What follows belongs to an exercise in optimizing a design on an open flow for small area; a production flow would make more cautious choices. Function was checked by simulation only, so behaviour that the tests miss may differ from the original. Some runs may be left out. An edit can pass the tests and still lose a function that they never use. In runs 7 to 12 the design's own scripts or RTL, not TritonCTS, make the clock network. No driver is modelled on the clock port, so clock power and skew are understated where the tree is cut down; a real chip needs a root buffer or a tree.

`flow/run.sh`:
```
#!/bin/bash
# synth_recipe.tcl (not shown) runs the flow's synth.tcl, then flattens the netlist and writes it again
# the make line also repeats each setting of config.mk as NAME=value (left out here)
make -C /OpenROAD-flow-scripts/flow DESIGN_CONFIG=/design/flow/config.mk WORK_HOME=/design/flow/orfs CLKGATE_MAP_FILE= SYNTH_SCRIPT=/design/flow/synth_recipe.tcl finish
```
`flow/config.mk`:
```
export PLATFORM = sky130hd
export DESIGN_NAME = computer_4_bit
export DESIGN_NICKNAME = computer_4_bit
export VERILOG_FILES = /design/flow/design.v
export SDC_FILE = /design/flow/constraint.sdc
export NUM_CORES = 4
export LEC_CHECK = 0
export CAP_MARGIN = 20
export CORE_MARGIN = 2
export CORE_UTILIZATION = 40
export SLEW_MARGIN = 20
```
`flow/constraint.sdc`:
```
create_clock -name core_clock -period 5.0 [get_ports {clk}]
set_input_delay 1.0000 -clock core_clock [delete_from_list [all_inputs] [get_ports {clk}]]
set_output_delay 1.0000 -clock core_clock [all_outputs]
set_load 0.01 [all_outputs]
```
`flow/design.v`:
```
module computer_4_bit(INPUT_A,INPUT_B,command,ADDRESS,OUTPUT_A,OUTPUT_B,ZF,CF,clk,reset);
input [3:0]INPUT_A,INPUT_B;
input [3:0]ADDRESS;
output reg [3:0]OUTPUT_A,OUTPUT_B;
output reg ZF, CF;
input clk, reset;
output reg [3:0]command;
reg [3:0]AX;
reg [3:0]BX;
reg [15:0]SI;
reg [3:0]stack_memory[15:0];
reg [15:0] IP, SP;
reg [3:0]temp;
reg hlt;
always @(posedge clk)
 begin
     SI[3:0] = 4'b0100;
     SI[7:4] = 4'b0110;
     SI[11:8] = 4'b1000;
     SI[15:12] = 4'b1010;
   if (reset == 1) 
    begin
        command = -1;
		hlt = 0;			
		IP = ADDRESS;	  
        SP = 15;          
		AX = INPUT_A;
		BX = INPUT_B;
        ZF = 0;
        CF = 0;
		OUTPUT_A = 4'b0000;
		OUTPUT_B = 4'b0000;
    end
    else if (reset == 0 && hlt == 0) 
       begin
         IP = IP + 1;
         command = command + 1;
            case(command)
            00: begin                      
                 {CF,OUTPUT_A} = AX+BX;
                 AX = OUTPUT_A; 
                 ZF = (OUTPUT_A==0)? 1:0; 
                end             
            01: begin                       
                 {CF,OUTPUT_A} = AX-BX;
                 AX = OUTPUT_A; 
                 ZF = (OUTPUT_A==0)? 1:0; 
                end              
            02: begin                       
                 temp = AX;
                 AX = BX;
                 BX = temp;
                 OUTPUT_A = AX;
                 OUTPUT_B = BX;
                 ZF = (OUTPUT_A==0)? 1:0; 
                end
            03: begin                       
                 OUTPUT_A = SI[IP[3:0]];    
                 AX = OUTPUT_A; 
                 ZF = (OUTPUT_A==0)? 1:0; 
                end
            04: begin                       
                 OUTPUT_A = AX;
                 ZF = (OUTPUT_A==0)? 1:0;
                end              
            05: begin                       
                 {CF, OUTPUT_A} = AX+1;
                 AX = OUTPUT_A; 
                 ZF = (OUTPUT_A==0)? 1:0; 
                end         
            06: begin                       
                 OUTPUT_A[3:0]={CF, AX[3:1]};
                 CF = AX[0];
                 AX = OUTPUT_A; 
                 ZF = (OUTPUT_A==0)? 1:0;
		        end
            07: begin 
                 AX = IP;                 
                 OUTPUT_A = AX;
                 ZF = (OUTPUT_A==0)? 1:0;
                end
            08: begin                       
                 if (ZF == 0)
			      IP = ADDRESS;
			      OUTPUT_B = IP;            
                end   
            09: begin                       
                 stack_memory[SP] = BX;
                 OUTPUT_A = stack_memory[SP];  
                 SP = SP - 1; 
                 OUTPUT_B = SP;                
                end
            10: begin
                 SP = SP + 1;         
                 BX = stack_memory[SP];         
                 OUTPUT_B = stack_memory[SP];
                 OUTPUT_A = SP;             
                 ZF = (OUTPUT_B==0)? 1:0;
                end
            11: begin	                    
	             OUTPUT_B = IP;             
	             stack_memory[SP] = IP;
	       	     OUTPUT_A = stack_memory[SP];  
	       	     IP = ADDRESS;
		         SP = SP - 1;
	            end
            12: begin	                    
		         SP = SP + 1;
		         OUTPUT_A = stack_memory[SP];  
		         IP = stack_memory[SP];
		         OUTPUT_B = IP;                
		        end
            13: begin                     
                 OUTPUT_B = IP;
                 OUTPUT_A= AX| SI[IP[3:0]];    
                 AX = OUTPUT_A;
                 ZF = (OUTPUT_A==0)? 1:0;
                end       
            14: begin 
                 OUTPUT_B = IP;                    
                 OUTPUT_A = AX^ SI[IP[3:0]];    
                 AX = OUTPUT_A;
                 ZF = (OUTPUT_A==0)? 1:0;
                end        
            15: hlt = 1;                     
            endcase
    end
 end
endmodule
```
==> qor.csv, run 1 <==
stage,metric,value,unit
clock_tree,postCtsSetupBuffers,0,
worst_setup_path,worstSetupPathType,register to register,
worst_setup_path,cp-end-kind,register,
clock_tree,clock_path_buffers,2,
synthesis,syn_inst,981,
synthesis,ys_top_cells_by_area,"edfxtp_1 (28%), nand2_1 (6.4%), o21ai_0 (5.9%)",
synthesis,synth_fp_nets,1026,
clock_tree,clock_sinks,95,
timing,period_minus_slack,3.82,ns
cells_and_area,drive_above_1_share,8.37,%
timing,drv_slew,0,
timing,hold_viol_final,0,
place,portBuffers,27,
route,via_count,8078,
grt,overflow,0,
outcome,outcome,"complete, no violations",
worst_setup_path,arrival,4.07,ns
timing,max_slew_margin,27.3,%
route,avgRoutedWirePerCell,24.3,um
route,first_iter_violations,1175,
floorplanning,io_pins,28,
grt,track_usage,28.0,%
worst_setup_path,start_kind,register,
floorplanning,die-area,21400,um^2
synthesis,postSynthAreaPerCell,8.26,um^2
worst_setup_path,crit_required,5.26,ns
timing,finalSetupTns,0,ns
grt,grt_pass1_vias,7377,
place,hpwl,21.8,mm
timing,rsz0062_at_grt,false,
floorplanning,start_util,40.4,%
floorplanning,die-width,146,um
clock_tree,cts-resized-gates,0,
flow_run,maxCapViolations,0,
grt,grt_max_degree,65,
cells_and_area,nNetsFinal,1008,
clock_tree,cts_root_buf,clkbuf_16,
cells_and_area,syn_to_final_growth,8.67,%
floorplanning,core_area,20000,um^2
worst_setup_path,cp_slowest_cell,o21ai_1,
min_path,min_path_type,register to register,
grt,antenna_found_initial,0,
route,drt-pass1-iter-count,8,
floorplanning,rows,52,
cells_and_area,seq_area,2660,um^2
synthesis,synth_commonest_cells,"nand2_1 (139), o21ai_0 (96), nor2_1 (81)",
floorplanning,die_y,146,um
clock_tree,h-tree-depth,3,
synthesis,yosysSeqAreaShare,32.9,%
cells_and_area,nFillCells,2086,
synthesis,synth_ff_type,edfxtp_1,
synthesis,synth_top_area_share,28.2,%
synthesis,synth_warnings,2,
clock_tree,cts_hold_buf,0,
timing,setup_viol_count_final,0,
synthesis,yosysTopAreaCell,edfxtp_1,
cells_and_area,antenna_cells,0,
synthesis,ys_ff_latch,95,
clock_tree,cts_tree,done,
route,vias_per_cell,6.53,
grt,grt_first_pass_wirelength,46.1,mm
timing,skew,0.0175,ns
synthesis,synth_edf_count,76,
synthesis,ys_types,89,
worst_setup_path,worstPathCellList,"inv_1, ha_1, buf_4, inv_2, o21ai_1, nand2_1, nor4_1, nor2_1, nand3b_1, o31a_1",
route,postRouteAntennaNets,0,
timing,fin_crit_sh,76.4,%
worst_setup_path,cp_max_fo,22,
timing,clock.fmax,0.262,GHz
route,drc,0,
synthesis,syn_area,8100,um^2
place,dp.cells,1222,
synthesis,synthArstFlopShare,0,%
place,gp_congestion,1.03,
route,wirelength,30.1,mm
synthesis,synth.most_common_cell,nand2_1,
worst_setup_path,cpPeakStageDelay,0.78,ns
cells_and_area,multi_input_area,4980,um^2
cells_and_area,final_cells,1238,
timing,worstMarginPinSlew,1.09,ns
clock_tree,cts.clk_slew.worst_paths,0.09,ns
## run 1: metrics by stage
| step | hold slack (ns) | utilization, % | instance area (um^2) | setup WS (ns) |
|---|---|---|---|---|
| CTS | 0.485 | 43.9 | 8800 | 1.28 |
| detailed placement | 0.470 | 42.5 | 8510 | 1.31 |
| floorplan | 0.490 | - | 8110 | 0.395 |
| global placement | 0.458 | 42.5 | 8510 | 1.34 |
| global route | 0.523 | 43.9 | 8800 | 0.982 |
| finish | 0.490 | 43.9 | 8800 | 1.18 |
## run 1: metal layers
layer | global-route usage [%] | part of all wire, % | up-vias | wire length (um)
met2 | 42.5 | 44 | 496 | 13400
met3 | 4.53 | 8.8 | 83 | 2660
met5 | 0 | 0 | - | 0
met4 | 11.6 | 4.2 | 0 | 1260
met1 | 39.7 | 42 | 3838 | 12800
li1 | - | - | 3661 | -
## run 1: path summary, 6_finish.rpt
kind | from | to | slack (ns) | cells past startpoint
worst max register to register | SP[0]$_SDFFE_PP1P_ | OUTPUT_A[3]$_SDFFE_PP0P_ | 1.18 | 10
worst max-delay path | SP[0]$_SDFFE_PP1P_ | OUTPUT_A[3]$_SDFFE_PP0P_ | 1.18 | 10
worst min register to register | OUTPUT_B[1]$_SDFFE_PP0P_ | OUTPUT_B[1]$_SDFFE_PP0P_ | 0.49 | 2
worst min-delay path | OUTPUT_B[1]$_SDFFE_PP0P_ | OUTPUT_B[1]$_SDFFE_PP0P_ | 0.49 | 2
## run 1: cells by family (layout without fill, tap and decap cells)
family	Yosys count	count (layout)	share of synthesized area, %
AO/OA/AOI/OAI	348	348	28.9
XOR/XNOR	25	25	3.26
adder cells (fa/ha/maj)	31	31	4.97
buffers and inverters	108	95	5.88
flip-flops	95	95	32.9
multiplexers	33	33	4.34
AND/OR/NAND/NOR	341	341	19.8
## run 1: cells in the final DEF (no fill, tap or decap), drive strengths merged, types with 7 or more instances in the layout
master	synthesis	final
clkbuf	38	9
o32ai	8	8
and2	7	7
o211ai	10	10
a221oi	16	16
mux2i	19	19
a22o	8	8
ha	29	29
a211oi	16	16
xnor2	13	13
a21oi	59	59
o21ai	114	114
nor2	82	82
edfxtp	76	76
nand4	8	8
nand2b	13	13
buf	37	19
inv	33	37
nand2	139	139
dfxtp	19	19
clkdlybuf4s50	0	27
nand3b	8	8
and3	8	8
mux2	14	14
nand3	31	31
a31oi	9	9
o22ai	10	10
o31ai	9	9
xor2	12	12
nor3	23	23
a311oi	7	7
nor4	8	8
a22oi	20	20
## run 1: registers in the layout, summed over array words and instances, names as in the netlist, 4 cells and up
register and flops:
stack_memory 64, AX 4, BX 4, IP 4
OUTPUT_A 4, OUTPUT_B 4, SP 4, command 4
## run 1: area by class of cell
cell class                      instances  share of cell area [%]
Clock buffer                            9                    2.56
Sequential cell                        95                    30.2
Clock inverter                          7                   0.725
Timing Repair Buffer                   46                    4.69
Tap cell                              270                    3.84
Multi-Input combinational cell        778                    56.5
Inverter                               33                    1.41
## run 1: worst max-delay path, delay by kind of cell (launching register included)
kind	cells	cell delay, ns
simple gates	4	1.06
flops	1	0.42
fa+ha+maj	1	0.48
buf+inv	3	0.72
compound gates	2	1.02
**Run 1: wiring heat map**

(2 px per um) 29 x 29 tiles, from dark purple (low) to yellow (high), scaled to the fullest tile. Values are wire area over tile area, all layers added.
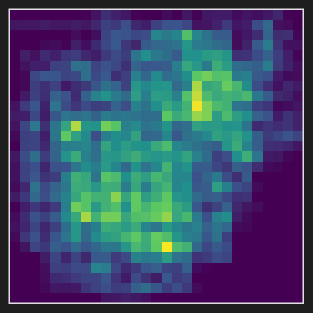
tiles over half the peak: 20%
densest ninth of the die: centre
fullest tile: 0.87

**Run 1: clock routing**

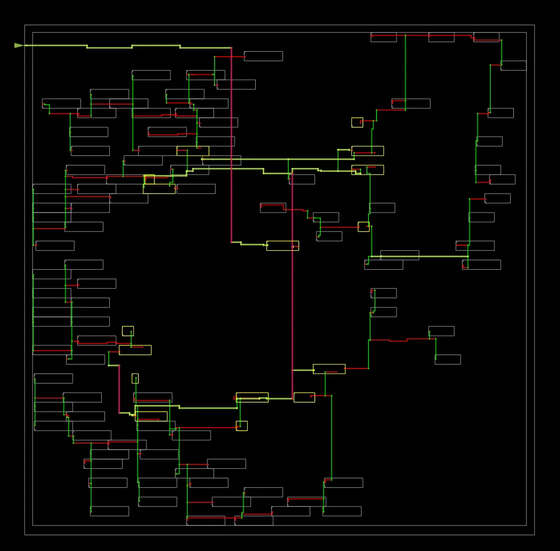
CTS Buf Count: 9
clock latency on the worst-skew pair: 0.37 ns
seq_cells: 95

**Run 1: nets reached from selected ports**

(3 px per um)
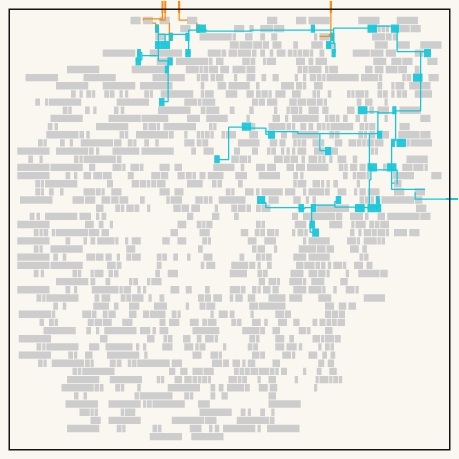
legend:
  `INPUT_A`:
    colour: orange
    bits: 4
    direction: input
    end_cells: 4
    buffers: 4
    wire: 42.3 um
  `reset`:
    colour: cyan
    bits: 1
    direction: input
    end_cells: 44
    buffers: 2
    wire: 441 um

**Run 1: where the registers sit**

(3 px per um)
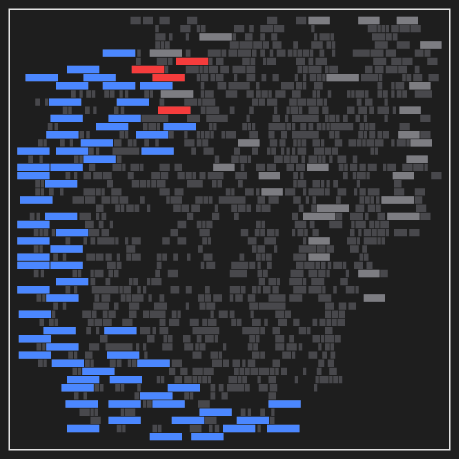
legend:
  `stack_memory`:
    colour: blue
    flops: 64
  `BX`:
    colour: red
    flops: 4
not coloured: 27

==> run 2: changes to the inputs <==
==> flow/design.v (replaced) <==
module computer_4_bit(INPUT_A,INPUT_B,command,ADDRESS,OUTPUT_A,OUTPUT_B,ZF,CF,clk,reset);
input [3:0]INPUT_A,INPUT_B;
input [3:0]ADDRESS;
output reg [3:0]OUTPUT_A,OUTPUT_B;
output reg ZF, CF;
input clk, reset;
output reg [3:0]command;
reg [3:0] X, Y, Z;
localparam [15:0] SI = 16'b1010_1000_0110_0100;
wire [3:0] nc   = command + 4'd1;
wire       run  = (command != 4'd15) | ((OUTPUT_A == 4'd0) & ~ZF);
wire [3:0] ax8  = {~Z[3], Z[2:0]};           
wire [3:0] i4   = Z + 4'd4;
wire       s    = SI[i4];                    
wire [4:0] sum  = X + Y;
wire [3:0] ip11 = Y + 4'd3;
wire [3:0] ipn  = OUTPUT_B + 4'd1;
wire       sn   = SI[ipn];
always @(posedge clk) begin
    if (reset) begin
        command  <= 4'd15;
        X        <= INPUT_A;
        Y        <= INPUT_B;
        Z        <= ADDRESS;
        ZF       <= 1'b0;
        CF       <= 1'b0;
        OUTPUT_A <= 4'd0;
        OUTPUT_B <= 4'd0;
    end else if (run) begin
        command <= nc;
        case (nc)
        4'd0: begin                                    
            OUTPUT_A <= sum[3:0];
            CF       <= sum[4];
            ZF       <= (sum[3:0] == 4'd0);
        end
        4'd1: begin                                    
            OUTPUT_A <= X;
            ZF       <= (X == 4'd0);
        end
        4'd2: begin                                    
            OUTPUT_A <= Y;
            OUTPUT_B <= X;
            ZF       <= (Y == 4'd0);
        end
        4'd3: begin                                    
            OUTPUT_A <= {3'b000, s};
            ZF       <= ~s;
        end
        4'd5: begin                                    
            OUTPUT_A <= {2'b00, s, ~s};
            CF       <= 1'b0;
            ZF       <= 1'b0;
        end
        4'd6: begin                                    
            OUTPUT_A <= {3'b000, s};
            CF       <= ~s;
            ZF       <= ~s;
        end
        4'd7: begin                                    
            OUTPUT_A <= ax8;
            ZF       <= (ax8 == 4'd0);
        end
        4'd8: OUTPUT_B <= ZF ? 4'd1 : ADDRESS;         
        4'd9: begin                                    
            OUTPUT_A <= X;
            OUTPUT_B <= 4'd14;
            Y        <= OUTPUT_B;
        end
        4'd10: begin                                   
            OUTPUT_A <= 4'd15;
            OUTPUT_B <= X;
            ZF       <= (X == 4'd0);
        end
        4'd11: begin                                   
            OUTPUT_A <= ip11;
            OUTPUT_B <= ip11;
        end
        4'd13: begin                                   
            OUTPUT_A <= {ax8[3:1], ax8[0] | sn};
            OUTPUT_B <= ipn;
            ZF       <= ({ax8[3:1], ax8[0] | sn} == 4'd0);
        end
        4'd14: begin                                   
            OUTPUT_A <= {OUTPUT_A[3:1], OUTPUT_A[0] ^ sn};
            OUTPUT_B <= ipn;
            ZF       <= ({OUTPUT_A[3:1], OUTPUT_A[0] ^ sn} == 4'd0);
        end
        default: ;                                     
        endcase
    end
end
endmodule
==> run 2 against run 1 <==
Compared with the run above: maximum frequency grew 41%; core utilization rose by 4.4 points; highest routed layer unchanged; hold slack better by 0.0065 ns.
==> qor.csv, run 2 <==
stage,metric,value,unit
synthesis,ys_top_cells_by_area,"edfxtp_1 (17%), dfxtp_1 (13%), ha_1 (11%)",
place,gp_congestion,0.868,
timing,worstMarginPinSlew,0.838,ns
synthesis,ys_types,58,
synthesis,synth_ff_type,dfxtp_1,
cells_and_area,nNetsFinal,298,
synthesis,ys_ff_latch,26,
route,postRouteAntennaNets,0,
clock_tree,cts.clk_slew.worst_paths,0.10,ns
route,via_count,1951,
worst_setup_path,cpPeakStageDelay,0.69,ns
cells_and_area,layout_commonest_cell,clkdlybuf4s50_1,
route,drc,0,
grt,antenna_found_initial,0,
floorplanning,die-area,5810,um^2
timing,hold_viol_final,0,
timing,rsz0062_at_grt,false,
clock_tree,postCtsSetupBuffers,0,
floorplanning,start_util,41.1,%
floorplanning,core_area,5070,um^2
grt,grt-busiest-layer,met2,
synthesis,synth_edf_count,12,
cells_and_area,final_cells,334,
synthesis,syn_area,2090,um^2
place,hpwl,4.22,mm
worst_setup_path,crit_required,5.20,ns
clock_tree,cts_tree,done,
floorplanning,die_y,76.2,um
worst_setup_path,arrival,2.90,ns
grt,met2_usage,31.5,%
timing,clock.fmax,0.370,GHz
grt,grt_first_pass_wirelength,9.29,mm
clock_tree,cts_hold_buf,0,
clock_tree,cts-resized-gates,0,
cells_and_area,syn_to_final_growth,17.5,%
route,first_iter_violations,190,
worst_setup_path,start_kind,register,
worst_setup_path,timing.critical_path.mode_cell,a21oi_1,
timing,fin_crit_sh,54.1,%
grt,grt_max_degree,30,
timing,max_slew_margin,44.0,%
synthesis,postSynthAreaPerCell,8.55,um^2
worst_setup_path,cp_slowest_cell,xor2_1,
synthesis,synth_warnings,1,
worst_setup_path,cp-end-kind,register,
synthesis,synth.most_common_cell,nor2_1,
timing,period_minus_slack,2.71,ns
synthesis,yosysSeqAreaShare,30.7,%
grt,met1_usage,26.7,%
clock_tree,clk_latency,0.28,ns
clock_tree,numCtsBuffers,3,
clock_tree,h-tree-depth,1,
cells_and_area,nFillCells,501,
floorplanning,io_pins,28,
worst_setup_path,cp_max_fo,11,
min_path,min_path_type,register to register,
route,wirelength,5.68,mm
cells_and_area,drive_above_1_share,5.68,%
flow_run,maxCapViolations,0,
clock_tree,clock_path_buffers,2,
grt,overflow,0,
timing,skew,0.00602,ns
worst_setup_path,worstSetupPathType,register to register,
route,vias_per_cell,5.84,
synthesis,syn_inst,244,
grt,track_usage,19.7,%
cells_and_area,layout_common_cells,"clkdlybuf4s50_1 (27), nor2_1 (19), ha_1 (18), nand2_1 (16)",
timing,finalSetupTns,0,ns
route,drt-pass1-iter-count,5,
synthesis,synth_top_area_share,17.3,%
route,avgRoutedWirePerCell,17.0,um
cells_and_area,antenna_cells,0,
synthesis,synthArstFlopShare,0,%
place,dp.cells,330,
clock_tree,clock_sinks,26,
synthesis,synth_commonest_cells,"nor2_1 (19), ha_1 (18), nand2_1 (16)",
synthesis,yosysTopAreaCell,edfxtp_1,
grt,grt_pass1_vias,1885,
synthesis,synth_fp_nets,277,
outcome,outcome,"complete, no violations",
floorplanning,die-width,76.2,um
clock_tree,cts_root_buf,clkbuf_8,
floorplanning,rows,26,
worst_setup_path,worstPathCellList,"nand3_1, xor2_1, nand2_1, a21oi_1, a21oi_1, a211oi_1",
place,portBuffers,27,
timing,drv_slew,0,
grt,grtUsageMet3,3.91,%
timing,setup_viol_count_final,0,
==> run 2: changes by cell type after synthesis, moves of 15 or more <==
cell	before	now
a21oi_1	58	14
a22oi_1	20	3
buf_2	24	3
clkbuf_1	38	7
edfxtp_1	76	12
mux2i_1	19	4
nand2_1	139	16
nand3_1	29	13
nor2_1	81	19
o21ai_0	96	15
==> run 2: worst paths after layout <==
check | from | endpoint | slack (ns) | cells past startpoint
setup / recovery | command[2]$_SDFFE_PP1P_ | OUTPUT_B[2]$_SDFFE_PP0P_ | 2.29 | 6
hold / removal | OUTPUT_A[3]$_SDFFE_PP0P_ | OUTPUT_A[3]$_SDFFE_PP0P_ | 0.50 | 2
setup reg to reg | command[2]$_SDFFE_PP1P_ | OUTPUT_B[2]$_SDFFE_PP0P_ | 2.29 | 6
hold reg to reg | OUTPUT_A[3]$_SDFFE_PP0P_ | OUTPUT_A[3]$_SDFFE_PP0P_ | 0.50 | 2
==> run 2: metal layers <==
metal  vias to the layer above  routed length [um]
met1                       907                2650
li1                        946                   -
met3                        14                 376
met5                         -                   0
met4                         0                 115
met2                        84                2540
==> run 2: stage by stage <==
stage                     hold WS [ns]  utilization, %  cell area [um^2]  worst slack [ns]
after floorplan                  0.493               -              2090              2.83
after detailed placement         0.487            47.3              2400              2.08
final                            0.496            48.3              2450              2.29
after CTS                        0.501            48.2              2440              2.05
after global routing             0.535            48.3              2450              2.02
after global placement           0.481            47.3              2400              2.14
==> run 2: area by class of cell <==
| type | count | area (um^2) | share of cell area (%) |
|---|---|---|---|
| Timing Repair Buffer | 28 | 278 | 11.3 |
| Tap cell | 70 | 87.6 | 3.57 |
| Clock inverter | 1 | 3.75 | 0.153 |
| Inverter | 15 | 56.3 | 2.30 |
| Sequential cell | 26 | 641 | 26.1 |
| Clock buffer | 3 | 41.3 | 1.68 |
| Multi-Input combinational cell | 191 | 1350 | 54.8 |
==> run 2: kinds of logic (layout without fill, tap and decap cells) <==
| group | after synthesis | count (layout) | synth area share, % |
|---|---|---|---|
| adder cells (fa/ha/maj) | 19 | 19 | 11.8 |
| AO/OA/AOI/OAI | 74 | 74 | 23.9 |
| multiplexers | 7 | 7 | 4.08 |
| XOR/XNOR | 12 | 12 | 5.40 |
| flip-flops | 26 | 26 | 30.7 |
| AND/OR/NAND/NOR | 79 | 79 | 18.9 |
| buffers and inverters | 27 | 47 | 5.22 |
==> run 2: critical path, delay by kind of cell, from the launching register on <==
kind             cells  cell delay [ns]
flip-flops           1             0.61
AND/OR/NAND/NOR      2             0.52
XOR/XNOR             1             0.69
AO/OA/AOI/OAI        3             0.79
**Run 2: nets reached from selected ports**

(6 px per um)
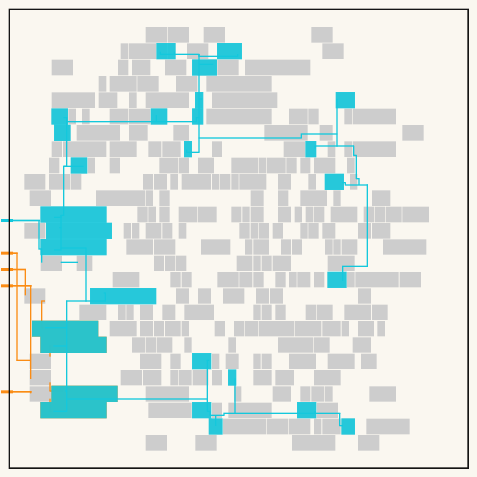
legend:
  `INPUT_A`:
    colour: orange
    bits: 4
    direction: input
    end_cells: 4
    buffers: 4
    wire: 61.3 um
  `reset`:
    colour: cyan
    bits: 1
    direction: input
    end_cells: 29
    buffers: 2
    wire: 287 um

**Run 2: signal wires by layer**

(10 px per um)
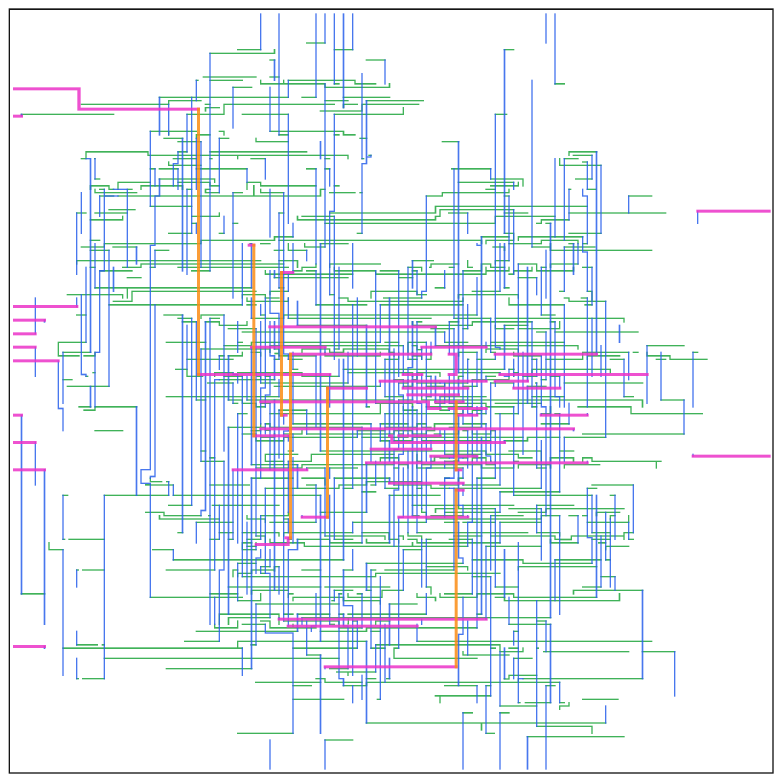
legend:
  metal 1:
    colour: green
    wire_length: 2,650 um
  metal 3:
    colour: magenta
    wire_length: 376 um
  metal 2:
    colour: blue
    wire_length: 2,540 um
  metal 4:
    colour: orange
    wire_length: 116 um

==> run 3: changes to the inputs <==
==> flow/flow/run.sh (new file) <==
#!/bin/bash
# Own layout flow: the standard synthesis, then the combinational logic
# is re-mapped by ABC with a stronger area script (flip-flops, their names
# and cell types are kept as the standard synthesis made them), then the standard flow's
# standard layout of that netlist with single-drive port buffers.
set -euo pipefail
HERE=$PWD
FL=$HERE/flow
LIB=$FLOW_HOME/platforms/sky130hd/lib/sky130_fd_sc_hd__tt_025C_1v80.lib

# 1. standard synthesis into ref/
bash standard.sh WORK_HOME=$HERE/ref synth > $HERE/std_synth.log 2>&1
SYN=$HERE/ref/results/sky130hd/computer_4_bit/base/1_2_yosys.v

# 2. re-map the combinational logic, keeping the flip-flops
cat > $HERE/reopt.ys <<EOY
read_liberty -ignore_miss_func $LIB
read_verilog $SYN
hierarchy -top computer_4_bit
setattr -mod -set keep_hierarchy 1 sky130_fd_sc_hd__*df* sky130_fd_sc_hd__*dl* sky130_fd_sc_hd__conb*
flatten
opt_clean
select computer_4_bit
rename -hide w:*.*
opt_clean -purge
techmap
opt -fast
abc -liberty $LIB -script $FL/reopt.abc -dont_use sky130_fd_sc_hd__probe_p_8 -dont_use sky130_fd_sc_hd__probec_p_8 -dont_use sky130_fd_sc_hd__lpflow_*
opt_clean -purge
hilomap -singleton -hicell sky130_fd_sc_hd__conb_1 HI -locell sky130_fd_sc_hd__conb_1 LO
splitnets
opt_clean -purge
tee -o $HERE/reopt_stat.txt stat -liberty $LIB computer_4_bit
write_verilog -noattr -noexpr -nohex -nodec -selected $HERE/reopt.v
EOY
yosys -s $HERE/reopt.ys > $HERE/reopt.log 2>&1

# 3. standard layout of the re-mapped netlist
bash standard.sh SYNTH_NETLIST_FILES=$HERE/reopt.v \
  "BUFFER_PORTS_ARGS=-buffer_cell sky130_fd_sc_hd__buf_1" finish > $HERE/layout.log 2>&1
==> flow/flow/reopt.abc (new file) <==
strash
&get -n
&deepsyn -T 30
&put
&get -n
&dch -f
&nf -R 1000
&put
==> flow/standard.sh (new file) <==
#!/bin/bash
# synth_recipe.tcl (not shown) runs the flow's synth.tcl, then flattens the netlist and writes it again
# the make line also repeats each setting of config.mk as NAME=value (left out here)
make -C /OpenROAD-flow-scripts/flow DESIGN_CONFIG=/design/flow/config.mk WORK_HOME=/design/flow/orfs CLKGATE_MAP_FILE= SYNTH_SCRIPT=/design/flow/synth_recipe.tcl "${@:-finish}"
--- a/flow/config.mk
+++ b/flow/config.mk
@@ -9,3 +9,4 @@
 export CORE_MARGIN = 2
 export CORE_UTILIZATION = 40
+export CTS_BUF_LIST = sky130_fd_sc_hd__clkbuf_8
 export SLEW_MARGIN = 20
removed: flow/run.sh
==> run 3 against run 2 <==
Compared with the run above: hold slack gained 0.0070 ns; core utilization grew 0.76 points; global-route usage grew 1.3 points; register-to-register slack gained 0.36 ns; sequential share of layout area grew 12 points; sequential cell count is the same; largest cell class unchanged; synthesized area shrank 30%; still clean on timing, DRC and antenna; routed wire length shrank 32%; first-iteration DRC count shrank 26%.
==> qor.csv, run 3 <==
stage,metric,value,unit
timing,worstMarginPinSlew,0.636,ns
route,first_iter_violations,140,
clock_tree,cts_hold_buf,0,
clock_tree,cts_root_buf,clkbuf_8,
synthesis,syn_inst,166,
cells_and_area,layout_common_cells,"nor2_1 (33), buf_1 (27), dfxtp_1 (14), edfxtp_1 (12), nand2_1 (11)",
worst_setup_path,ff2ff_path_depth,9,
grt,overflow,0,
floorplanning,start_util,42.8,%
place,post_dp_cell_area,1630,um^2
worst_setup_path,reg2reg_to,OUTPUT_A[2]$_SDFFE_PP0P_,
worst_setup_path,cp-end-kind,register,
min_path,min_path_type,register to register,
place,portBuffers,27,
cells_and_area,nNetsFinal,213,
timing,fin_crit_sh,47.0,%
cells_and_area,layout_commonest_cell,nor2_1,
worst_setup_path,worstPathCellList,"nor2_1, nor2_1, nor2_1, o21ai_0, nor2_1, nand2_1, nor2_1, nor3_1, a2111oi_0",
clock_tree,cts_tree,done,
cells_and_area,seq_area,641,um^2
clock_tree,h-tree-depth,1,
worst_setup_path,cp-startpoint,command[2]$_SDFFE_PP1P_,
route,postRouteAntennaNets,0,
synthesis,syn_area,1460,um^2
floorplanning,die_y,64.4,um
cells_and_area,syn_to_final_growth,14.7,%
grt,grt_max_degree,20,
clock_tree,clock_path_buffers,2,
timing,period_minus_slack,2.35,ns
worst_setup_path,timing.critical_path.mode_cell,nor2_1,
grt,grt_pass1_vias,1354,
min_path,worstHoldPathCells,2,
clock_tree,numCtsBuffers,3,
clock_tree,cts.clk_slew.worst_paths,0.09,ns
route,vias_per_cell,5.70,
cells_and_area,antenna_cells,0,
min_path,holdCritStartpoint,CF$_SDFFE_PP0P_,
timing,hold_slack,0.503,ns
floorplanning,die-width,64.4,um
route,drc,0,
cells_and_area,nFillCells,348,
clock_tree,cts-resized-gates,0,
timing,clock.fmax,0.426,GHz
route,drt-pass1-iter-count,4,
synthesis,synth_fp_nets,180,
flow_run,maxCapViolations,0,
route,avgRoutedWirePerCell,15.8,um
clock_tree,clk_latency,0.28,ns
worst_setup_path,r2r_slack,2.65,ns
cells_and_area,multi_input_area,810,um^2
route,via_count,1392,
place,dp.cells,240,
grt,grt_first_pass_wirelength,6.72,mm
grt,track_usage,21.0,%
floorplanning,die-area,4150,um^2
worst_setup_path,arrival,2.51,ns
clock_tree,postCtsSetupBuffers,0,
cells_and_area,drive_above_1_share,2.02,%
outcome,outcome,"complete, no violations",
timing,finalSetupTns,0,ns
floorplanning,core_area,3420,um^2
worst_setup_path,start_kind,register,
worst_setup_path,cpPeakStageDelay,0.46,ns
place,gp_congestion,0.896,
place,hpwl,2.92,mm
cells_and_area,final_cells,244,
## run 3: worst max-delay path: cells and delay by family (launching register included)
kind / cells / cell delay (ns)
simple gates: 7 / 1.22
compound gates: 2 / 0.56
flops: 1 / 0.46
## run 3: worst max-delay path by stage
| stage | endpoint |
|---|---|
| after floorplan | OUTPUT_B[2]$_SDFFE_PP0P_ |
| after global placement | Y[1]$_DFFE_PP_ |
| after detailed placement | OUTPUT_B[2]$_SDFFE_PP0P_ |
| after CTS | OUTPUT_B[2]$_SDFFE_PP0P_ |
| after global routing | OUTPUT_B[2]$_SDFFE_PP0P_ |
| final | OUTPUT_A[2]$_SDFFE_PP0P_ |
## run 3: per-stage QoR
stage | utilization (%) | setup WS (ns)
floorplan | - | 3.01
global placement | 47.4 | 2.49
detailed placement | 47.8 | 2.69
CTS | 49.1 | 2.68
global route | 49.1 | 2.34
finish | 49.1 | 2.65
## run 3: routing by layer
| layer | global-route usage [%] | share of wire [%] | routed length, um |
|---|---|---|---|
| met1 | 29.2 | 46 | 1790 |
| met2 | 33.3 | 46 | 1790 |
| met3 | 2.95 | 5.8 | 225 |
| met4 | 7.98 | 1.8 | 68 |
| met5 | 0 | 0 | 0 |
## run 3: cell type report
| cell class | instances | area share, % |
|---|---|---|
| clock buffers | 3 | 2.46 |
| clock inverters | 1 | 0.224 |
| inverters | 3 | 0.672 |
| multi-input cells | 137 | 48.3 |
| flip-flops and latches | 26 | 38.2 |
| well taps | 46 | 3.43 |
| repair buffers | 28 | 6.72 |
**Run 3: nets reached from selected ports**

(8 px per um)
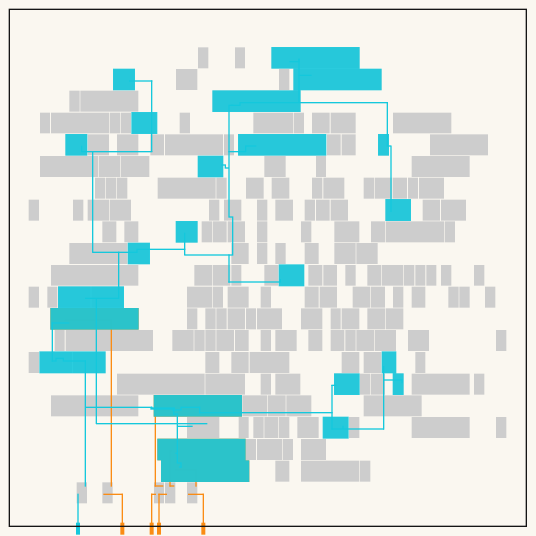
legend:
  `reset`:
    colour: cyan
    bits: 1
    direction: input
    end_cells: 25
    buffers: 2
    wire: 268 um
  `INPUT_A`:
    colour: orange
    bits: 4
    direction: input
    end_cells: 4
    buffers: 4
    wire: 68.0 um

**Run 3: full-chip view from the flow's report step**

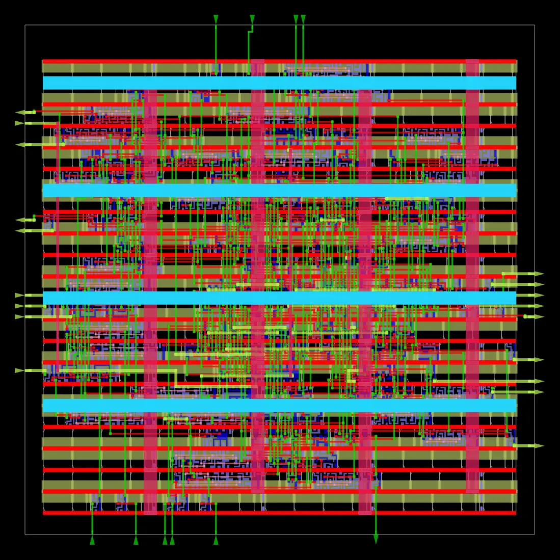
total wire length: 3.87 mm
# rows: 21
final core utilization: 49.1%
design area: 1680 um^2
Ports: 28

==> run 4: changes to the inputs <==
--- a/flow/config.mk
+++ b/flow/config.mk
@@ -9,4 +9,4 @@
 export CORE_MARGIN = 2
 export CORE_UTILIZATION = 40
-export CTS_BUF_LIST = sky130_fd_sc_hd__clkbuf_8
+export CTS_BUF_LIST = sky130_fd_sc_hd__clkbuf_16
 export SLEW_MARGIN = 20
==> run 4 against run 3 <==
Compared with the run above: still clean on timing, DRC and antenna; maximum frequency decreased by 1.7%; cell area rose by 2.0%; critical path depth unchanged.
==> qor.csv, run 4 <==
stage,metric,value,unit
worst_setup_path,cp_max_fo,14,
worst_setup_path,worstSetupPathType,register to register,
cells_and_area,seq_area,641,um^2
timing,setup_viol_count_final,0,
grt,antenna_found_initial,0,
flow_run,maxCapViolations,0,
timing,drv_slew,0,
clock_tree,cts_hold_buf,0,
timing,hold_viol_final,0,
cells_and_area,layout_commonest_cell,nor2_1,
route,route.met3.wl,268,um
clock_tree,cts.clk_slew.worst_paths,0.06,ns
outcome,outcome,"complete, no violations",
worst_setup_path,r2r_slack,2.61,ns
timing,skew,0.00570,ns
grt,overflow,0,
floorplanning,start_util,42.8,%
clock_tree,clock_sinks,26,
worst_setup_path,timing.critical_path.mode_cell,nor2_1,
timing,period_minus_slack,2.39,ns
worst_setup_path,start_kind,register,
floorplanning,die-area,4150,um^2
worst_setup_path,crit_required,5.14,ns
route,first_iter_violations,128,
route,drc,0,
worst_setup_path,worstPathCellList,"nor2_1, nor2_1, nor2_1, o21ai_0, nor2_1, nand2_1, nor2_1, nor3_1, a2111oi_0",
min_path,min_path_type,register to register,
place,hpwl,2.92,mm
place,portBuffers,27,
cells_and_area,fin_util,50.1,%
floorplanning,core_area,3420,um^2
route,drt-pass1-iter-count,5,
synthesis,postSynthAreaPerCell,8.80,um^2
clock_tree,h-tree-depth,1,
cells_and_area,multi_input_area,810,um^2
grt,grt_first_pass_wirelength,6.73,mm
timing,clock.fmax,0.418,GHz
route,avgRoutedWirePerCell,15.8,um
route,drt-met1-wl,1.76,mm
clock_tree,postCtsSetupBuffers,0,
place,dp.cells,240,
clock_tree,cts-resized-gates,0,
synthesis,syn_area,1460,um^2
route,via_count,1416,
cells_and_area,syn_to_final_growth,17.0,%
route,vias_per_cell,5.80,
cells_and_area,nFillCells,345,
grt,track_usage,20.9,%
route,wl_met2,1.76,mm
cells_and_area,nNetsFinal,213,
synthesis,synth_warnings,0,
cells_and_area,antenna_cells,0,
worst_setup_path,cp_slowest_cell,dfxtp_1,
timing,finalSetupTns,0,ns
floorplanning,rows,21,
worst_setup_path,cpPeakStageDelay,0.45,ns
timing,max_slew_margin,56.6,%
route,postRouteAntennaNets,0,
clock_tree,clk_latency,0.26,ns
grt,grt_pass1_vias,1362,
worst_setup_path,cp-end-kind,register,
clock_tree,cts_tree,done,
clock_tree,numCtsBuffers,3,
worst_setup_path,arrival,2.53,ns
route,highest_layer,met4,
grt,grt_max_degree,20,
timing,fin_crit_sh,47.8,%
cells_and_area,drive_above_1_share,2.02,%
floorplanning,io_pins,28,
clock_tree,cts_root_buf,clkbuf_16,
timing,worstMarginPinSlew,0.650,ns
clock_tree,clock_path_buffers,2,
place,gp_congestion,0.896,
cells_and_area,layout_common_cells,"nor2_1 (33), buf_1 (27), dfxtp_1 (14), edfxtp_1 (12), nand2_1 (11)",
synthesis,syn_inst,166,
synthesis,synth_fp_nets,180,
timing,rsz0062_at_grt,false,
==> run 4: changes by cell type in the layout (fill, tap and decap cells not counted) <==
cell and delta:
clkbuf_16 +3, clkbuf_8 -3
==> run 4: final timing paths <==
| check | end | from | cells past startpoint |
|---|---|---|---|
| worst max-delay path | OUTPUT_A[2]$_SDFFE_PP0P_ | command[2]$_SDFFE_PP1P_ | 9 |
| worst min-delay path | CF$_SDFFE_PP0P_ | CF$_SDFFE_PP0P_ | 2 |
| worst max register to register | OUTPUT_A[2]$_SDFFE_PP0P_ | command[2]$_SDFFE_PP1P_ | 9 |
| worst min register to register | CF$_SDFFE_PP0P_ | CF$_SDFFE_PP0P_ | 2 |
==> run 4: routing by layer <==
metal | GRT usage (%) | vias up
met5 | 0 | -
met4 | 5.59 | 0
met3 | 3.47 | 9
met2 | 33.9 | 68
met1 | 29.1 | 647
li1 | - | 692
==> run 4: critical path, delay by kind of cell (launching register included) <==
family | cells | cell delay [ns]
flip-flops | 1 | 0.45
AND/OR/NAND/NOR | 7 | 1.26
AO/OA/AOI/OAI | 2 | 0.56
==> run 4: metrics by stage <==
stage	hold WS, ns	setup slack, ns	area [um^2]
2_1_floorplan	0.513	3.01	1460
3_3_place_gp	0.487	2.49	1620
3_5_place_dp	0.496	2.69	1630
4_1_cts	0.505	2.67	1710
5_1_grt	0.563	2.34	1710
6_report	0.500	2.61	1710
==> run 4: final cells by class <==
class | count | area share, %
tap | 46 | 3.37
timing repair buffer | 28 | 6.58
clock buffer | 3 | 4.39
inverter | 3 | 0.658
multi-input combinational | 137 | 47.3
sequential | 26 | 37.5
clock inverter | 1 | 0.219
**Run 4: full-chip view from the flow's report step**

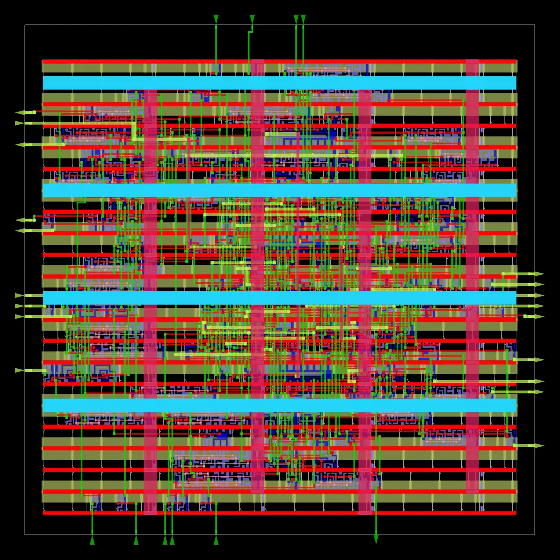
Final Non-Filler Cells: 244
total wire length: 3.85 mm
Die W: 64.4 um

**Run 4: wiring heat map**

(6 px per um) 13 x 13 tiles, from dark purple (low) to yellow (high), scaled to the fullest tile. Values are wire area over tile area, all layers added.
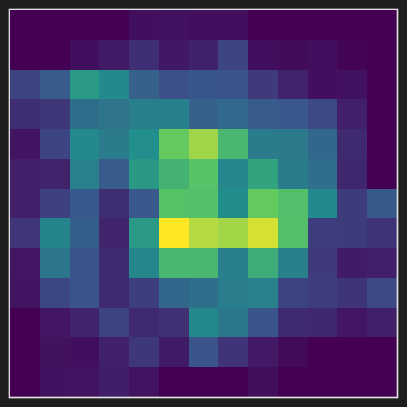
emptiest ninth of the die: north-east
tiles over half the peak: 12%
fullest tile: 0.63
densest ninth of the die: centre
nearly empty tiles: 18%

==> run 5: changes to the inputs <==
--- a/flow/flow/run.sh
+++ b/flow/flow/run.sh
@@ -37,4 +37,6 @@
 
 # 3. standard layout of the re-mapped netlist
+CTS="-sink_clustering_enable -sink_clustering_size 30 -sink_clustering_max_diameter 500"
+CTS="$CTS -buf_list sky130_fd_sc_hd__clkbuf_8 -root_buf sky130_fd_sc_hd__clkbuf_8 -dont_use_dummy_load -repair_clock_nets"
 bash standard.sh SYNTH_NETLIST_FILES=$HERE/reopt.v \
-  "BUFFER_PORTS_ARGS=-buffer_cell sky130_fd_sc_hd__buf_1" finish > $HERE/layout.log 2>&1
+  "BUFFER_PORTS_ARGS=-buffer_cell sky130_fd_sc_hd__buf_1" "CTS_ARGS=$CTS" finish > $HERE/layout.log 2>&1
--- a/flow/config.mk
+++ b/flow/config.mk
@@ -9,4 +9,4 @@
 export CORE_MARGIN = 2
 export CORE_UTILIZATION = 40
-export CTS_BUF_LIST = sky130_fd_sc_hd__clkbuf_16
+export CTS_BUF_LIST = sky130_fd_sc_hd__clkbuf_8
 export SLEW_MARGIN = 20
==> run 5 against run 4 <==
Compared with the run above: non-clock buffer count unchanged; die area unchanged; via count down 1.4%; count of clock-buffer cells in the layout unchanged; maximum frequency up 0.75%; critical endpoint unchanged.
==> qor.csv, run 5 <==
stage,metric,value,unit
outcome,outcome,"complete, no violations",
timing,worstMarginPinSlew,0.614,ns
synthesis,syn_area,1460,um^2
grt,grt_first_pass_wirelength,6.69,mm
min_path,min_path_type,register to register,
cells_and_area,finalInstanceArea,1670,um^2
timing,setup_viol_count_final,0,
timing,hold_viol_final,0,
clock_tree,cts_root_buf,clkbuf_8,
clock_tree,cts_hold_buf,0,
floorplanning,rows,21,
synthesis,syn_inst,166,
worst_setup_path,start_kind,register,
worst_setup_path,cp-end-kind,register,
worst_setup_path,ff2ff_path_depth,9,
grt,grt_max_degree,20,
route,drt-pass1-iter-count,4,
flow_run,maxCapViolations,0,
timing,period_minus_slack,2.37,ns
grt,antenna_found_initial,0,
clock_tree,clock_path_buffers,2,
worst_setup_path,cp_max_fo,14,
cells_and_area,antenna_cells,0,
timing,finalSetupTns,0,ns
cells_and_area,layout_common_cells,"nor2_1 (33), buf_1 (27), dfxtp_1 (14), edfxtp_1 (12), nand2_1 (11)",
cells_and_area,drive_above_1_share,2.03,%
timing,max_slew_margin,59.0,%
worst_setup_path,worstSetupPathType,register to register,
clock_tree,numCtsBuffers,3,
floorplanning,core_area,3420,um^2
timing,fin_crit_sh,47.4,%
timing,drv_slew,0,
timing,hold_slack,0.503,ns
clock_tree,clock_sinks,26,
cells_and_area,layout_commonest_cell,nor2_1,
clock_tree,cts.clk_slew.worst_paths,0.08,ns
route,avgRoutedWirePerCell,15.7,um
timing,clock.fmax,0.422,GHz
place,portBuffers,27,
clock_tree,cts_tree,done,
synthesis,synth_fp_nets,180,
route,via_count,1396,
timing,rsz0062_at_grt,false,
timing,skew,0.00268,ns
place,hpwl,2.92,mm
cells_and_area,nNetsFinal,213,
place,dp.cells,240,
route,drc,0,
synthesis,postSynthAreaPerCell,8.80,um^2
clock_tree,clk_latency,0.27,ns
floorplanning,io_pins,28,
clock_tree,cts-resized-gates,0,
route,first_iter_violations,137,
min_path,worstHoldPathCells,2,
grt,track_usage,21.0,%
route,postRouteAntennaNets,0,
floorplanning,die_y,64.4,um
grt,overflow,0,
cells_and_area,syn_to_final_growth,14.5,%
floorplanning,start_util,42.8,%
clock_tree,h-tree-depth,1,
worst_setup_path,crit_required,5.15,ns
place,post_dp_cell_area,1630,um^2
floorplanning,die-width,64.4,um
route,vias_per_cell,5.74,
place,gp_congestion,0.896,
clock_tree,postCtsSetupBuffers,0,
worst_setup_path,arrival,2.52,ns
synthesis,synth_warnings,0,
grt,grt_pass1_vias,1350,
==> run 5: changes by cell type in the layout (fill, tap and decap cells not counted), sizes merged <==
cell	change
inv	-1
==> run 5: final timing paths <==
check	from	to	slack [ns]
worst max-delay path	command[2]$_SDFFE_PP1P_	OUTPUT_A[2]$_SDFFE_PP0P_	2.63
worst min-delay path	CF$_SDFFE_PP0P_	CF$_SDFFE_PP0P_	0.50
worst max register to register	command[2]$_SDFFE_PP1P_	OUTPUT_A[2]$_SDFFE_PP0P_	2.63
worst min register to register	CF$_SDFFE_PP0P_	CF$_SDFFE_PP0P_	0.50
==> run 5: per-layer routing <==
| layer | wire, um | track usage (%) | share of wire (%) | vias to the layer above |
|---|---|---|---|---|
| li1 | - | - | - | 692 |
| met4 | 60 | 7.98 | 1.6 | 0 |
| met3 | 220 | 2.95 | 5.8 | 4 |
| met1 | 1800 | 29.2 | 47 | 649 |
| met5 | 0 | 0 | 0 | - |
| met2 | 1740 | 33.1 | 46 | 51 |
==> run 5: cell type report <==
cell class	count	area, um^2
well taps	46	57.6
inverters	3	11.3
flip-flops and latches	26	641
clock buffers	3	41.3
repair buffers	28	113
fillers	348	1740
multi-input cells	137	810
==> run 5: through the flow <==
stage	setup WS (ns)	util, %
final	2.63	49.0
after global routing	2.34	49.0
after CTS	2.68	49.0
after detailed placement	2.69	47.8
after global placement	2.49	47.4
after floorplan	3.01	-
==> run 5: critical path, stage by stage (launching register included) <==
cell and delay, ns:
dfxtp_1 0.46, nor2_1 0.37, nor2_1 0.08, nor2_1 0.25, o21ai_0 0.23, nor2_1 0.13, nand2_1 0.20, nor2_1 0.15
nor3_1 0.05, a2111oi_0 0.34
**Run 5: full-chip view from the flow's report step**

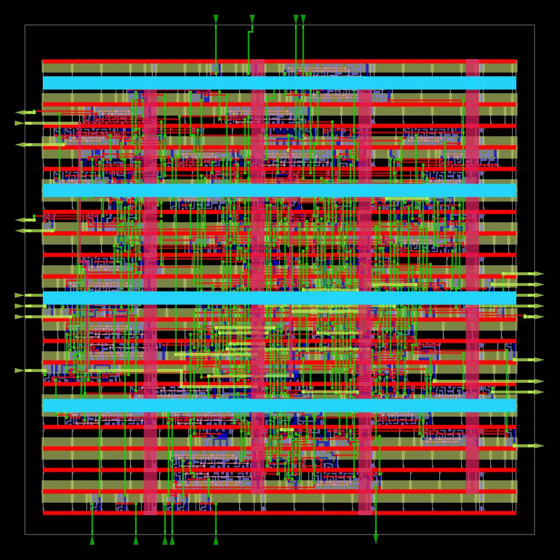
total wire length: 3.82 mm
die area: 4150 um^2
Final Non-Filler Cells: 243

**Run 5: the metal 2 layer**

(10 px per um)
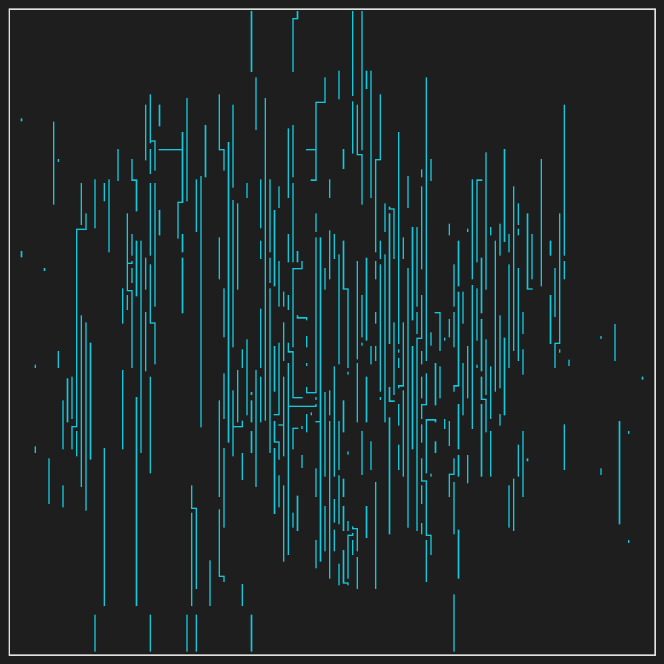
main direction: vertical
longest straight run: 32.3 um
share of all routed wire: 46%
nets with wire on the layer: 178

## Run 6: files that changed since run 5, shown whole
removed: flow/flow/reopt.abc
==> flow/design.v <==
module computer_4_bit(INPUT_A,INPUT_B,command,ADDRESS,OUTPUT_A,OUTPUT_B,ZF,CF,clk,reset);
input [3:0]INPUT_A,INPUT_B;
input [3:0]ADDRESS;
output reg [3:0]OUTPUT_A;
output [3:0]OUTPUT_B;
output reg ZF, CF;
input clk, reset;
output reg [3:0]command;
reg [3:0] X, Z, B;
reg       R;
localparam [15:0] SI = 16'b1010_1000_0110_0100;
wire       halt = (command == 4'd15) & ~R;
wire       mask = R | (command[3:1] == 3'd0);
assign OUTPUT_B = mask ? 4'd0 : B;
wire [3:0] ax8  = {~Z[3], Z[2:0]};
wire       s    = SI[Z + 4'd4];
wire [4:0] sum  = X + B;
wire [3:0] ipn  = B + 4'd1;
wire       sn   = SI[ipn];
wire [3:0] ip8  = ZF ? 4'd1 : ADDRESS;
reg  [3:0] oa_n;
always @* begin
    case (command)
    4'd15:   oa_n = halt ? OUTPUT_A : sum[3:0];
    4'd0:    oa_n = X;
    4'd1:    oa_n = B;
    4'd2:    oa_n = {3'b000, s};
    4'd4:    oa_n = {2'b00, s, ~s};
    4'd5:    oa_n = {3'b000, s};
    4'd6:    oa_n = ax8;
    4'd8:    oa_n = X;
    4'd9:    oa_n = 4'd15;
    4'd10:   oa_n = X;
    4'd12:   oa_n = {ax8[3:1], ax8[0] | sn};
    4'd13:   oa_n = {OUTPUT_A[3:1], OUTPUT_A[0] ^ sn};
    default: oa_n = OUTPUT_A;
    endcase
end
wire zf_hold = halt | (command == 4'd7) | (command == 4'd8) | (command == 4'd10) | (command == 4'd11) | (command == 4'd14);
wire zf_n    = zf_hold ? ZF : (command == 4'd9) ? (OUTPUT_A == 4'd0) : (oa_n == 4'd0);
always @(posedge clk) begin
    R <= reset;
    if (reset) begin
        command  <= 4'd15;
        X        <= INPUT_A;
        B        <= INPUT_B;
        Z        <= ADDRESS;
        ZF       <= 1'b0;
        CF       <= 1'b0;
        OUTPUT_A <= 4'd0;
    end else begin
        if (!halt) command <= command + 4'd1;
        OUTPUT_A <= oa_n;
        ZF       <= zf_n;
        case (command)
        4'd15: if (!halt) CF <= sum[4];
        4'd1:  B  <= OUTPUT_A;
        4'd4:  CF <= 1'b0;
        4'd5:  CF <= ~s;
        4'd7:  B  <= ip8;
        4'd8:  begin B <= 4'd14; X <= B + 4'd3; end
        4'd9:  B  <= OUTPUT_A;
        4'd10: B  <= X;
        4'd12: B  <= ipn;
        4'd13: B  <= ipn;
        default: ;
        endcase
    end
end
endmodule
==> flow/flow/run.sh <==
#!/bin/bash
# Own layout flow:
#  1. the standard synthesis (standard.sh synth), unchanged, into ref/;
#  2. its combinational logic re-mapped by ABC with several area scripts
#     (flow/s*.abc); the flip-flops keep their instances, names and cell
#     types; each result is proven equivalent to the standard netlist
#     (Yosys equiv_simple/equiv_induct, registers paired by name) and the
#     smallest proven one is kept (the standard netlist if none is proven);
#  3. the standard layout (standard.sh) of that netlist, with buf_1 port
#     buffers, a clkbuf_8 clock tree without dummy loads.
set -uo pipefail
HERE=$PWD
FL=$HERE/flow
LIB=$FLOW_HOME/platforms/sky130hd/lib/sky130_fd_sc_hd__tt_025C_1v80.lib

bash standard.sh WORK_HOME=$HERE/ref synth > $HERE/std_synth.log 2>&1 || exit 1
SYN=$HERE/ref/results/sky130hd/computer_4_bit/base/1_2_yosys.v

best=$SYN
best_area=999999999
for scr in $FL/s*.abc; do
  n=$(basename $scr .abc)
  cat > $HERE/reopt_$n.ys <<EOY
read_liberty -ignore_miss_func $LIB
read_verilog $SYN
hierarchy -top computer_4_bit
setattr -mod -set keep_hierarchy 1 sky130_fd_sc_hd__*df*
flatten
opt_clean
select computer_4_bit
rename -hide w:*.*
opt_clean -purge
techmap
opt -fast
abc -liberty $LIB -script $scr -dont_use sky130_fd_sc_hd__probe_p_8 -dont_use sky130_fd_sc_hd__probec_p_8 -dont_use sky130_fd_sc_hd__lpflow_*
opt_clean -purge
hilomap -singleton -hicell sky130_fd_sc_hd__conb_1 HI -locell sky130_fd_sc_hd__conb_1 LO
splitnets
opt_clean -purge
tee -o $HERE/reopt_$n.stat stat -liberty $LIB computer_4_bit
write_verilog -noattr -noexpr -nohex -nodec -selected $HERE/reopt_$n.v
EOY
  cat > $HERE/equiv_$n.ys <<EOY
read_liberty -ignore_miss_func $LIB
read_verilog $SYN
rename computer_4_bit gold
read_verilog $HERE/reopt_$n.v
rename computer_4_bit gate
flatten gold gate
rename -hide w:_* w:*.*
opt_clean
equiv_make gold gate equiv
hierarchy -top equiv
equiv_simple
equiv_induct
equiv_status -assert
EOY
  ( yosys -s $HERE/reopt_$n.ys > $HERE/reopt_$n.log 2>&1 && \
    yosys -s $HERE/equiv_$n.ys > $HERE/equiv_$n.log 2>&1 && touch $HERE/ok_$n ) &
done
wait
for scr in $FL/s*.abc; do
  n=$(basename $scr .abc)
  [[ -f $HERE/ok_$n ]] || continue
  grep -qE '^\s*\\\$' $HERE/reopt_$n.v && continue
  a=$(awk '/Chip area/ {print $NF}' $HERE/reopt_$n.stat)
  if awk "BEGIN{exit !($a < $best_area)}"; then best_area=$a; best=$HERE/reopt_$n.v; fi
done
echo "netlist: $best ($best_area)" > $HERE/reopt_choice.txt
cp $best $HERE/netlist.v

CTS="-sink_clustering_enable -sink_clustering_size 30 -sink_clustering_max_diameter 500"
CTS="$CTS -buf_list sky130_fd_sc_hd__clkbuf_8 -root_buf sky130_fd_sc_hd__clkbuf_8 -dont_use_dummy_load -repair_clock_nets"
bash standard.sh SYNTH_NETLIST_FILES=$HERE/netlist.v \
  "BUFFER_PORTS_ARGS=-buffer_cell sky130_fd_sc_hd__buf_1" "CTS_ARGS=$CTS" finish > $HERE/layout.log 2>&1
==> flow/flow/s1.abc <==
strash
&get -n
&deepsyn -T 30
&put
&get -n
&dch -f
&nf -R 1000
&put
==> flow/flow/s2.abc <==
strash
&get -n
&deepsyn -T 60 -S 1
&put
&get -n
&dch -f
&nf -R 1000
&put
==> flow/flow/s3.abc <==
strash
dc2
&get -n
&deepsyn -T 30 -S 2
&put
&get -n
&dch -f
&nf -p -R 1000
&put
==> flow/flow/s4.abc <==
strash
dc2
balance
 rewrite
 refactor
 balance
 rewrite
 rewrite -z
 balance
 refactor -z
 rewrite -z
 balance
&get -n
&dch -f
&nf -R 1000 -a
&put
==> flow/config.mk <==
export PLATFORM = sky130hd
export DESIGN_NAME = computer_4_bit
export DESIGN_NICKNAME = computer_4_bit
export VERILOG_FILES = /design/flow/design.v
export SDC_FILE = /design/flow/constraint.sdc
export NUM_CORES = 4
export LEC_CHECK = 0
export CAP_MARGIN = 5
export CORE_MARGIN = 2
export CORE_UTILIZATION = 40
export SLEW_MARGIN = 20
==> run 6 against run 5 <==
Compared with the run above: still clean; synthesized area fell by 9.4%; final cell count is 6.2% lower; synthesized cell count is 7.8% lower; clock skew is essentially flat; maximum frequency fell by 12%; global-route usage increased by 0.27 points; routed wire length fell by 3.3%.
==> qor.csv, run 6 <==
stage,metric,value,unit
grt,met2_usage,32.9,%
clock_tree,clock_path_buffers,2,
cells_and_area,seq_area,581,um^2
timing,setup_viol_count_final,0,
grt,grt-busiest-layer,met2,
timing,rsz0062_at_grt,false,
worst_setup_path,cp_max_fo,11,
route,avgRoutedWirePerCell,16.2,um
worst_setup_path,worstSetupPathType,register to register,
min_path,min_path_type,register to register,
clock_tree,postCtsSetupBuffers,0,
timing,hold_slack,0.492,ns
cells_and_area,layout_common_cells,"buf_1 (27), nand2_1 (23), o21ai_0 (16), nor2_1 (15), edfxtp_1 (12)",
place,post_dp_cell_area,1490,um^2
floorplanning,die_y,61.5,um
grt,overflow,0,
cells_and_area,syn_to_final_growth,15.5,%
cells_and_area,nFillCells,317,
grt,grt_max_degree,24,
timing,max_slew_margin,32.3,%
floorplanning,rows,20,
timing,clock.fmax,0.369,GHz
grt,antenna_found_initial,0,
worst_setup_path,cp-end-kind,register,
floorplanning,die-width,61.5,um
route,drt-pass1-iter-count,5,
synthesis,postSynthAreaPerCell,8.65,um^2
grt,met1_usage,30.6,%
route,postRouteAntennaNets,0,
timing,hold_viol_final,0,
floorplanning,die-area,3790,um^2
route,wirelength,3.69,mm
grt,track_usage,21.2,%
cells_and_area,multi_input_area,724,um^2
cells_and_area,antenna_cells,0,
outcome,outcome,"complete, no violations",
cells_and_area,drive_above_1_share,2.17,%
worst_setup_path,arrival,2.90,ns
cells_and_area,layout_commonest_cell,buf_1,
place,hpwl,2.72,mm
grt,grtUsageMet3,3.36,%
clock_tree,cts_root_buf,clkbuf_8,
route,drc,0,
timing,fin_crit_sh,54.2,%
grt,grt_first_pass_wirelength,5.88,mm
floorplanning,start_util,42.7,%
synthesis,synth_warnings,0,
worst_setup_path,crit_required,5.19,ns
clock_tree,cts_hold_buf,0,
route,first_iter_violations,100,
timing,finalSetupTns,0,ns
timing,worstMarginPinSlew,1.00,ns
place,portBuffers,27,
route,vias_per_cell,5.90,
clock_tree,clk_latency,0.26,ns
clock_tree,h-tree-depth,1,
route,via_count,1345,
synthesis,syn_inst,153,
clock_tree,clock_sinks,23,
cells_and_area,nNetsFinal,200,
timing,period_minus_slack,2.71,ns
grt,grt_pass1_vias,1159,
==> run 6: cell types whose count changed in the layout (fill, tap and decap cells not counted), moves of 3 or more <==
cell | previous run | this run
nor2_1 | 33 | 15
nand2_1 | 11 | 23
and2_0 | 2 | 9
o21ai_0 | 10 | 16
mux2_1 | 4 | 0
nand2b_1 | 4 | 0
a21o_1 | 3 | 0
a221oi_1 | 0 | 3
dfxtp_1 | 14 | 11
o211ai_1 | 3 | 0
==> run 6: per-stage QoR <==
stage / cells / worst slack, ns
floorplan: 153 / 2.82
global placement: 225 / 2.37
detailed placement: 225 / 2.29
CTS: 228 / 2.37
global route: 228 / 2.13
finish: 228 / 2.29
==> run 6: final cells by class <==
type	count	area share, %
clock buffer	3	2.70
inverter	5	1.23
multi-input combinational	125	47.4
sequential	23	38.0
tap	44	3.60
timing repair buffer	28	7.12
==> run 6: worst max-delay path, cell delays in order, from the launching register on <==
cell      delay [ns]
dfxtp_1         0.42
and2_0          0.26
nand2_1         0.12
nor2_1          0.13
nor4_1          0.72
a22oi_1         0.22
xor2_1          0.18
a211oi_1        0.29
nand4_1         0.16
a31oi_1         0.15
==> run 6: final timing paths <==
kind | start | endpoint | slack (ns) | cells after the start
setup reg to reg | command[1]$_SDFFE_PP1N_ | ZF$_SDFFE_PP0N_ | 2.29 | 9
hold / removal | command[0]$_SDFFE_PP1N_ | command[0]$_SDFFE_PP1N_ | 0.49 | 1
hold reg to reg | command[0]$_SDFFE_PP1N_ | command[0]$_SDFFE_PP1N_ | 0.49 | 1
setup / recovery | command[1]$_SDFFE_PP1N_ | ZF$_SDFFE_PP0N_ | 2.29 | 9
==> run 6: routing by layer <==
| layer | wire, um | share of wire [%] | vias to the layer above |
|---|---|---|---|
| met2 | 1700 | 46 | 82 |
| met4 | 43 | 1.2 | 0 |
| met3 | 334 | 9.0 | 8 |
| li1 | - | - | 647 |
| met1 | 1610 | 44 | 608 |
| met5 | 0 | 0 | - |
**Run 6: clock routing**

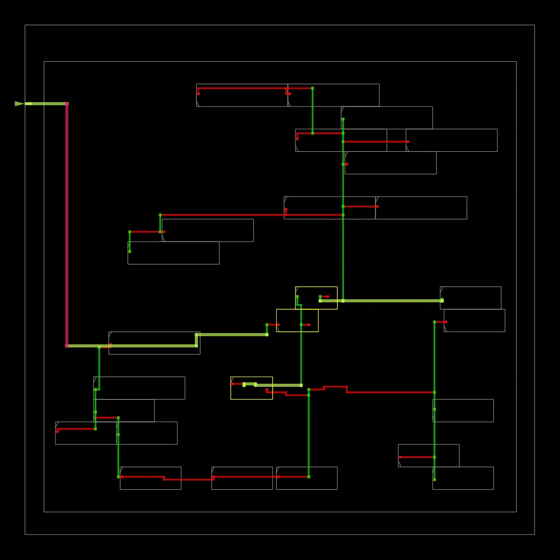
Fin Clk Skew: 0.00273 ns
# clk buffers: 3
CTS Buf Count: 3

**Run 6: the metal 2 layer**

(12 px per um)
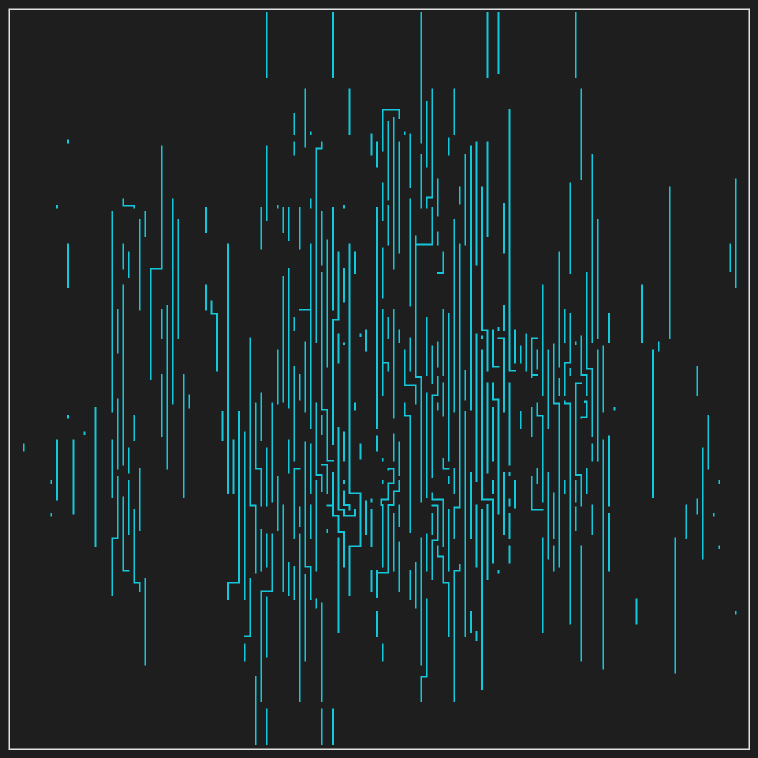
longest straight run: 21.9 um
wire length on this layer: 1,700 um

==> run 7: changes to the inputs <==
--- a/flow/flow/run.sh
+++ b/flow/flow/run.sh
@@ -8,5 +8,5 @@
 #     smallest proven one is kept (the standard netlist if none is proven);
 #  3. the standard layout (standard.sh) of that netlist, with buf_1 port
-#     buffers, a clkbuf_8 clock tree without dummy loads.
+#     buffers and a clock tree of one clkbuf_16 (flow/cts_one.tcl).
 set -uo pipefail
 HERE=$PWD
@@ -70,6 +70,4 @@
 cp $best $HERE/netlist.v
 
-CTS="-sink_clustering_enable -sink_clustering_size 30 -sink_clustering_max_diameter 500"
-CTS="$CTS -buf_list sky130_fd_sc_hd__clkbuf_8 -root_buf sky130_fd_sc_hd__clkbuf_8 -dont_use_dummy_load -repair_clock_nets"
 bash standard.sh SYNTH_NETLIST_FILES=$HERE/netlist.v \
-  "BUFFER_PORTS_ARGS=-buffer_cell sky130_fd_sc_hd__buf_1" "CTS_ARGS=$CTS" finish > $HERE/layout.log 2>&1
+  "BUFFER_PORTS_ARGS=-buffer_cell sky130_fd_sc_hd__buf_1" PRE_CTS_TCL=$FL/cts_one.tcl finish > $HERE/layout.log 2>&1
==> flow/flow/cts_one.tcl (new file) <==
# Clock tree of one buffer: the clock port drives a single clkbuf_16 placed
# at the centre of the flip-flops, which drives every flip-flop clock pin.
# Replaces clock_tree_synthesis for this small design (a few dozen sinks).
rename clock_tree_synthesis cts_tritoncts
proc clock_tree_synthesis { args } {
  set block [ord::get_db_block]
  set master [[ord::get_db] findMaster sky130_fd_sc_hd__clkbuf_16]
  set port [$block findBTerm clk]
  set clknet [$port getNet]
  set sinks [$clknet getITerms]
  set newnet [odb::dbNet_create $block clknet_0_clk]
  $newnet setSigType CLOCK
  set buf [odb::dbInst_create $block $master clkbuf_0_clk]
  set sx 0
  set sy 0
  set n 0
  foreach it $sinks {
    set inst [$it getInst]
    set loc [$inst getLocation]
    set sx [expr {$sx + [lindex $loc 0]}]
    set sy [expr {$sy + [lindex $loc 1]}]
    incr n
    $it disconnect
    $it connect $newnet
  }
  [$buf findITerm A] connect $clknet
  [$buf findITerm X] connect $newnet
  $buf setLocation [expr {$sx / $n}] [expr {$sy / $n}]
  $buf setPlacementStatus PLACED
  puts "clock_tree_synthesis (one buffer): clkbuf_0_clk drives $n sinks"
  set_propagated_clock [all_clocks]
}
==> flow/flow/s1.abc (replaced) <==
strash
&get -n
&deepsyn -T 60 -S 1
&put
&get -n
&dch -f
&nf -R 1000
&put
==> flow/flow/s2.abc (replaced) <==
strash
&get -n
&deepsyn -T 60 -S 2
&put
&get -n
&dch -f
&nf -R 1000
&put
==> flow/flow/s3.abc (replaced) <==
strash
&get -n
&deepsyn -T 60 -S 3
&put
&get -n
&dch -f
&nf -R 1000
&put
==> flow/flow/s4.abc (replaced) <==
strash
&get -n
&deepsyn -T 60 -S 4
&put
&get -n
&dch -f
&nf -R 1000
&put
==> flow/flow/s5.abc (new file) <==
strash
&get -n
&deepsyn -T 60 -S 5
&put
&get -n
&dch -f
&nf -R 1000
&put
==> flow/flow/s6.abc (new file) <==
strash
&get -n
&deepsyn -T 60 -S 6
&put
&get -n
&dch -f
&nf -R 1000
&put
--- a/flow/config.mk
+++ b/flow/config.mk
@@ -8,4 +8,4 @@
 export CAP_MARGIN = 5
 export CORE_MARGIN = 2
-export CORE_UTILIZATION = 40
+export CORE_UTILIZATION = 60
 export SLEW_MARGIN = 20
==> run 7 against run 6 <==
Compared with the run above: still clean on timing, DRC and antenna; hold slack improved by 0.00072 ns; global-route usage rose by 6.9 points; clock skew rose by 0.0021 ns; final cell count fell by 7.9%; maximum frequency rose by 3.1%; synthesized area did not move; critical path depth did not move; synthesized cell count did not move; setup slack improved by 0.081 ns; critical endpoint unchanged; largest cell class unchanged; highest routed layer unchanged.
==> qor.csv, run 7 <==
stage,metric,value,unit
outcome,outcome,"complete, no violations",
clock_tree,postCtsSetupBuffers,0,
cells_and_area,syn_to_final_growth,12.8,%
grt,grt_first_pass_wirelength,5.65,mm
timing,worstMarginPinSlew,0.702,ns
floorplanning,core_area,2150,um^2
worst_setup_path,cp-end-kind,register,
worst_setup_path,endpoint,ZF$_SDFFE_PP0N_,
synthesis,synth_warnings,0,
min_path,min_path_type,register to register,
grt,overflow,0,
cells_and_area,final_cells,210,
route,vias_per_cell,6.45,
worst_setup_path,cpPeakStageDelay,0.64,ns
timing,max_slew_margin,52.9,%
worst_setup_path,cp_slowest_cell,nor4_1,
cells_and_area,nFillCells,168,
floorplanning,rows,17,
timing,clock.fmax,0.380,GHz
synthesis,syn_inst,153,
worst_setup_path,worstSetupPathType,register to register,
cells_and_area,layout_commonest_cell,buf_1,
route,via_count,1354,
route,postRouteAntennaNets,0,
worst_setup_path,cp-startpoint,command[1]$_SDFFE_PP1N_,
worst_setup_path,reg2reg_from,command[1]$_SDFFE_PP1N_,
synthesis,syn_area,1320,um^2
worst_setup_path,reg2reg_to,ZF$_SDFFE_PP0N_,
worst_setup_path,arrival,2.71,ns
floorplanning,die-width,51.0,um
cells_and_area,fin_util,69.5,%
worst_setup_path,crit_required,5.09,ns
grt,grt_max_degree,24,
grt,grt_pass1_vias,1234,
route,wirelength,3.54,mm
place,hpwl,2.62,mm
grt,antenna_found_initial,0,
timing,fin_crit_sh,52.6,%
route,drc,0,
worst_setup_path,worstPathCellList,"and2_0, nand2_1, nor2_1, nor4_1, a22oi_1, xor2_1, a211oi_1, nand4_1, a31oi_1",
synthesis,postSynthAreaPerCell,8.65,um^2
floorplanning,die-area,2600,um^2
route,avgRoutedWirePerCell,16.9,um
clock_tree,cts.clk_slew.worst_paths,0.09,ns
place,gp_congestion,1.04,
timing,finalSetupTns,0,ns
cells_and_area,antenna_cells,0,
synthesis,synth_fp_nets,167,
place,dp.cells,209,
timing,hold_viol_final,0,
worst_setup_path,start_kind,register,
worst_setup_path,r2r_slack,2.37,ns
timing,hold_slack,0.493,ns
place,portBuffers,27,
==> run 7: final cells by class <==
type / instances / area, um^2 / share of cell area (%)
Timing Repair Buffer: 28 / 109 / 7.29
Buffer: 1 / 25.0 / 1.68
Multi-Input combinational cell: 125 / 724 / 48.5
Sequential cell: 23 / 581 / 38.9
Inverter: 5 / 18.8 / 1.26
Tap cell: 28 / 35.0 / 2.35
==> run 7: critical path: cells and delay by family (launching register included) <==
family,cells,cell delay [ns]
simple gates,5,1.25
compound gates,3,0.72
flops,1,0.41
xor+xnor,1,0.17
==> run 7: how the worst min path moves through the flow <==
| stage | from | to | slack [ns] | cells after the start |
|---|---|---|---|---|
| 6_report | command[0]$_SDFFE_PP1N_ | command[0]$_SDFFE_PP1N_ | 0.49 | 1 |
| 5_1_grt | command[0]$_SDFFE_PP1N_ | command[0]$_SDFFE_PP1N_ | 0.52 | 1 |
| 4_1_cts | command[0]$_SDFFE_PP1N_ | command[0]$_SDFFE_PP1N_ | 0.48 | 1 |
| 3_5_place_dp | command[0]$_SDFFE_PP1N_ | command[0]$_SDFFE_PP1N_ | 0.46 | 1 |
| 3_3_place_gp | command[0]$_SDFFE_PP1N_ | command[0]$_SDFFE_PP1N_ | 0.44 | 1 |
| 2_1_floorplan | command[0]$_SDFFE_PP1N_ | command[0]$_SDFFE_PP1N_ | 0.46 | 1 |
==> run 7: metrics by stage <==
| step | area [um^2] | setup WS (ns) |
|---|---|---|
| final | 1490 | 2.37 |
| after CTS | 1490 | 2.41 |
| after global placement | 1470 | 2.21 |
| after floorplan | 1320 | 2.82 |
| after detailed placement | 1470 | 2.24 |
| after global routing | 1490 | 2.08 |
==> run 7: metal layers <==
metal,track usage (%),wire (um),up-vias
met3,2.34,351,10
met4,5.41,63,0
met5,0,0,-
met1,42.2,1560,610
met2,44.8,1570,95
li1,-,-,639
**Run 7: the metal 2 layer**

(12 px per um)
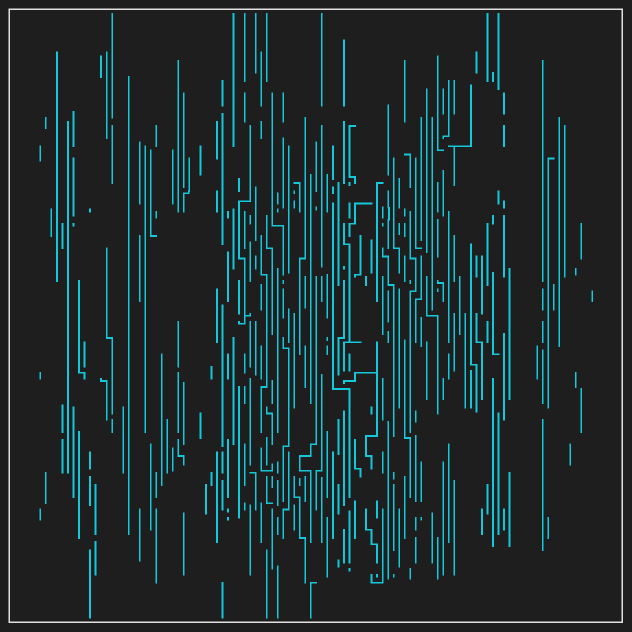
share of all routed wire: 44%
main direction: vertical
wire length on this layer: 1,570 um

**Run 7: signal wires by layer**

(12 px per um)
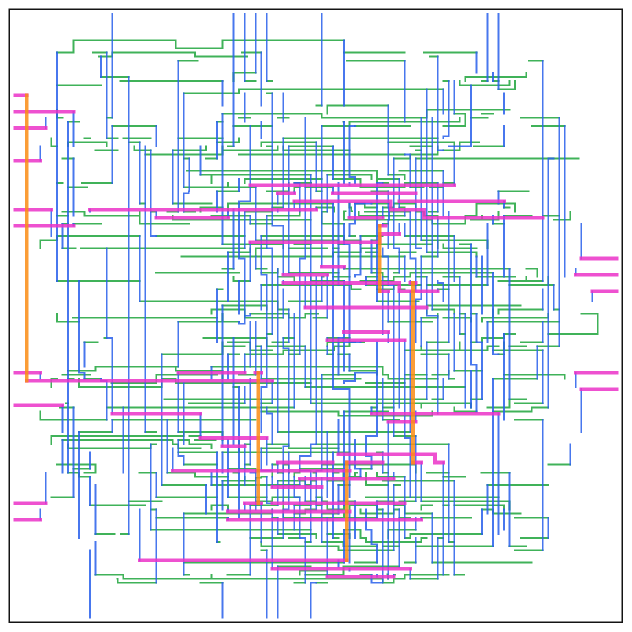
legend:
  metal 1:
    colour: green
    wire_length: 1,560 um
  metal 4:
    colour: orange
    wire_length: 63.2 um
  metal 2:
    colour: blue
    wire_length: 1,570 um
  metal 3:
    colour: magenta
    wire_length: 352 um

==> run 8: changes to the inputs <==
==> flow/design.v (replaced) <==
module computer_4_bit(INPUT_A,INPUT_B,command,ADDRESS,OUTPUT_A,OUTPUT_B,ZF,CF,clk,reset);
input [3:0]INPUT_A,INPUT_B;
input [3:0]ADDRESS;
output [3:0]OUTPUT_A;
output [3:0]OUTPUT_B;
output reg ZF, CF;
input clk, reset;
output reg [3:0]command;
reg [3:0] A, B, Z;
reg       R;
localparam [15:0] SI = 16'b1010_1000_0110_0100;
wire       halt = (command == 4'd15) & ~R;
assign OUTPUT_A = R ? 4'd0 : (command == 4'd10) ? 4'd15 : A;
assign OUTPUT_B = (command == 4'd9) ? 4'd14 : (R | (command[3:1] == 3'd0)) ? 4'd0 : B;
wire       s    = SI[Z + 4'd12];             
wire       sub  = (command == 4'd0);
wire [3:0] op1  = (command == 4'd15 || sub) ? A : {2'b00, command == 4'd8, 1'b1};
wire [4:0] sum  = op1 + (B ^ {4{sub}}) + sub;
wire       sn   = SI[sum[3:0]];              
wire [3:0] ip8  = ZF ? 4'd1 : ADDRESS;       
reg  [3:0] a_n;
always @* begin
    case (command)
    4'd15:   a_n = halt ? A : sum[3:0];      
    4'd0:    a_n = sum[3:0];                 
    4'd1:    a_n = B;                        
    4'd2:    a_n = {3'b000, s};              
    4'd4:    a_n = {2'b00, s, ~s};           
    4'd5:    a_n = {3'b000, s};              
    4'd6:    a_n = Z;                        
    4'd8:    a_n = Z;                        
    4'd9:    a_n = B;                        
    4'd12:   a_n = {Z[3:1], Z[0] | sn};      
    4'd13:   a_n = {A[3:1], A[0] ^ sn};      
    default: a_n = A;
    endcase
end
wire zf_hold = halt | (command == 4'd7) | (command == 4'd8) | (command == 4'd10) | (command == 4'd11) | (command == 4'd14);
wire zf_n    = zf_hold ? ZF : (command == 4'd9) ? (A == 4'd0) : (a_n == 4'd0);
always @(posedge clk) begin
    R <= reset;
    if (reset) begin
        command <= 4'd15;
        A       <= INPUT_A;
        B       <= INPUT_B;
        Z       <= ADDRESS ^ 4'd8;
        ZF      <= 1'b0;
        CF      <= 1'b0;
    end else begin
        if (!halt) command <= command + 4'd1;
        A  <= a_n;
        ZF <= zf_n;
        case (command)
        4'd15: if (!halt) CF <= sum[4];                  
        4'd1:  B  <= A;                                  
        4'd4:  CF <= 1'b0;                               
        4'd5:  CF <= ~s;                                 
        4'd7:  begin B <= ip8; Z <= B; end               
        4'd8:  begin B <= sum[3:0]; Z <= A; end          
        4'd9:  B  <= A;                                  
        4'd10: B  <= A;                                  
        4'd12: B  <= sum[3:0];                           
        4'd13: B  <= sum[3:0];                           
        default: ;
        endcase
    end
end
endmodule
--- a/flow/flow/run.sh
+++ b/flow/flow/run.sh
@@ -8,5 +8,6 @@
 #     smallest proven one is kept (the standard netlist if none is proven);
 #  3. the standard layout (standard.sh) of that netlist, with buf_1 port
-#     buffers and a clock tree of one clkbuf_16 (flow/cts_one.tcl).
+#     buffers and a one-level clock tree of one or two buffers
+#     (flow/cts_one.tcl).
 set -uo pipefail
 HERE=$PWD
==> flow/flow/cts_one.tcl (replaced) <==
rename clock_tree_synthesis cts_tritoncts

proc onelevel_build { mname nbuf } {
  set block [ord::get_db_block]
  set master [[ord::get_db] findMaster $mname]
  set clknet [[$block findBTerm clk] getNet]
  set sinks {}
  foreach it [$clknet getITerms] {
    set loc [[$it getInst] getLocation]
    lappend sinks [list [lindex $loc 0] [lindex $loc 1] $it]
  }
  set sinks [lsort -integer -index 0 $sinks]
  set n [llength $sinks]
  set made {}
  for {set g 0} {$g < $nbuf} {incr g} {
    set lo [expr {$g * $n / $nbuf}]
    set hi [expr {($g + 1) * $n / $nbuf - 1}]
    set net [odb::dbNet_create $block clknet_0_clk_$g]
    $net setSigType CLOCK
    set buf [odb::dbInst_create $block $master clkbuf_0_clk_$g]
    set sx 0
    set sy 0
    foreach s [lrange $sinks $lo $hi] {
      set sx [expr {$sx + [lindex $s 0]}]
      set sy [expr {$sy + [lindex $s 1]}]
      set it [lindex $s 2]
      $it disconnect
      $it connect $net
    }
    set k [expr {$hi - $lo + 1}]
    [$buf findITerm A] connect $clknet
    [$buf findITerm X] connect $net
    $buf setLocation [expr {$sx / $k}] [expr {$sy / $k}]
    $buf setPlacementStatus PLACED
    lappend made [list $buf $net]
    puts "one-level clock tree: clkbuf_0_clk_$g ($mname) drives $k flip-flops"
  }
  return $made
}

proc onelevel_undo { made } {
  set block [ord::get_db_block]
  set clknet [[$block findBTerm clk] getNet]
  foreach m $made {
    lassign $m buf net
    foreach it [$net getITerms] {
      if { [$it getInst] != $buf } {
        $it disconnect
        $it connect $clknet
      }
    }
    odb::dbInst_destroy $buf
    odb::dbNet_destroy $net
  }
}

proc onelevel_max_clk_slew { } {
  set_propagated_clock [all_clocks]
  estimate_parasitics -placement
  set m 0.0
  foreach p [get_pins -hierarchical */CLK] {
    set m [expr {max($m, [get_property $p slew_max_rise], [get_property $p slew_max_fall])}]
  }
  return $m
}

proc clock_tree_synthesis { args } {
  foreach choice { {sky130_fd_sc_hd__clkbuf_8 1} {sky130_fd_sc_hd__clkbuf_4 2} } {
    lassign $choice mname nbuf
    set made [onelevel_build $mname $nbuf]
    set s [onelevel_max_clk_slew]
    puts "one-level clock tree: $nbuf x $mname, estimated max clock-pin slew $s ns"
    if { $s <= 0.105 } {
      set_propagated_clock [all_clocks]
      return
    }
    onelevel_undo $made
  }
  onelevel_build sky130_fd_sc_hd__clkbuf_16 1
  set_propagated_clock [all_clocks]
}
--- a/flow/config.mk
+++ b/flow/config.mk
@@ -8,4 +8,5 @@
 export CAP_MARGIN = 5
 export CORE_MARGIN = 2
-export CORE_UTILIZATION = 60
-export SLEW_MARGIN = 20
+export CORE_UTILIZATION = 40
+export GPL_TIMING_DRIVEN = 0
+export SLEW_MARGIN = 5
==> run 8 against run 7 <==
Compared with the run above: first-iteration DRC count fell by 7.5%; clock skew about the same; routed wire length is 7.7% higher; sequential share of layout area down 7.2 points; core utilization is 22 points lower; register-to-register slack got worse by 0.35 ns; maximum frequency decreased by 12%; critical endpoint unchanged.
==> qor.csv, run 8 <==
stage,metric,value,unit
outcome,outcome,"complete, no violations",
floorplanning,die_y,60.3,um
timing,finalSetupTns,0,ns
timing,clock.fmax,0.335,GHz
min_path,hold_path_end,CF$_SDFFE_PP0P_,
worst_setup_path,cpPeakStageDelay,0.73,ns
floorplanning,io_pins,28,
worst_setup_path,start_kind,register,
clock_tree,cts.clk_slew.worst_paths,0.09,ns
place,gp_congestion,1.03,
place,dp.cells,238,
cells_and_area,final_cells,239,
worst_setup_path,worstPathCellList,"nand3_1, nor2_1, nand2_1, o21ai_0, nand3_1, nand2_1, nor3_1, a2111oi_0, nand4_1, o32ai_1",
clock_tree,clk_latency,0.15,ns
flow_run,maxCapViolations,0,
route,drc,0,
cells_and_area,layout_common_cells,"nor2_1 (28), buf_1 (27), nand2_1 (23), o21ai_0 (15), a21oi_1 (13)",
clock_tree,postCtsSetupBuffers,0,
worst_setup_path,cp_slowest_cell,a2111oi_0,
clock_tree,cts-resized-gates,0,
synthesis,synth_warnings,0,
worst_setup_path,ff2ff_path_depth,10,
grt,grt_pass1_vias,1214,
floorplanning,die-width,60.3,um
cells_and_area,syn_to_final_growth,14.3,%
min_path,min_path_type,register to register,
route,avgRoutedWirePerCell,16.0,um
clock_tree,cts_hold_buf,0,
place,hpwl,2.84,mm
timing,hold_viol_final,0,
route,drt-met1-wl,1.70,mm
synthesis,syn_area,1270,um^2
route,wl_met2,1.84,mm
timing,fin_crit_sh,59.6,%
worst_setup_path,crit_family,compound AO/OA/AOI/OAI gates,
timing,drv_slew,0,
grt,overflow,0,
cells_and_area,layout_commonest_cell,nor2_1,
cells_and_area,nNetsFinal,211,
floorplanning,start_util,41.9,%
worst_setup_path,r2r_slack,2.02,ns
cells_and_area,drive_above_1_share,0.513,%
route,drt-pass1-iter-count,4,
synthesis,synth_fp_nets,181,
place,portBuffers,27,
route,postRouteAntennaNets,0,
grt,grt_max_degree,20,
floorplanning,core_area,3030,um^2
grt,track_usage,21.6,%
route,highest_layer,met4,
timing,max_slew_margin,41.5,%
min_path,worstHoldPathCells,2,
worst_setup_path,arrival,3.05,ns
timing,setup_viol_count_final,0,
timing,period_minus_slack,2.98,ns
route,vias_per_cell,5.71,
min_path,holdCritStartpoint,CF$_SDFFE_PP0P_,
worst_setup_path,cp-end-kind,register,
floorplanning,rows,20,
route,wirelength,3.82,mm
timing,rsz0062_at_grt,false,
synthesis,postSynthAreaPerCell,7.60,um^2
worst_setup_path,crit_required,5.07,ns
timing,skew,0.00443,ns
route,via_count,1364,
cells_and_area,antenna_cells,0,
worst_setup_path,cp.buffers_inverters,0,
synthesis,syn_inst,167,
grt,grt_first_pass_wirelength,6.02,mm
floorplanning,die-area,3640,um^2
timing,worstMarginPinSlew,0.869,ns
worst_setup_path,cp_max_fo,19,
worst_setup_path,reg2reg_from,command[2]$_SDFFE_PP1N_,
route,route.met3.wl,255,um
worst_setup_path,cp-startpoint,command[2]$_SDFFE_PP1N_,
route,first_iter_violations,111,
grt,antenna_found_initial,0,
worst_setup_path,reg2reg_to,ZF$_SDFFE_PP0N_,
worst_setup_path,worstSetupPathType,register to register,
[run 8: tightest hold or removal path: stages, from the launching register on]
cell,delay (ns)
dfxtp_1,0.35
a31oi_1,0.09
nor2_1,0.08
[run 8: final cells by class]
type	instances	area (um^2)
Buffer	1	25.0
Fill cell	317	1580
Inverter	5	18.8
Multi-Input combinational cell	143	791
Sequential cell	19	460
Tap cell	44	55.1
Timing Repair Buffer	27	101
[run 8: how the worst max path moves through the flow]
stage                            endpoint  slack, ns  cells past startpoint
after CTS                  B[0]$_DFFE_PP_       2.06                      4
after detailed placement   B[2]$_DFFE_PP_       1.90                      4
after global routing      ZF$_SDFFE_PP0N_       1.72                     10
after global placement     B[3]$_DFFE_PP_       1.95                      4
final                     ZF$_SDFFE_PP0N_       2.02                     10
after floorplan            B[0]$_DFFE_PP_       2.63                      3
[run 8: metal layers]
| layer | vias up | track usage, % |
|---|---|---|
| met1 | 633 | 31.1 |
| met5 | - | 0 |
| met3 | 2 | 0.640 |
| met2 | 53 | 37.4 |
| met4 | 0 | 2.54 |
| li1 | 676 | - |
[run 8: through the flow]
stage	instance area (um^2)	utilization, %	setup WS (ns)	hold slack (ns)
floorplan	1270	-	2.63	0.523
global placement	1430	47.1	1.95	0.502
detailed placement	1430	47.1	1.90	0.516
CTS	1450	47.9	2.06	0.536
global route	1450	47.9	1.72	0.568
finish	1450	47.9	2.02	0.544
**Run 8: signal wires by layer**

(12 px per um)
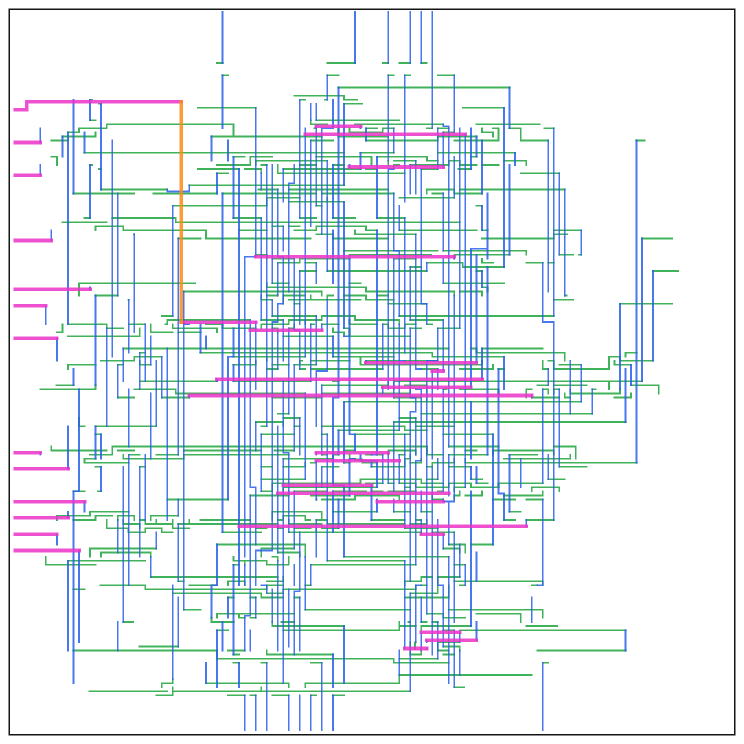
legend:
  metal 4:
    colour: orange
    wire_length: 18.4 um
  metal 1:
    colour: green
    wire_length: 1,700 um
  metal 3:
    colour: magenta
    wire_length: 256 um
  metal 2:
    colour: blue
    wire_length: 1,840 um

**Run 8: nets reached from selected ports**

(8 px per um)
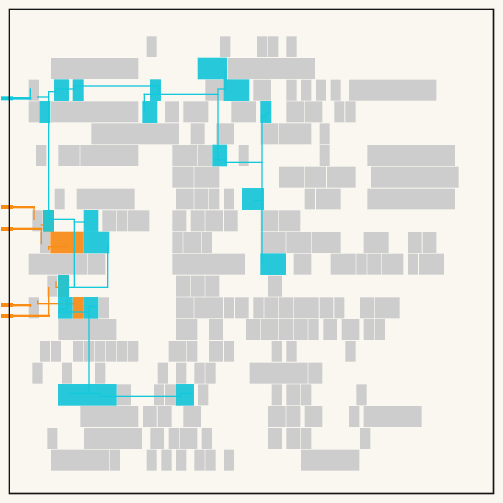
legend:
  `reset`:
    colour: cyan
    bits: 1
    direction: input
    end_cells: 19
    buffers: 1
    wire: 145 um
  `INPUT_A`:
    colour: orange
    bits: 4
    direction: input
    end_cells: 4
    buffers: 4
    wire: 29.4 um

==> run 9: changes to the inputs <==
--- a/flow/flow/run.sh
+++ b/flow/flow/run.sh
@@ -8,5 +8,5 @@
 #     smallest proven one is kept (the standard netlist if none is proven);
 #  3. the standard layout (standard.sh) of that netlist, with buf_1 port
-#     buffers and a one-level clock tree of one or two buffers
+#     buffers and a one-level clock tree of one to three buffers
 #     (flow/cts_one.tcl).
 set -uo pipefail
--- a/flow/flow/cts_one.tcl
+++ b/flow/flow/cts_one.tcl
@@ -10,5 +10,12 @@
     lappend sinks [list [lindex $loc 0] [lindex $loc 1] $it]
   }
-  set sinks [lsort -integer -index 0 $sinks]
+  # split along the axis in which the flip-flops spread further
+  set xs [lsort -integer [lmap s $sinks {lindex $s 0}]]
+  set ys [lsort -integer [lmap s $sinks {lindex $s 1}]]
+  if { [lindex $ys end] - [lindex $ys 0] > [lindex $xs end] - [lindex $xs 0] } {
+    set sinks [lsort -integer -index 1 $sinks]
+  } else {
+    set sinks [lsort -integer -index 0 $sinks]
+  }
   set n [llength $sinks]
   set made {}
@@ -66,10 +73,10 @@
 
 proc clock_tree_synthesis { args } {
-  foreach choice { {sky130_fd_sc_hd__clkbuf_8 1} {sky130_fd_sc_hd__clkbuf_4 2} } {
+  foreach choice { {sky130_fd_sc_hd__clkbuf_8 1} {sky130_fd_sc_hd__clkbuf_4 2} {sky130_fd_sc_hd__buf_4 2} {sky130_fd_sc_hd__clkbuf_4 3} {sky130_fd_sc_hd__buf_4 3} } {
     lassign $choice mname nbuf
     set made [onelevel_build $mname $nbuf]
     set s [onelevel_max_clk_slew]
     puts "one-level clock tree: $nbuf x $mname, estimated max clock-pin slew $s ns"
-    if { $s <= 0.105 } {
+    if { $s <= 0.110 } {
       set_propagated_clock [all_clocks]
       return
==> flow/flow/s1.abc (replaced) <==
strash
&get -n
&deepsyn -T 60 -S 1
&put
&get -n
&dch -f
&nf -R 1000
&put
mfs3 -ae
==> flow/flow/s2.abc (replaced) <==
strash
&get -n
&deepsyn -T 60 -S 2
&put
&get -n
&dch -f
&nf -R 1000
&put
mfs3 -ae
==> flow/flow/s3.abc (replaced) <==
strash
&get -n
&deepsyn -T 60 -S 3
&put
&get -n
&dch -f
&nf -R 1000
&put
mfs3 -ae
==> flow/flow/s4.abc (replaced) <==
strash
&get -n
&deepsyn -T 60 -S 4
&put
&get -n
&dch -f
&nf -R 1000
&put
mfs3 -ae
==> flow/flow/s5.abc (replaced) <==
strash
&get -n
&deepsyn -T 60 -S 5
&put
&get -n
&dch -f
&nf -R 1000
&put
mfs3 -ae
==> flow/flow/s6.abc (replaced) <==
strash
&get -n
&deepsyn -T 60 -S 6
&put
&get -n
&dch -f
&nf -R 1000
&put
mfs3 -ae
==> flow/flow/s7.abc (new file) <==
strash
&get -n
&deepsyn -T 60 -S 7
&put
&get -n
&dch -f
&nf -R 1000
&put
mfs3 -ae
==> flow/flow/s8.abc (new file) <==
strash
&get -n
&deepsyn -T 60 -S 8
&put
&get -n
&dch -f
&nf -R 1000
&put
mfs3 -ae
==> run 9 against run 8 <==
Compared with the run above: via count fell by 0.51%; final cell count down 1.3%; sequential share of layout area grew 0.44 points; core utilization down 0.66 points; clock skew increased by 0.0063 ns; synthesized area fell by 0.79%; maximum frequency fell by 15%; sequential cell count stayed put; routed wire length fell by 5.8%; highest routed layer unchanged.
==> qor.csv, run 9 <==
stage,metric,value,unit
outcome,outcome,"complete, no violations",
route,drt-pass1-iter-count,4,
clock_tree,clk_latency,0.14,ns
place,portBuffers,27,
cells_and_area,nFillCells,321,
worst_setup_path,worstPathCellList,"nand2_1, o21ai_0, nand2_1, xnor2_1, mux2i_1, nand2_1, o21ai_0, nand2_1, o21a_1, xnor2_1, nand2_1, o21ai_0, o21ai_0, xor2_1, a31oi_1, nand3_1, a31oi_1",
worst_setup_path,worstSetupPathType,register to register,
synthesis,syn_area,1260,um^2
grt,met1_usage,30.2,%
worst_setup_path,arrival,3.59,ns
worst_setup_path,cp-end-kind,register,
grt,met2_usage,32.6,%
route,first_iter_violations,110,
worst_setup_path,start_kind,register,
timing,fin_crit_sh,70.6,%
place,gp_congestion,0.894,
timing,hold_viol_final,0,
timing,finalSetupTns,0,ns
clock_tree,postCtsSetupBuffers,0,
worst_setup_path,timing.critical_path.mode_cell,nand2_1,
synthesis,synth_fp_nets,177,
cells_and_area,drive_above_1_share,1.04,%
grt,grt_pass1_vias,1157,
timing,max_slew_margin,30.0,%
worst_setup_path,cp_max_fo,15,
synthesis,synth_warnings,0,
worst_setup_path,crit_required,5.06,ns
grt,grt_first_pass_wirelength,5.78,mm
grt,grt_max_degree,27,
route,wirelength,3.60,mm
cells_and_area,layout_common_cells,"buf_1 (27), nand2_1 (23), nor2_1 (22), o21ai_0 (14), a21oi_1 (14)",
place,dp.cells,234,
floorplanning,die-width,60.1,um
timing,period_minus_slack,3.53,ns
floorplanning,start_util,41.6,%
floorplanning,rows,20,
grt,overflow,0,
timing,drv_slew,0,
grt,grt-busiest-layer,met2,
route,postRouteAntennaNets,0,
cells_and_area,layout_commonest_cell,buf_1,
cells_and_area,antenna_cells,0,
route,avgRoutedWirePerCell,15.2,um
grt,antenna_found_initial,0,
timing,worstMarginPinSlew,1.05,ns
route,vias_per_cell,5.75,
timing,clock.fmax,0.283,GHz
route,via_count,1357,
grt,grtUsageMet3,1.73,%
timing,setup_viol_count_final,0,
floorplanning,die_y,60.1,um
clock_tree,cts_hold_buf,0,
cells_and_area,nNetsFinal,208,
route,drc,0,
cells_and_area,syn_to_final_growth,13.6,%
synthesis,syn_inst,163,
cells_and_area,final_cells,236,
floorplanning,io_pins,28,
flow_run,maxCapViolations,0,
synthesis,postSynthAreaPerCell,7.73,um^2
min_path,min_path_type,register to register,
grt,track_usage,20.4,%
worst_setup_path,cpPeakStageDelay,0.64,ns
clock_tree,cts-resized-gates,0,
clock_tree,cts.clk_slew.worst_paths,0.08,ns
place,hpwl,2.70,mm
worst_setup_path,cp_slowest_cell,dfxtp_1,
timing,rsz0062_at_grt,false,
floorplanning,core_area,3030,um^2
run 9: cell count changes in the layout (fill, tap and decap cells not counted), moves of 3 or more:
cell,previous run,this run
nand2b_1,6,3
a22o_1,0,3
clkinv_1,5,11
nor2_1,28,22
a222oi_1,0,4
nand3_1,8,3
run 9: cell type report:
cell class	instances	area, um^2	share of cell area [%]
multi-input combinational	133	758	53.0
sequential	19	460	32.2
timing repair buffer	27	101	7.08
tap	44	55.1	3.85
inverter	11	41.3	2.88
buffer	2	15.0	1.05
run 9: critical path, delay by kind of cell, from the launching register on:
| kind | cells | cell delay [ns] |
|---|---|---|
| muxes | 1 | 0.29 |
| AOI/OAI and AO/OA | 7 | 1.02 |
| DFF | 1 | 0.64 |
| xor gates and xnor gates | 3 | 0.80 |
| and+or+nand+nor | 6 | 0.68 |
run 9: final timing paths:
path                                start  slack, ns                       to  cells past startpoint
setup / recovery  command[3]$_SDFFE_PP1N_       1.47          CF$_SDFFE_PP0P_                     17
setup reg to reg  command[3]$_SDFFE_PP1N_       1.47          CF$_SDFFE_PP0P_                     17
hold reg to reg   command[0]$_SDFFE_PP1N_       0.55  command[0]$_SDFFE_PP1N_                      1
hold / removal    command[0]$_SDFFE_PP1N_       0.55  command[0]$_SDFFE_PP1N_                      1
run 9: per-stage QoR:
step	area [um^2]	setup WS, ns	hold slack [ns]
after floorplan	1260	2.15	0.496
after global placement	1420	1.70	0.525
after detailed placement	1420	1.59	0.529
after CTS	1430	1.55	0.552
after global routing	1430	1.15	0.578
final	1430	1.47	0.551
run 9: metal layers:
layer / routed length [um] / share of wire [%] / vias to the layer above
met2: 1670 / 46 / 57
met1: 1630 / 45 / 631
met3: 243 / 6.8 / 5
li1: - / - / 664
met5: 0 / 0 / -
met4: 54 / 1.5 / 0
**Run 9: full-chip view from the flow's report step**

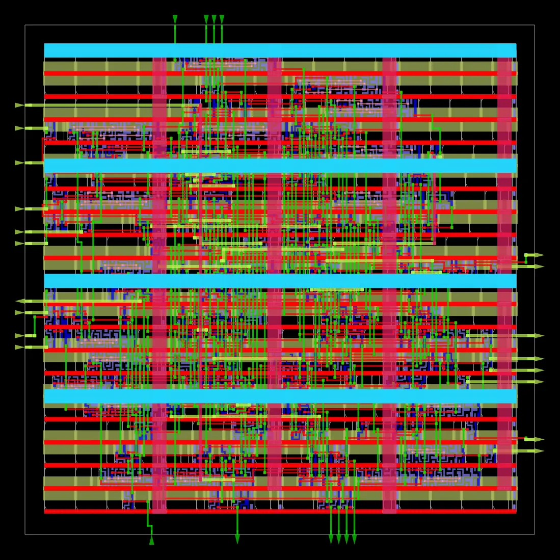
final core utilization: 47.3%
die area: 3620 um^2

**Run 9: clock routing**

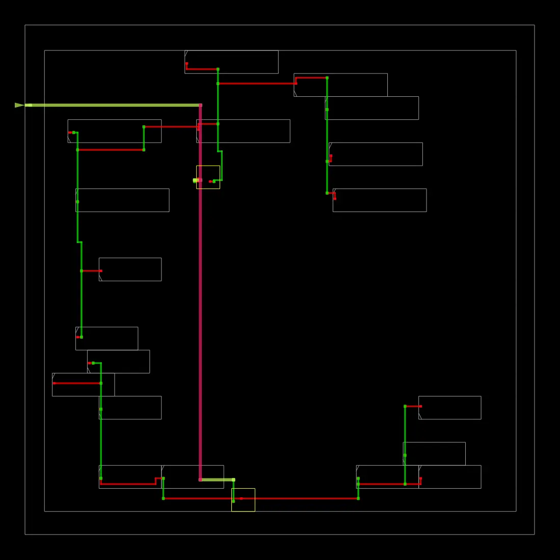
Fin Clk Skew: 0.0108 ns

==> run 10: changes to the inputs <==
==> flow/flow/s1.abc (replaced) <==
strash
&get -n
&deepsyn -T 60 -S 1
&put
&get -n
&dch -f
&nf -R 1000
&put
mfs3 -ae
strash
&get -n
&dch -f
&nf -R 1000
&put
mfs3 -ae
==> flow/flow/s2.abc (replaced) <==
strash
&get -n
&deepsyn -T 60 -S 2
&put
&get -n
&dch -f
&nf -R 1000
&put
mfs3 -ae
strash
&get -n
&dch -f
&nf -R 1000
&put
mfs3 -ae
==> flow/flow/s3.abc (replaced) <==
strash
&get -n
&deepsyn -T 60 -S 3
&put
&get -n
&dch -f
&nf -R 1000
&put
mfs3 -ae
strash
&get -n
&dch -f
&nf -R 1000
&put
mfs3 -ae
==> flow/flow/s4.abc (replaced) <==
strash
&get -n
&deepsyn -T 60 -S 4
&put
&get -n
&dch -f
&nf -R 1000
&put
mfs3 -ae
strash
&get -n
&dch -f
&nf -R 1000
&put
mfs3 -ae
==> flow/flow/s5.abc (replaced) <==
strash
&get -n
&deepsyn -T 60 -S 5
&put
&get -n
&dch -f
&nf -R 1000
&put
mfs3 -ae
strash
&get -n
&dch -f
&nf -R 1000
&put
mfs3 -ae
==> flow/flow/s6.abc (replaced) <==
strash
&get -n
&deepsyn -T 60 -S 6
&put
&get -n
&dch -f
&nf -R 1000
&put
mfs3 -ae
strash
&get -n
&dch -f
&nf -R 1000
&put
mfs3 -ae
==> flow/flow/s7.abc (replaced) <==
strash
&get -n
&deepsyn -T 60 -S 7
&put
&get -n
&dch -f
&nf -R 1000
&put
mfs3 -ae
strash
&get -n
&dch -f
&nf -R 1000
&put
mfs3 -ae
==> flow/flow/s8.abc (replaced) <==
strash
&get -n
&deepsyn -T 60 -S 8
&put
&get -n
&dch -f
&nf -R 1000
&put
mfs3 -ae
strash
&get -n
&dch -f
&nf -R 1000
&put
mfs3 -ae
==> run 10 against run 9 <==
Compared with the run above: via count is 1.0% lower; cell area is 0.18% higher; hold slack better by 0.025 ns; clock skew is 0.0076 ns lower; final cell count is 1.3% higher; global-route usage is 0.23 points lower; first-iteration DRC count is 14% lower; setup slack better by 0.040 ns; sequential share of layout area is 0.056 points lower; critical path depth stayed put; highest routed layer unchanged.
==> qor.csv, run 10 <==
stage,metric,value,unit
cells_and_area,nNetsFinal,211,
timing,hold_viol_final,0,
clock_tree,postCtsSetupBuffers,0,
grt,antenna_found_initial,0,
worst_setup_path,cpPeakStageDelay,0.61,ns
clock_tree,cts_hold_buf,0,
route,first_iter_violations,95,
synthesis,syn_inst,165,
route,drt-pass1-iter-count,4,
route,via_count,1343,
cells_and_area,layout_common_cells,"buf_1 (27), nor2_1 (24), nand2_1 (21), a21oi_1 (21), o21ai_0 (13)",
synthesis,synth_warnings,0,
cells_and_area,drive_above_1_share,1.54,%
place,dp.cells,236,
grt,track_usage,20.1,%
min_path,min_path_type,register to register,
clock_tree,cts.clk_slew.worst_paths,0.08,ns
worst_setup_path,crit_required,5.05,ns
timing,setup_viol_count_final,0,
cells_and_area,layout_commonest_cell,buf_1,
route,postRouteAntennaNets,0,
outcome,outcome,"complete, no violations",
grt,overflow,0,
place,place_ws,1.59,ns
floorplanning,io_pins,28,
clock_tree,cts-resized-gates,0,
place,gp_congestion,0.922,
route,wirelength,3.49,mm
grt,grt_max_degree,27,
synthesis,postSynthAreaPerCell,7.61,um^2
timing,skew,0.00315,ns
timing,setup_ws,1.51,ns
route,avgRoutedWirePerCell,14.6,um
timing,period_minus_slack,3.49,ns
timing,clock.fmax,0.287,GHz
route,vias_per_cell,5.62,
cells_and_area,antenna_cells,0,
worst_setup_path,cp-end-kind,register,
synthesis,synth_fp_nets,179,
timing,rsz0062_at_grt,false,
synthesis,syn_area,1250,um^2
route,drc,0,
worst_setup_path,worstSetupPathType,register to register,
timing,finalSetupTns,0,ns
place,hpwl,2.62,mm
cells_and_area,syn_to_final_growth,14.3,%
worst_setup_path,worstPathCellList,"nand2_1, o21ai_0, nand2_1, xor2_1, nor2_1, a21oi_1, nor2_1, a31oi_1, xnor2_1, xnor2_1, nand2_1, o21ai_0, o21ai_0, xor2_1, a31oi_1, a21oi_1, nor4_1",
timing,drv_slew,0,
timing,max_slew_margin,30.1,%
flow_run,maxCapViolations,0,
grt,grt_first_pass_wirelength,5.51,mm
worst_setup_path,start_kind,register,
worst_setup_path,arrival,3.54,ns
clock_tree,clk_latency,0.15,ns
floorplanning,core_area,3030,um^2
grt,grt_pass1_vias,1151,
timing,fin_crit_sh,69.8,%
floorplanning,start_util,41.4,%
timing,worstMarginPinSlew,1.05,ns
worst_setup_path,cp_max_fo,13,
worst_setup_path,cp_slowest_cell,dfxtp_1,
## run 10: cell count changes in the layout (fill, tap and decap cells not counted), moves of 2 or more
cell / before / now
a21oi_1: 14 / 21
a22o_1: 3 / 6
clkbuf_4: 0 / 3
a222oi_1: 4 / 2
and3_1: 0 / 2
buf_4: 2 / 0
mux2i_1: 2 / 0
nand2_1: 23 / 21
nor2_1: 22 / 24
o21a_1: 2 / 0
xnor2_1: 6 / 4
xor2_1: 2 / 4
## run 10: cell type report
class	instances	area, um^2
sequential	19	460
inverter	10	37.5
timing repair buffer	27	101
tap	44	55.1
multi-input combinational	136	757
fill	299	1590
buffer	3	22.5
## run 10: path summary, 6_finish.rpt
kind	start	to	slack, ns	cells after the start
worst max-delay path	command[3]$_SDFFE_PP1N_	CF$_SDFFE_PP0P_	1.51	17
worst min register to register	command[0]$_SDFFE_PP1N_	command[0]$_SDFFE_PP1N_	0.58	1
worst max register to register	command[3]$_SDFFE_PP1N_	CF$_SDFFE_PP0P_	1.51	17
worst min-delay path	command[0]$_SDFFE_PP1N_	command[0]$_SDFFE_PP1N_	0.58	1
## run 10: critical path, delay by kind of cell, from the launching register on
family | cells | cell delay (ns)
AOI/OAI and AO/OA | 7 | 1.14
xor gates and xnor gates | 4 | 0.85
DFF | 1 | 0.61
and+or+nand+nor | 6 | 0.79
## run 10: routing by layer
metal  GRT usage, %  routed length, um  vias to the layer above
met4           1.59                 21                        0
met1           29.8               1540                      602
met2           34.0               1680                       65
li1               -                  -                      674
met3          0.649                247                        2
met5              0                  0                        -
## run 10: stage by stage
stage	hold slack (ns)	util [%]	area, um^2
floorplan	0.513	-	1250
global placement	0.536	46.6	1410
detailed placement	0.546	46.6	1410
CTS	0.567	47.4	1430
global route	0.619	47.4	1430
finish	0.576	47.4	1430
**Run 10: nets reached from selected ports**

(8 px per um)
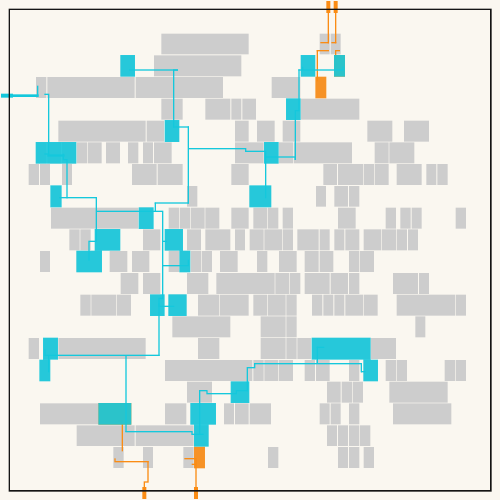
Port Buffers: 27

**Run 10: full-chip view from the flow's report step**

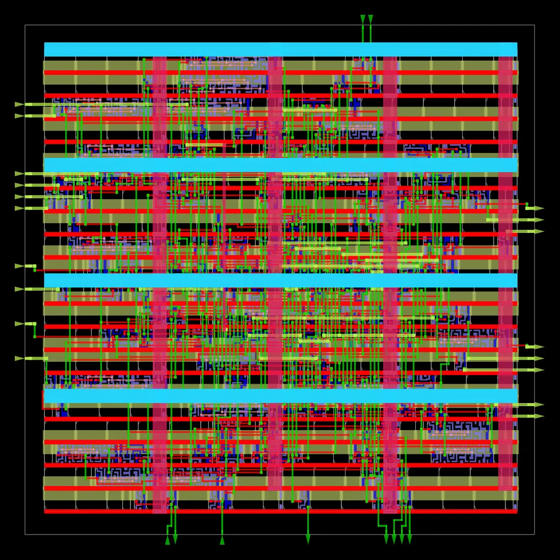
die area: 3600 um^2
# rows: 20
design area: 1430 um^2
Die W: 60.0 um
Final Non-Filler Cells: 239

==> run 11: changes to the inputs <==
--- a/flow/flow/cts_one.tcl
+++ b/flow/flow/cts_one.tcl
@@ -1,5 +1,5 @@
 rename clock_tree_synthesis cts_tritoncts
 
-proc onelevel_build { mname nbuf } {
+proc onelevel_build { mname nbuf {axis auto} } {
   set block [ord::get_db_block]
   set master [[ord::get_db] findMaster $mname]
@@ -13,5 +13,12 @@
   set xs [lsort -integer [lmap s $sinks {lindex $s 0}]]
   set ys [lsort -integer [lmap s $sinks {lindex $s 1}]]
-  if { [lindex $ys end] - [lindex $ys 0] > [lindex $xs end] - [lindex $xs 0] } {
+  if { $axis == "auto" } {
+    if { [lindex $ys end] - [lindex $ys 0] > [lindex $xs end] - [lindex $xs 0] } {
+      set axis y
+    } else {
+      set axis x
+    }
+  }
+  if { $axis == "y" } {
     set sinks [lsort -integer -index 1 $sinks]
   } else {
@@ -75,12 +82,15 @@
   foreach choice { {sky130_fd_sc_hd__clkbuf_8 1} {sky130_fd_sc_hd__clkbuf_4 2} {sky130_fd_sc_hd__buf_4 2} {sky130_fd_sc_hd__clkbuf_4 3} {sky130_fd_sc_hd__buf_4 3} } {
     lassign $choice mname nbuf
-    set made [onelevel_build $mname $nbuf]
-    set s [onelevel_max_clk_slew]
-    puts "one-level clock tree: $nbuf x $mname, estimated max clock-pin slew $s ns"
-    if { $s <= 0.110 } {
-      set_propagated_clock [all_clocks]
-      return
+    foreach axis { x y } {
+      set made [onelevel_build $mname $nbuf $axis]
+      set s [onelevel_max_clk_slew]
+      puts "one-level clock tree: $nbuf x $mname split by $axis, estimated max clock-pin slew $s ns"
+      if { $s <= 0.118 } {
+        set_propagated_clock [all_clocks]
+        return
+      }
+      onelevel_undo $made
+      if { $nbuf == 1 } { break }
     }
-    onelevel_undo $made
   }
   onelevel_build sky130_fd_sc_hd__clkbuf_16 1
--- a/flow/config.mk
+++ b/flow/config.mk
@@ -10,3 +10,4 @@
 export CORE_UTILIZATION = 40
 export GPL_TIMING_DRIVEN = 0
+export PLACE_DENSITY = 0.8
 export SLEW_MARGIN = 5
==> run 11 against run 10 <==
Compared with the run above: die area unchanged; cell area decreased by 0.52%; global-route usage fell by 1.3 points; still clean; synthesized cell count unchanged; sequential share of layout area is 0.17 points higher.
==> qor.csv, run 11 <==
stage,metric,value,unit
outcome,outcome,"complete, no violations",
worst_setup_path,worstPathCellList,"nand2_1, o21ai_0, nand2_1, xor2_1, nor2_1, a21oi_1, nor2_1, a31oi_1, xnor2_1, xnor2_1, nand2_1, o21ai_0, o21ai_0, xor2_1, a31oi_1, nand2_1, o32ai_1",
route,avgRoutedWirePerCell,13.7,um
clock_tree,clk_latency,0.17,ns
cells_and_area,layout_common_cells,"buf_1 (27), nor2_1 (24), nand2_1 (21), a21oi_1 (21), o21ai_0 (13)",
min_path,min_path_type,register to register,
route,postRouteAntennaNets,0,
worst_setup_path,reg2reg_to,ZF$_SDFFE_PP0N_,
timing,fin_crit_sh,70.3,%
timing,setup_ws,1.49,ns
worst_setup_path,cp-startpoint,command[3]$_SDFFE_PP1N_,
grt,track_usage,18.9,%
grt,overflow,0,
grt,grt_pass1_vias,1065,
route,drc,0,
timing,hold_viol_final,0,
worst_setup_path,ff2ff_path_depth,17,
clock_tree,cts_hold_buf,0,
floorplanning,rows,20,
floorplanning,start_util,41.4,%
grt,met2_usage,30.9,%
place,place_ws,1.60,ns
worst_setup_path,crit_family,compound AO/OA/AOI/OAI gates,
grt,met1_usage,28.1,%
grt,grt_max_degree,27,
clock_tree,postCtsSetupBuffers,0,
grt,grtUsageMet3,1.30,%
route,first_iter_violations,78,
grt,grt_first_pass_wirelength,5.21,mm
timing,rsz0062_at_grt,false,
worst_setup_path,arrival,3.57,ns
floorplanning,io_pins,28,
worst_setup_path,endpoint,ZF$_SDFFE_PP0N_,
cells_and_area,final_cells,238,
cells_and_area,nNetsFinal,210,
worst_setup_path,cp.buffers_inverters,0,
synthesis,syn_area,1250,um^2
worst_setup_path,cp.depth,17,
timing,skew,0.0155,ns
grt,antenna_found_initial,0,
cells_and_area,antenna_cells,0,
timing,finalSetupTns,0,ns
worst_setup_path,cp_max_fo,13,
floorplanning,die-width,60.0,um
worst_setup_path,cpPeakStageDelay,0.61,ns
synthesis,postSynthAreaPerCell,7.61,um^2
cells_and_area,syn_to_final_growth,13.7,%
cells_and_area,finalInstanceArea,1430,um^2
worst_setup_path,cp_slowest_cell,dfxtp_1,
floorplanning,core_area,3030,um^2
timing,setup_viol_count_final,0,
timing,drv_slew,0,
cells_and_area,drive_above_1_share,1.03,%
clock_tree,cts.clk_slew.worst_paths,0.11,ns
worst_setup_path,cp-end-kind,register,
route,wirelength,3.26,mm
grt,grt-busiest-layer,met2,
## run 11: changes by cell type in the layout (fill, tap and decap cells not counted), sizes merged
cell	change
clkbuf	-1
## run 11: how the worst min path moves through the flow
stage	from	endpoint	depth (start not counted)
floorplan	command[0]$_SDFFE_PP1N_	command[0]$_SDFFE_PP1N_	1
global placement	command[0]$_SDFFE_PP1N_	command[0]$_SDFFE_PP1N_	1
detailed placement	command[0]$_SDFFE_PP1N_	command[0]$_SDFFE_PP1N_	1
CTS	command[0]$_SDFFE_PP1N_	command[0]$_SDFFE_PP1N_	1
global route	command[0]$_SDFFE_PP1N_	command[0]$_SDFFE_PP1N_	1
finish	command[0]$_SDFFE_PP1N_	command[0]$_SDFFE_PP1N_	1
## run 11: per-layer routing
metal  vias to the layer above  part of all wire [%]
met1                       611                    44
met5                         -                     0
met3                         2                   7.5
met4                         0                  0.71
met2                        59                    47
li1                        670                     -
## run 11: final cells by class
cell class	instances	area, um^2
Tap cell	44	55.1
Sequential cell	19	460
Fill cell	329	1600
Buffer	2	15.0
Timing Repair Buffer	27	101
Inverter	10	37.5
Multi-Input combinational cell	136	757
## run 11: through the flow
stage | utilization, % | hold WS [ns]
after CTS | 47.1 | 0.565
final | 47.1 | 0.565
after global placement | 46.6 | 0.544
after floorplan | - | 0.513
after global routing | 47.1 | 0.608
after detailed placement | 46.6 | 0.539
**Run 11: signal wires by layer**

(12 px per um)
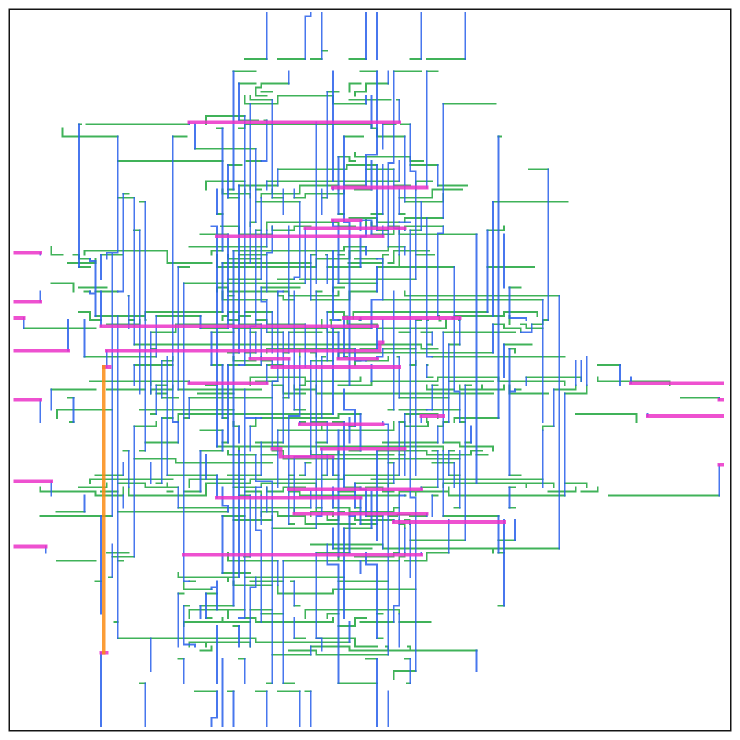
legend:
  metal 3:
    colour: magenta
    wire_length: 245 um
  metal 2:
    colour: blue
    wire_length: 1,540 um
  metal 4:
    colour: orange
    wire_length: 23.8 um
  metal 1:
    colour: green
    wire_length: 1,450 um

**Run 11: nets reached from selected ports**

(8 px per um)
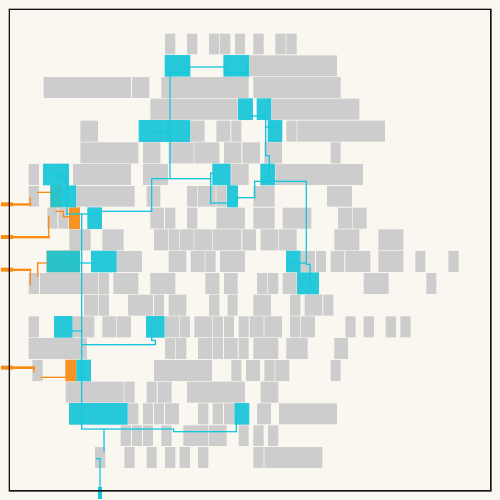
legend:
  `reset`:
    colour: cyan
    bits: 1
    direction: input
    end_cells: 26
    buffers: 1
    wire: 180 um
  `INPUT_A`:
    colour: orange
    bits: 4
    direction: input
    end_cells: 4
    buffers: 4
    wire: 30.5 um

==> run 12: changes to the inputs <==
--- a/flow/design.v
+++ b/flow/design.v
@@ -26,4 +26,5 @@
     4'd1:    a_n = B;                        
     4'd2:    a_n = {3'b000, s};              
+    4'd3:    a_n = {3'b000, s};              
     4'd4:    a_n = {2'b00, s, ~s};           
     4'd5:    a_n = {3'b000, s};              
@@ -36,5 +37,5 @@
     endcase
 end
-wire zf_hold = halt | (command == 4'd7) | (command == 4'd8) | (command == 4'd10) | (command == 4'd11) | (command == 4'd14);
+wire zf_hold = (command == 4'd8) | (command == 4'd10) | (command == 4'd11);
 wire zf_n    = zf_hold ? ZF : (command == 4'd9) ? (A == 4'd0) : (a_n == 4'd0);
 always @(posedge clk) begin
--- a/flow/flow/run.sh
+++ b/flow/flow/run.sh
@@ -57,4 +57,5 @@
 equiv_status -assert
 EOY
+  while [[ $(jobs -rp | wc -l) -ge 4 ]]; do wait -n; done
   ( yosys -s $HERE/reopt_$n.ys > $HERE/reopt_$n.log 2>&1 && \
     yosys -s $HERE/equiv_$n.ys > $HERE/equiv_$n.log 2>&1 && touch $HERE/ok_$n ) &
==> flow/flow/s91.abc (new file) <==
strash
&get -n
&deepsyn -T 60 -S 1
&put
&get -n
&dch -f
&nf -R 1000
&put
==> flow/flow/s92.abc (new file) <==
strash
&get -n
&deepsyn -T 60 -S 2
&put
&get -n
&dch -f
&nf -R 1000
&put
==> flow/flow/s93.abc (new file) <==
strash
&get -n
&deepsyn -T 60 -S 3
&put
&get -n
&dch -f
&nf -R 1000
&put
==> flow/flow/s94.abc (new file) <==
strash
&get -n
&deepsyn -T 60 -S 4
&put
&get -n
&dch -f
&nf -R 1000
&put
==> run 12 against run 11 <==
Compared with the run above: first-iteration DRC count fell by 15%; still clean; die area shrank 2.0%; synthesized cell count unchanged; hold slack worse by 0.058 ns.
==> qor.csv, run 12 <==
stage,metric,value,unit
outcome,outcome,"complete, no violations",
timing,skew,0.0255,ns
worst_setup_path,cp_slowest_cell,dfxtp_1,
route,first_iter_violations,66,
route,via_count,1309,
floorplanning,die_y,59.4,um
timing,period_minus_slack,3.02,ns
cells_and_area,nNetsFinal,210,
route,wl_met2,1.52,mm
worst_setup_path,worstPathCellList,"clkinv_1, o21ai_0, xnor2_1, nor2_1, o21ai_0, nand2_1, and2_0, nor2_1, nand2_1, a22o_1, nor3_1, nand4_1, a31oi_1",
worst_setup_path,cpPeakStageDelay,0.52,ns
timing,max_slew_margin,40.0,%
timing,drv_slew,0,
floorplanning,core_area,2980,um^2
cells_and_area,layout_commonest_cell,nand2_1,
route,wirelength,3.30,mm
grt,overflow,0,
grt,grt_max_degree,22,
synthesis,synth_warnings,0,
floorplanning,die-width,59.4,um
clock_tree,cts_hold_buf,0,
cells_and_area,antenna_cells,0,
worst_setup_path,worstSetupPathType,register to register,
timing,worstMarginPinSlew,0.891,ns
timing,finalSetupTns,0,ns
route,drt-met1-wl,1.52,mm
timing,hold_viol_final,0,
min_path,min_path_type,register to register,
synthesis,syn_area,1230,um^2
worst_setup_path,cp-end-kind,register,
cells_and_area,syn_to_final_growth,12.8,%
synthesis,syn_inst,165,
timing,setup_viol_count_final,0,
place,portBuffers,27,
route,postRouteAntennaNets,0,
grt,antenna_found_initial,0,
route,highest_layer,met4,
floorplanning,io_pins,28,
route,avgRoutedWirePerCell,14.5,um
place,dp.cells,225,
worst_setup_path,arrival,3.13,ns
cells_and_area,drive_above_1_share,1.03,%
floorplanning,die-area,3530,um^2
timing,rsz0062_at_grt,false,
clock_tree,postCtsSetupBuffers,0,
timing,fin_crit_sh,60.3,%
worst_setup_path,start_kind,register,
place,gp_congestion,0.902,
cells_and_area,nFillCells,321,
route,drt-pass1-iter-count,5,
cells_and_area,fin_util,46.6,%
grt,grt_first_pass_wirelength,5.48,mm
clock_tree,cts-resized-gates,0,
place,hpwl,2.49,mm
route,route.met3.wl,239,um
floorplanning,rows,20,
[run 12: cell types whose count changed in the layout (fill, tap and decap cells not counted), sizes merged, moves of 4 or more]
| cell | change |
|---|---|
| a21oi | -10 |
| a22oi | +5 |
| clkinv | -5 |
| nand2 | +13 |
| nor2 | +4 |
[run 12: worst paths after layout]
kind	to	depth (start not counted)	from	slack, ns
setup / recovery	CF$_SDFFE_PP0P_	13	command[3]$_SDFFE_PP1N_	1.98
hold / removal	command[0]$_SDFFE_PP1N_	1	command[0]$_SDFFE_PP1N_	0.51
setup reg to reg	CF$_SDFFE_PP0P_	13	command[3]$_SDFFE_PP1N_	1.98
hold reg to reg	command[0]$_SDFFE_PP1N_	1	command[0]$_SDFFE_PP1N_	0.51
[run 12: per-stage QoR]
step / area [um^2] / worst slack, ns
6_report: 1390 / 1.98
5_1_grt: 1390 / 1.63
4_1_cts: 1390 / 2.04
3_5_place_dp: 1370 / 1.81
3_3_place_gp: 1370 / 1.85
2_1_floorplan: 1230 / 2.41
[run 12: worst max-delay path: cells and delay by family (launching register included)]
family | cells | cell delay (ns)
AOI/OAI and AO/OA | 4 | 1.11
xor gates and xnor gates | 1 | 0.14
buffers and inverters | 1 | 0.20
DFF | 1 | 0.52
and+or+nand+nor | 7 | 0.98
[run 12: routing by layer]
metal,track usage (%),vias to the layer above
li1,-,664
met1,29.1,591
met2,32.8,52
met3,1.97,2
met4,2.27,0
met5,0,-
[run 12: cell type report]
class | instances | area, um^2 | share of cell area (%)
buffer | 2 | 15.0 | 1.08
tap | 33 | 41.3 | 2.98
inverter | 5 | 18.8 | 1.35
sequential | 19 | 460 | 33.2
timing repair buffer | 27 | 101 | 7.31
multi-input combinational | 141 | 749 | 54.1
**Run 12: signal wires by layer**

(12 px per um)
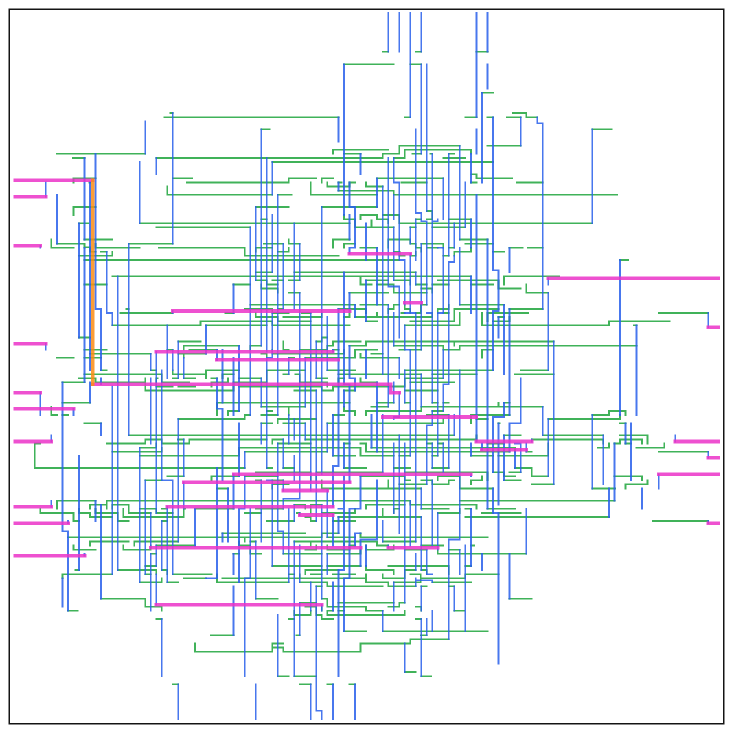
legend:
  metal 3:
    colour: magenta
    wire_length: 239 um
  metal 2:
    colour: blue
    wire_length: 1,520 um
  metal 1:
    colour: green
    wire_length: 1,520 um
  metal 4:
    colour: orange
    wire_length: 17.0 um

**Run 12: clock routing**

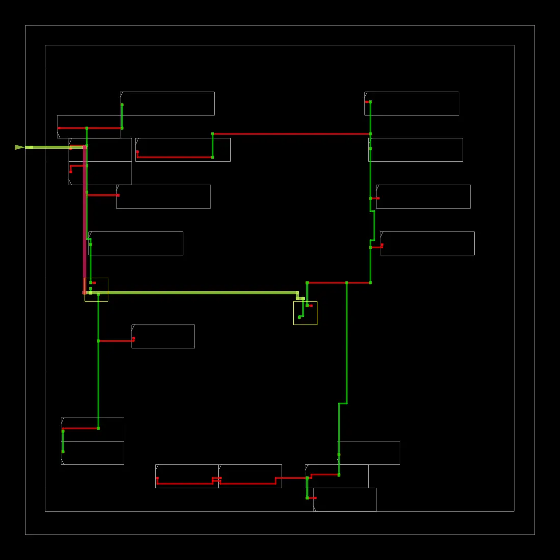
seq_cells: 19
clock latency on the worst-skew pair: 0.18 ns

==> static timing again, ports no longer ideal <==
The flow's constraints put no driver on any port. The routed layouts listed below were extracted and timed again, unchanged, in two steps.
Step 1 (the two cells are an assumption about what drives the block):
set clk [get_ports {clk}]
set_driving_cell -lib_cell sky130_fd_sc_hd__clkbuf_16 $clk
set_driving_cell -lib_cell sky130_fd_sc_hd__buf_2 [delete_from_list [all_inputs] $clk]
Step 2 times the ports against the registers' clock, not the clock port: input delays grow and output delays shrink by t, the midpoint of the rising clock arrivals with the driver on.
Three values: ideal ports, drivers, drivers and shift; two values: the first two.
run	t (ns)	setup WS [ns]	latest minus earliest clock arrival (ns)	slew at the worst register clock pin (ns)	pins driven straight from the clock port
run 1	0.405	1.182 / 1.182 / 1.182	0.017 / 0.018	0.09 / 0.09	1
run 2	0.303	2.294 / 2.294 / 2.294	0.006 / 0.006	0.10 / 0.10	1
run 3	0.301	2.651 / 2.651 / 2.651	0.010 / 0.010	0.09 / 0.09	1
run 4	0.287	2.610 / 2.610 / 2.610	0.006 / 0.005	0.06 / 0.06	1
run 5	0.297	2.628 / 2.628 / 2.628	0.003 / 0.003	0.08 / 0.08	1
run 6	0.286	2.291 / 2.291 / 2.291	0.002 / 0.003	0.08 / 0.08	1
run 7	0.184	2.372 / 2.372 / 2.372	0.005 / 0.005	0.09 / 0.09	1
run 8	0.177	2.018 / 2.018 / 1.915	0.004 / 0.004	0.09 / 0.09	1
run 9	0.165	1.472 / 1.472 / 1.472	0.011 / 0.011	0.10 / 0.10	2
run 10	0.176	1.512 / 1.512 / 1.512	0.003 / 0.003	0.08 / 0.08	3
run 11	0.188	1.485 / 1.485 / 1.485	0.015 / 0.016	0.11 / 0.11	2
run 12	0.193	1.983 / 1.983 / 1.811	0.025 / 0.026	0.12 / 0.12	2
After both steps every run listed still meets setup and hold. For run 12, which loses most, drivers alone change the setup slack by 0.000 ns; drivers and shift together by -0.172 ns.
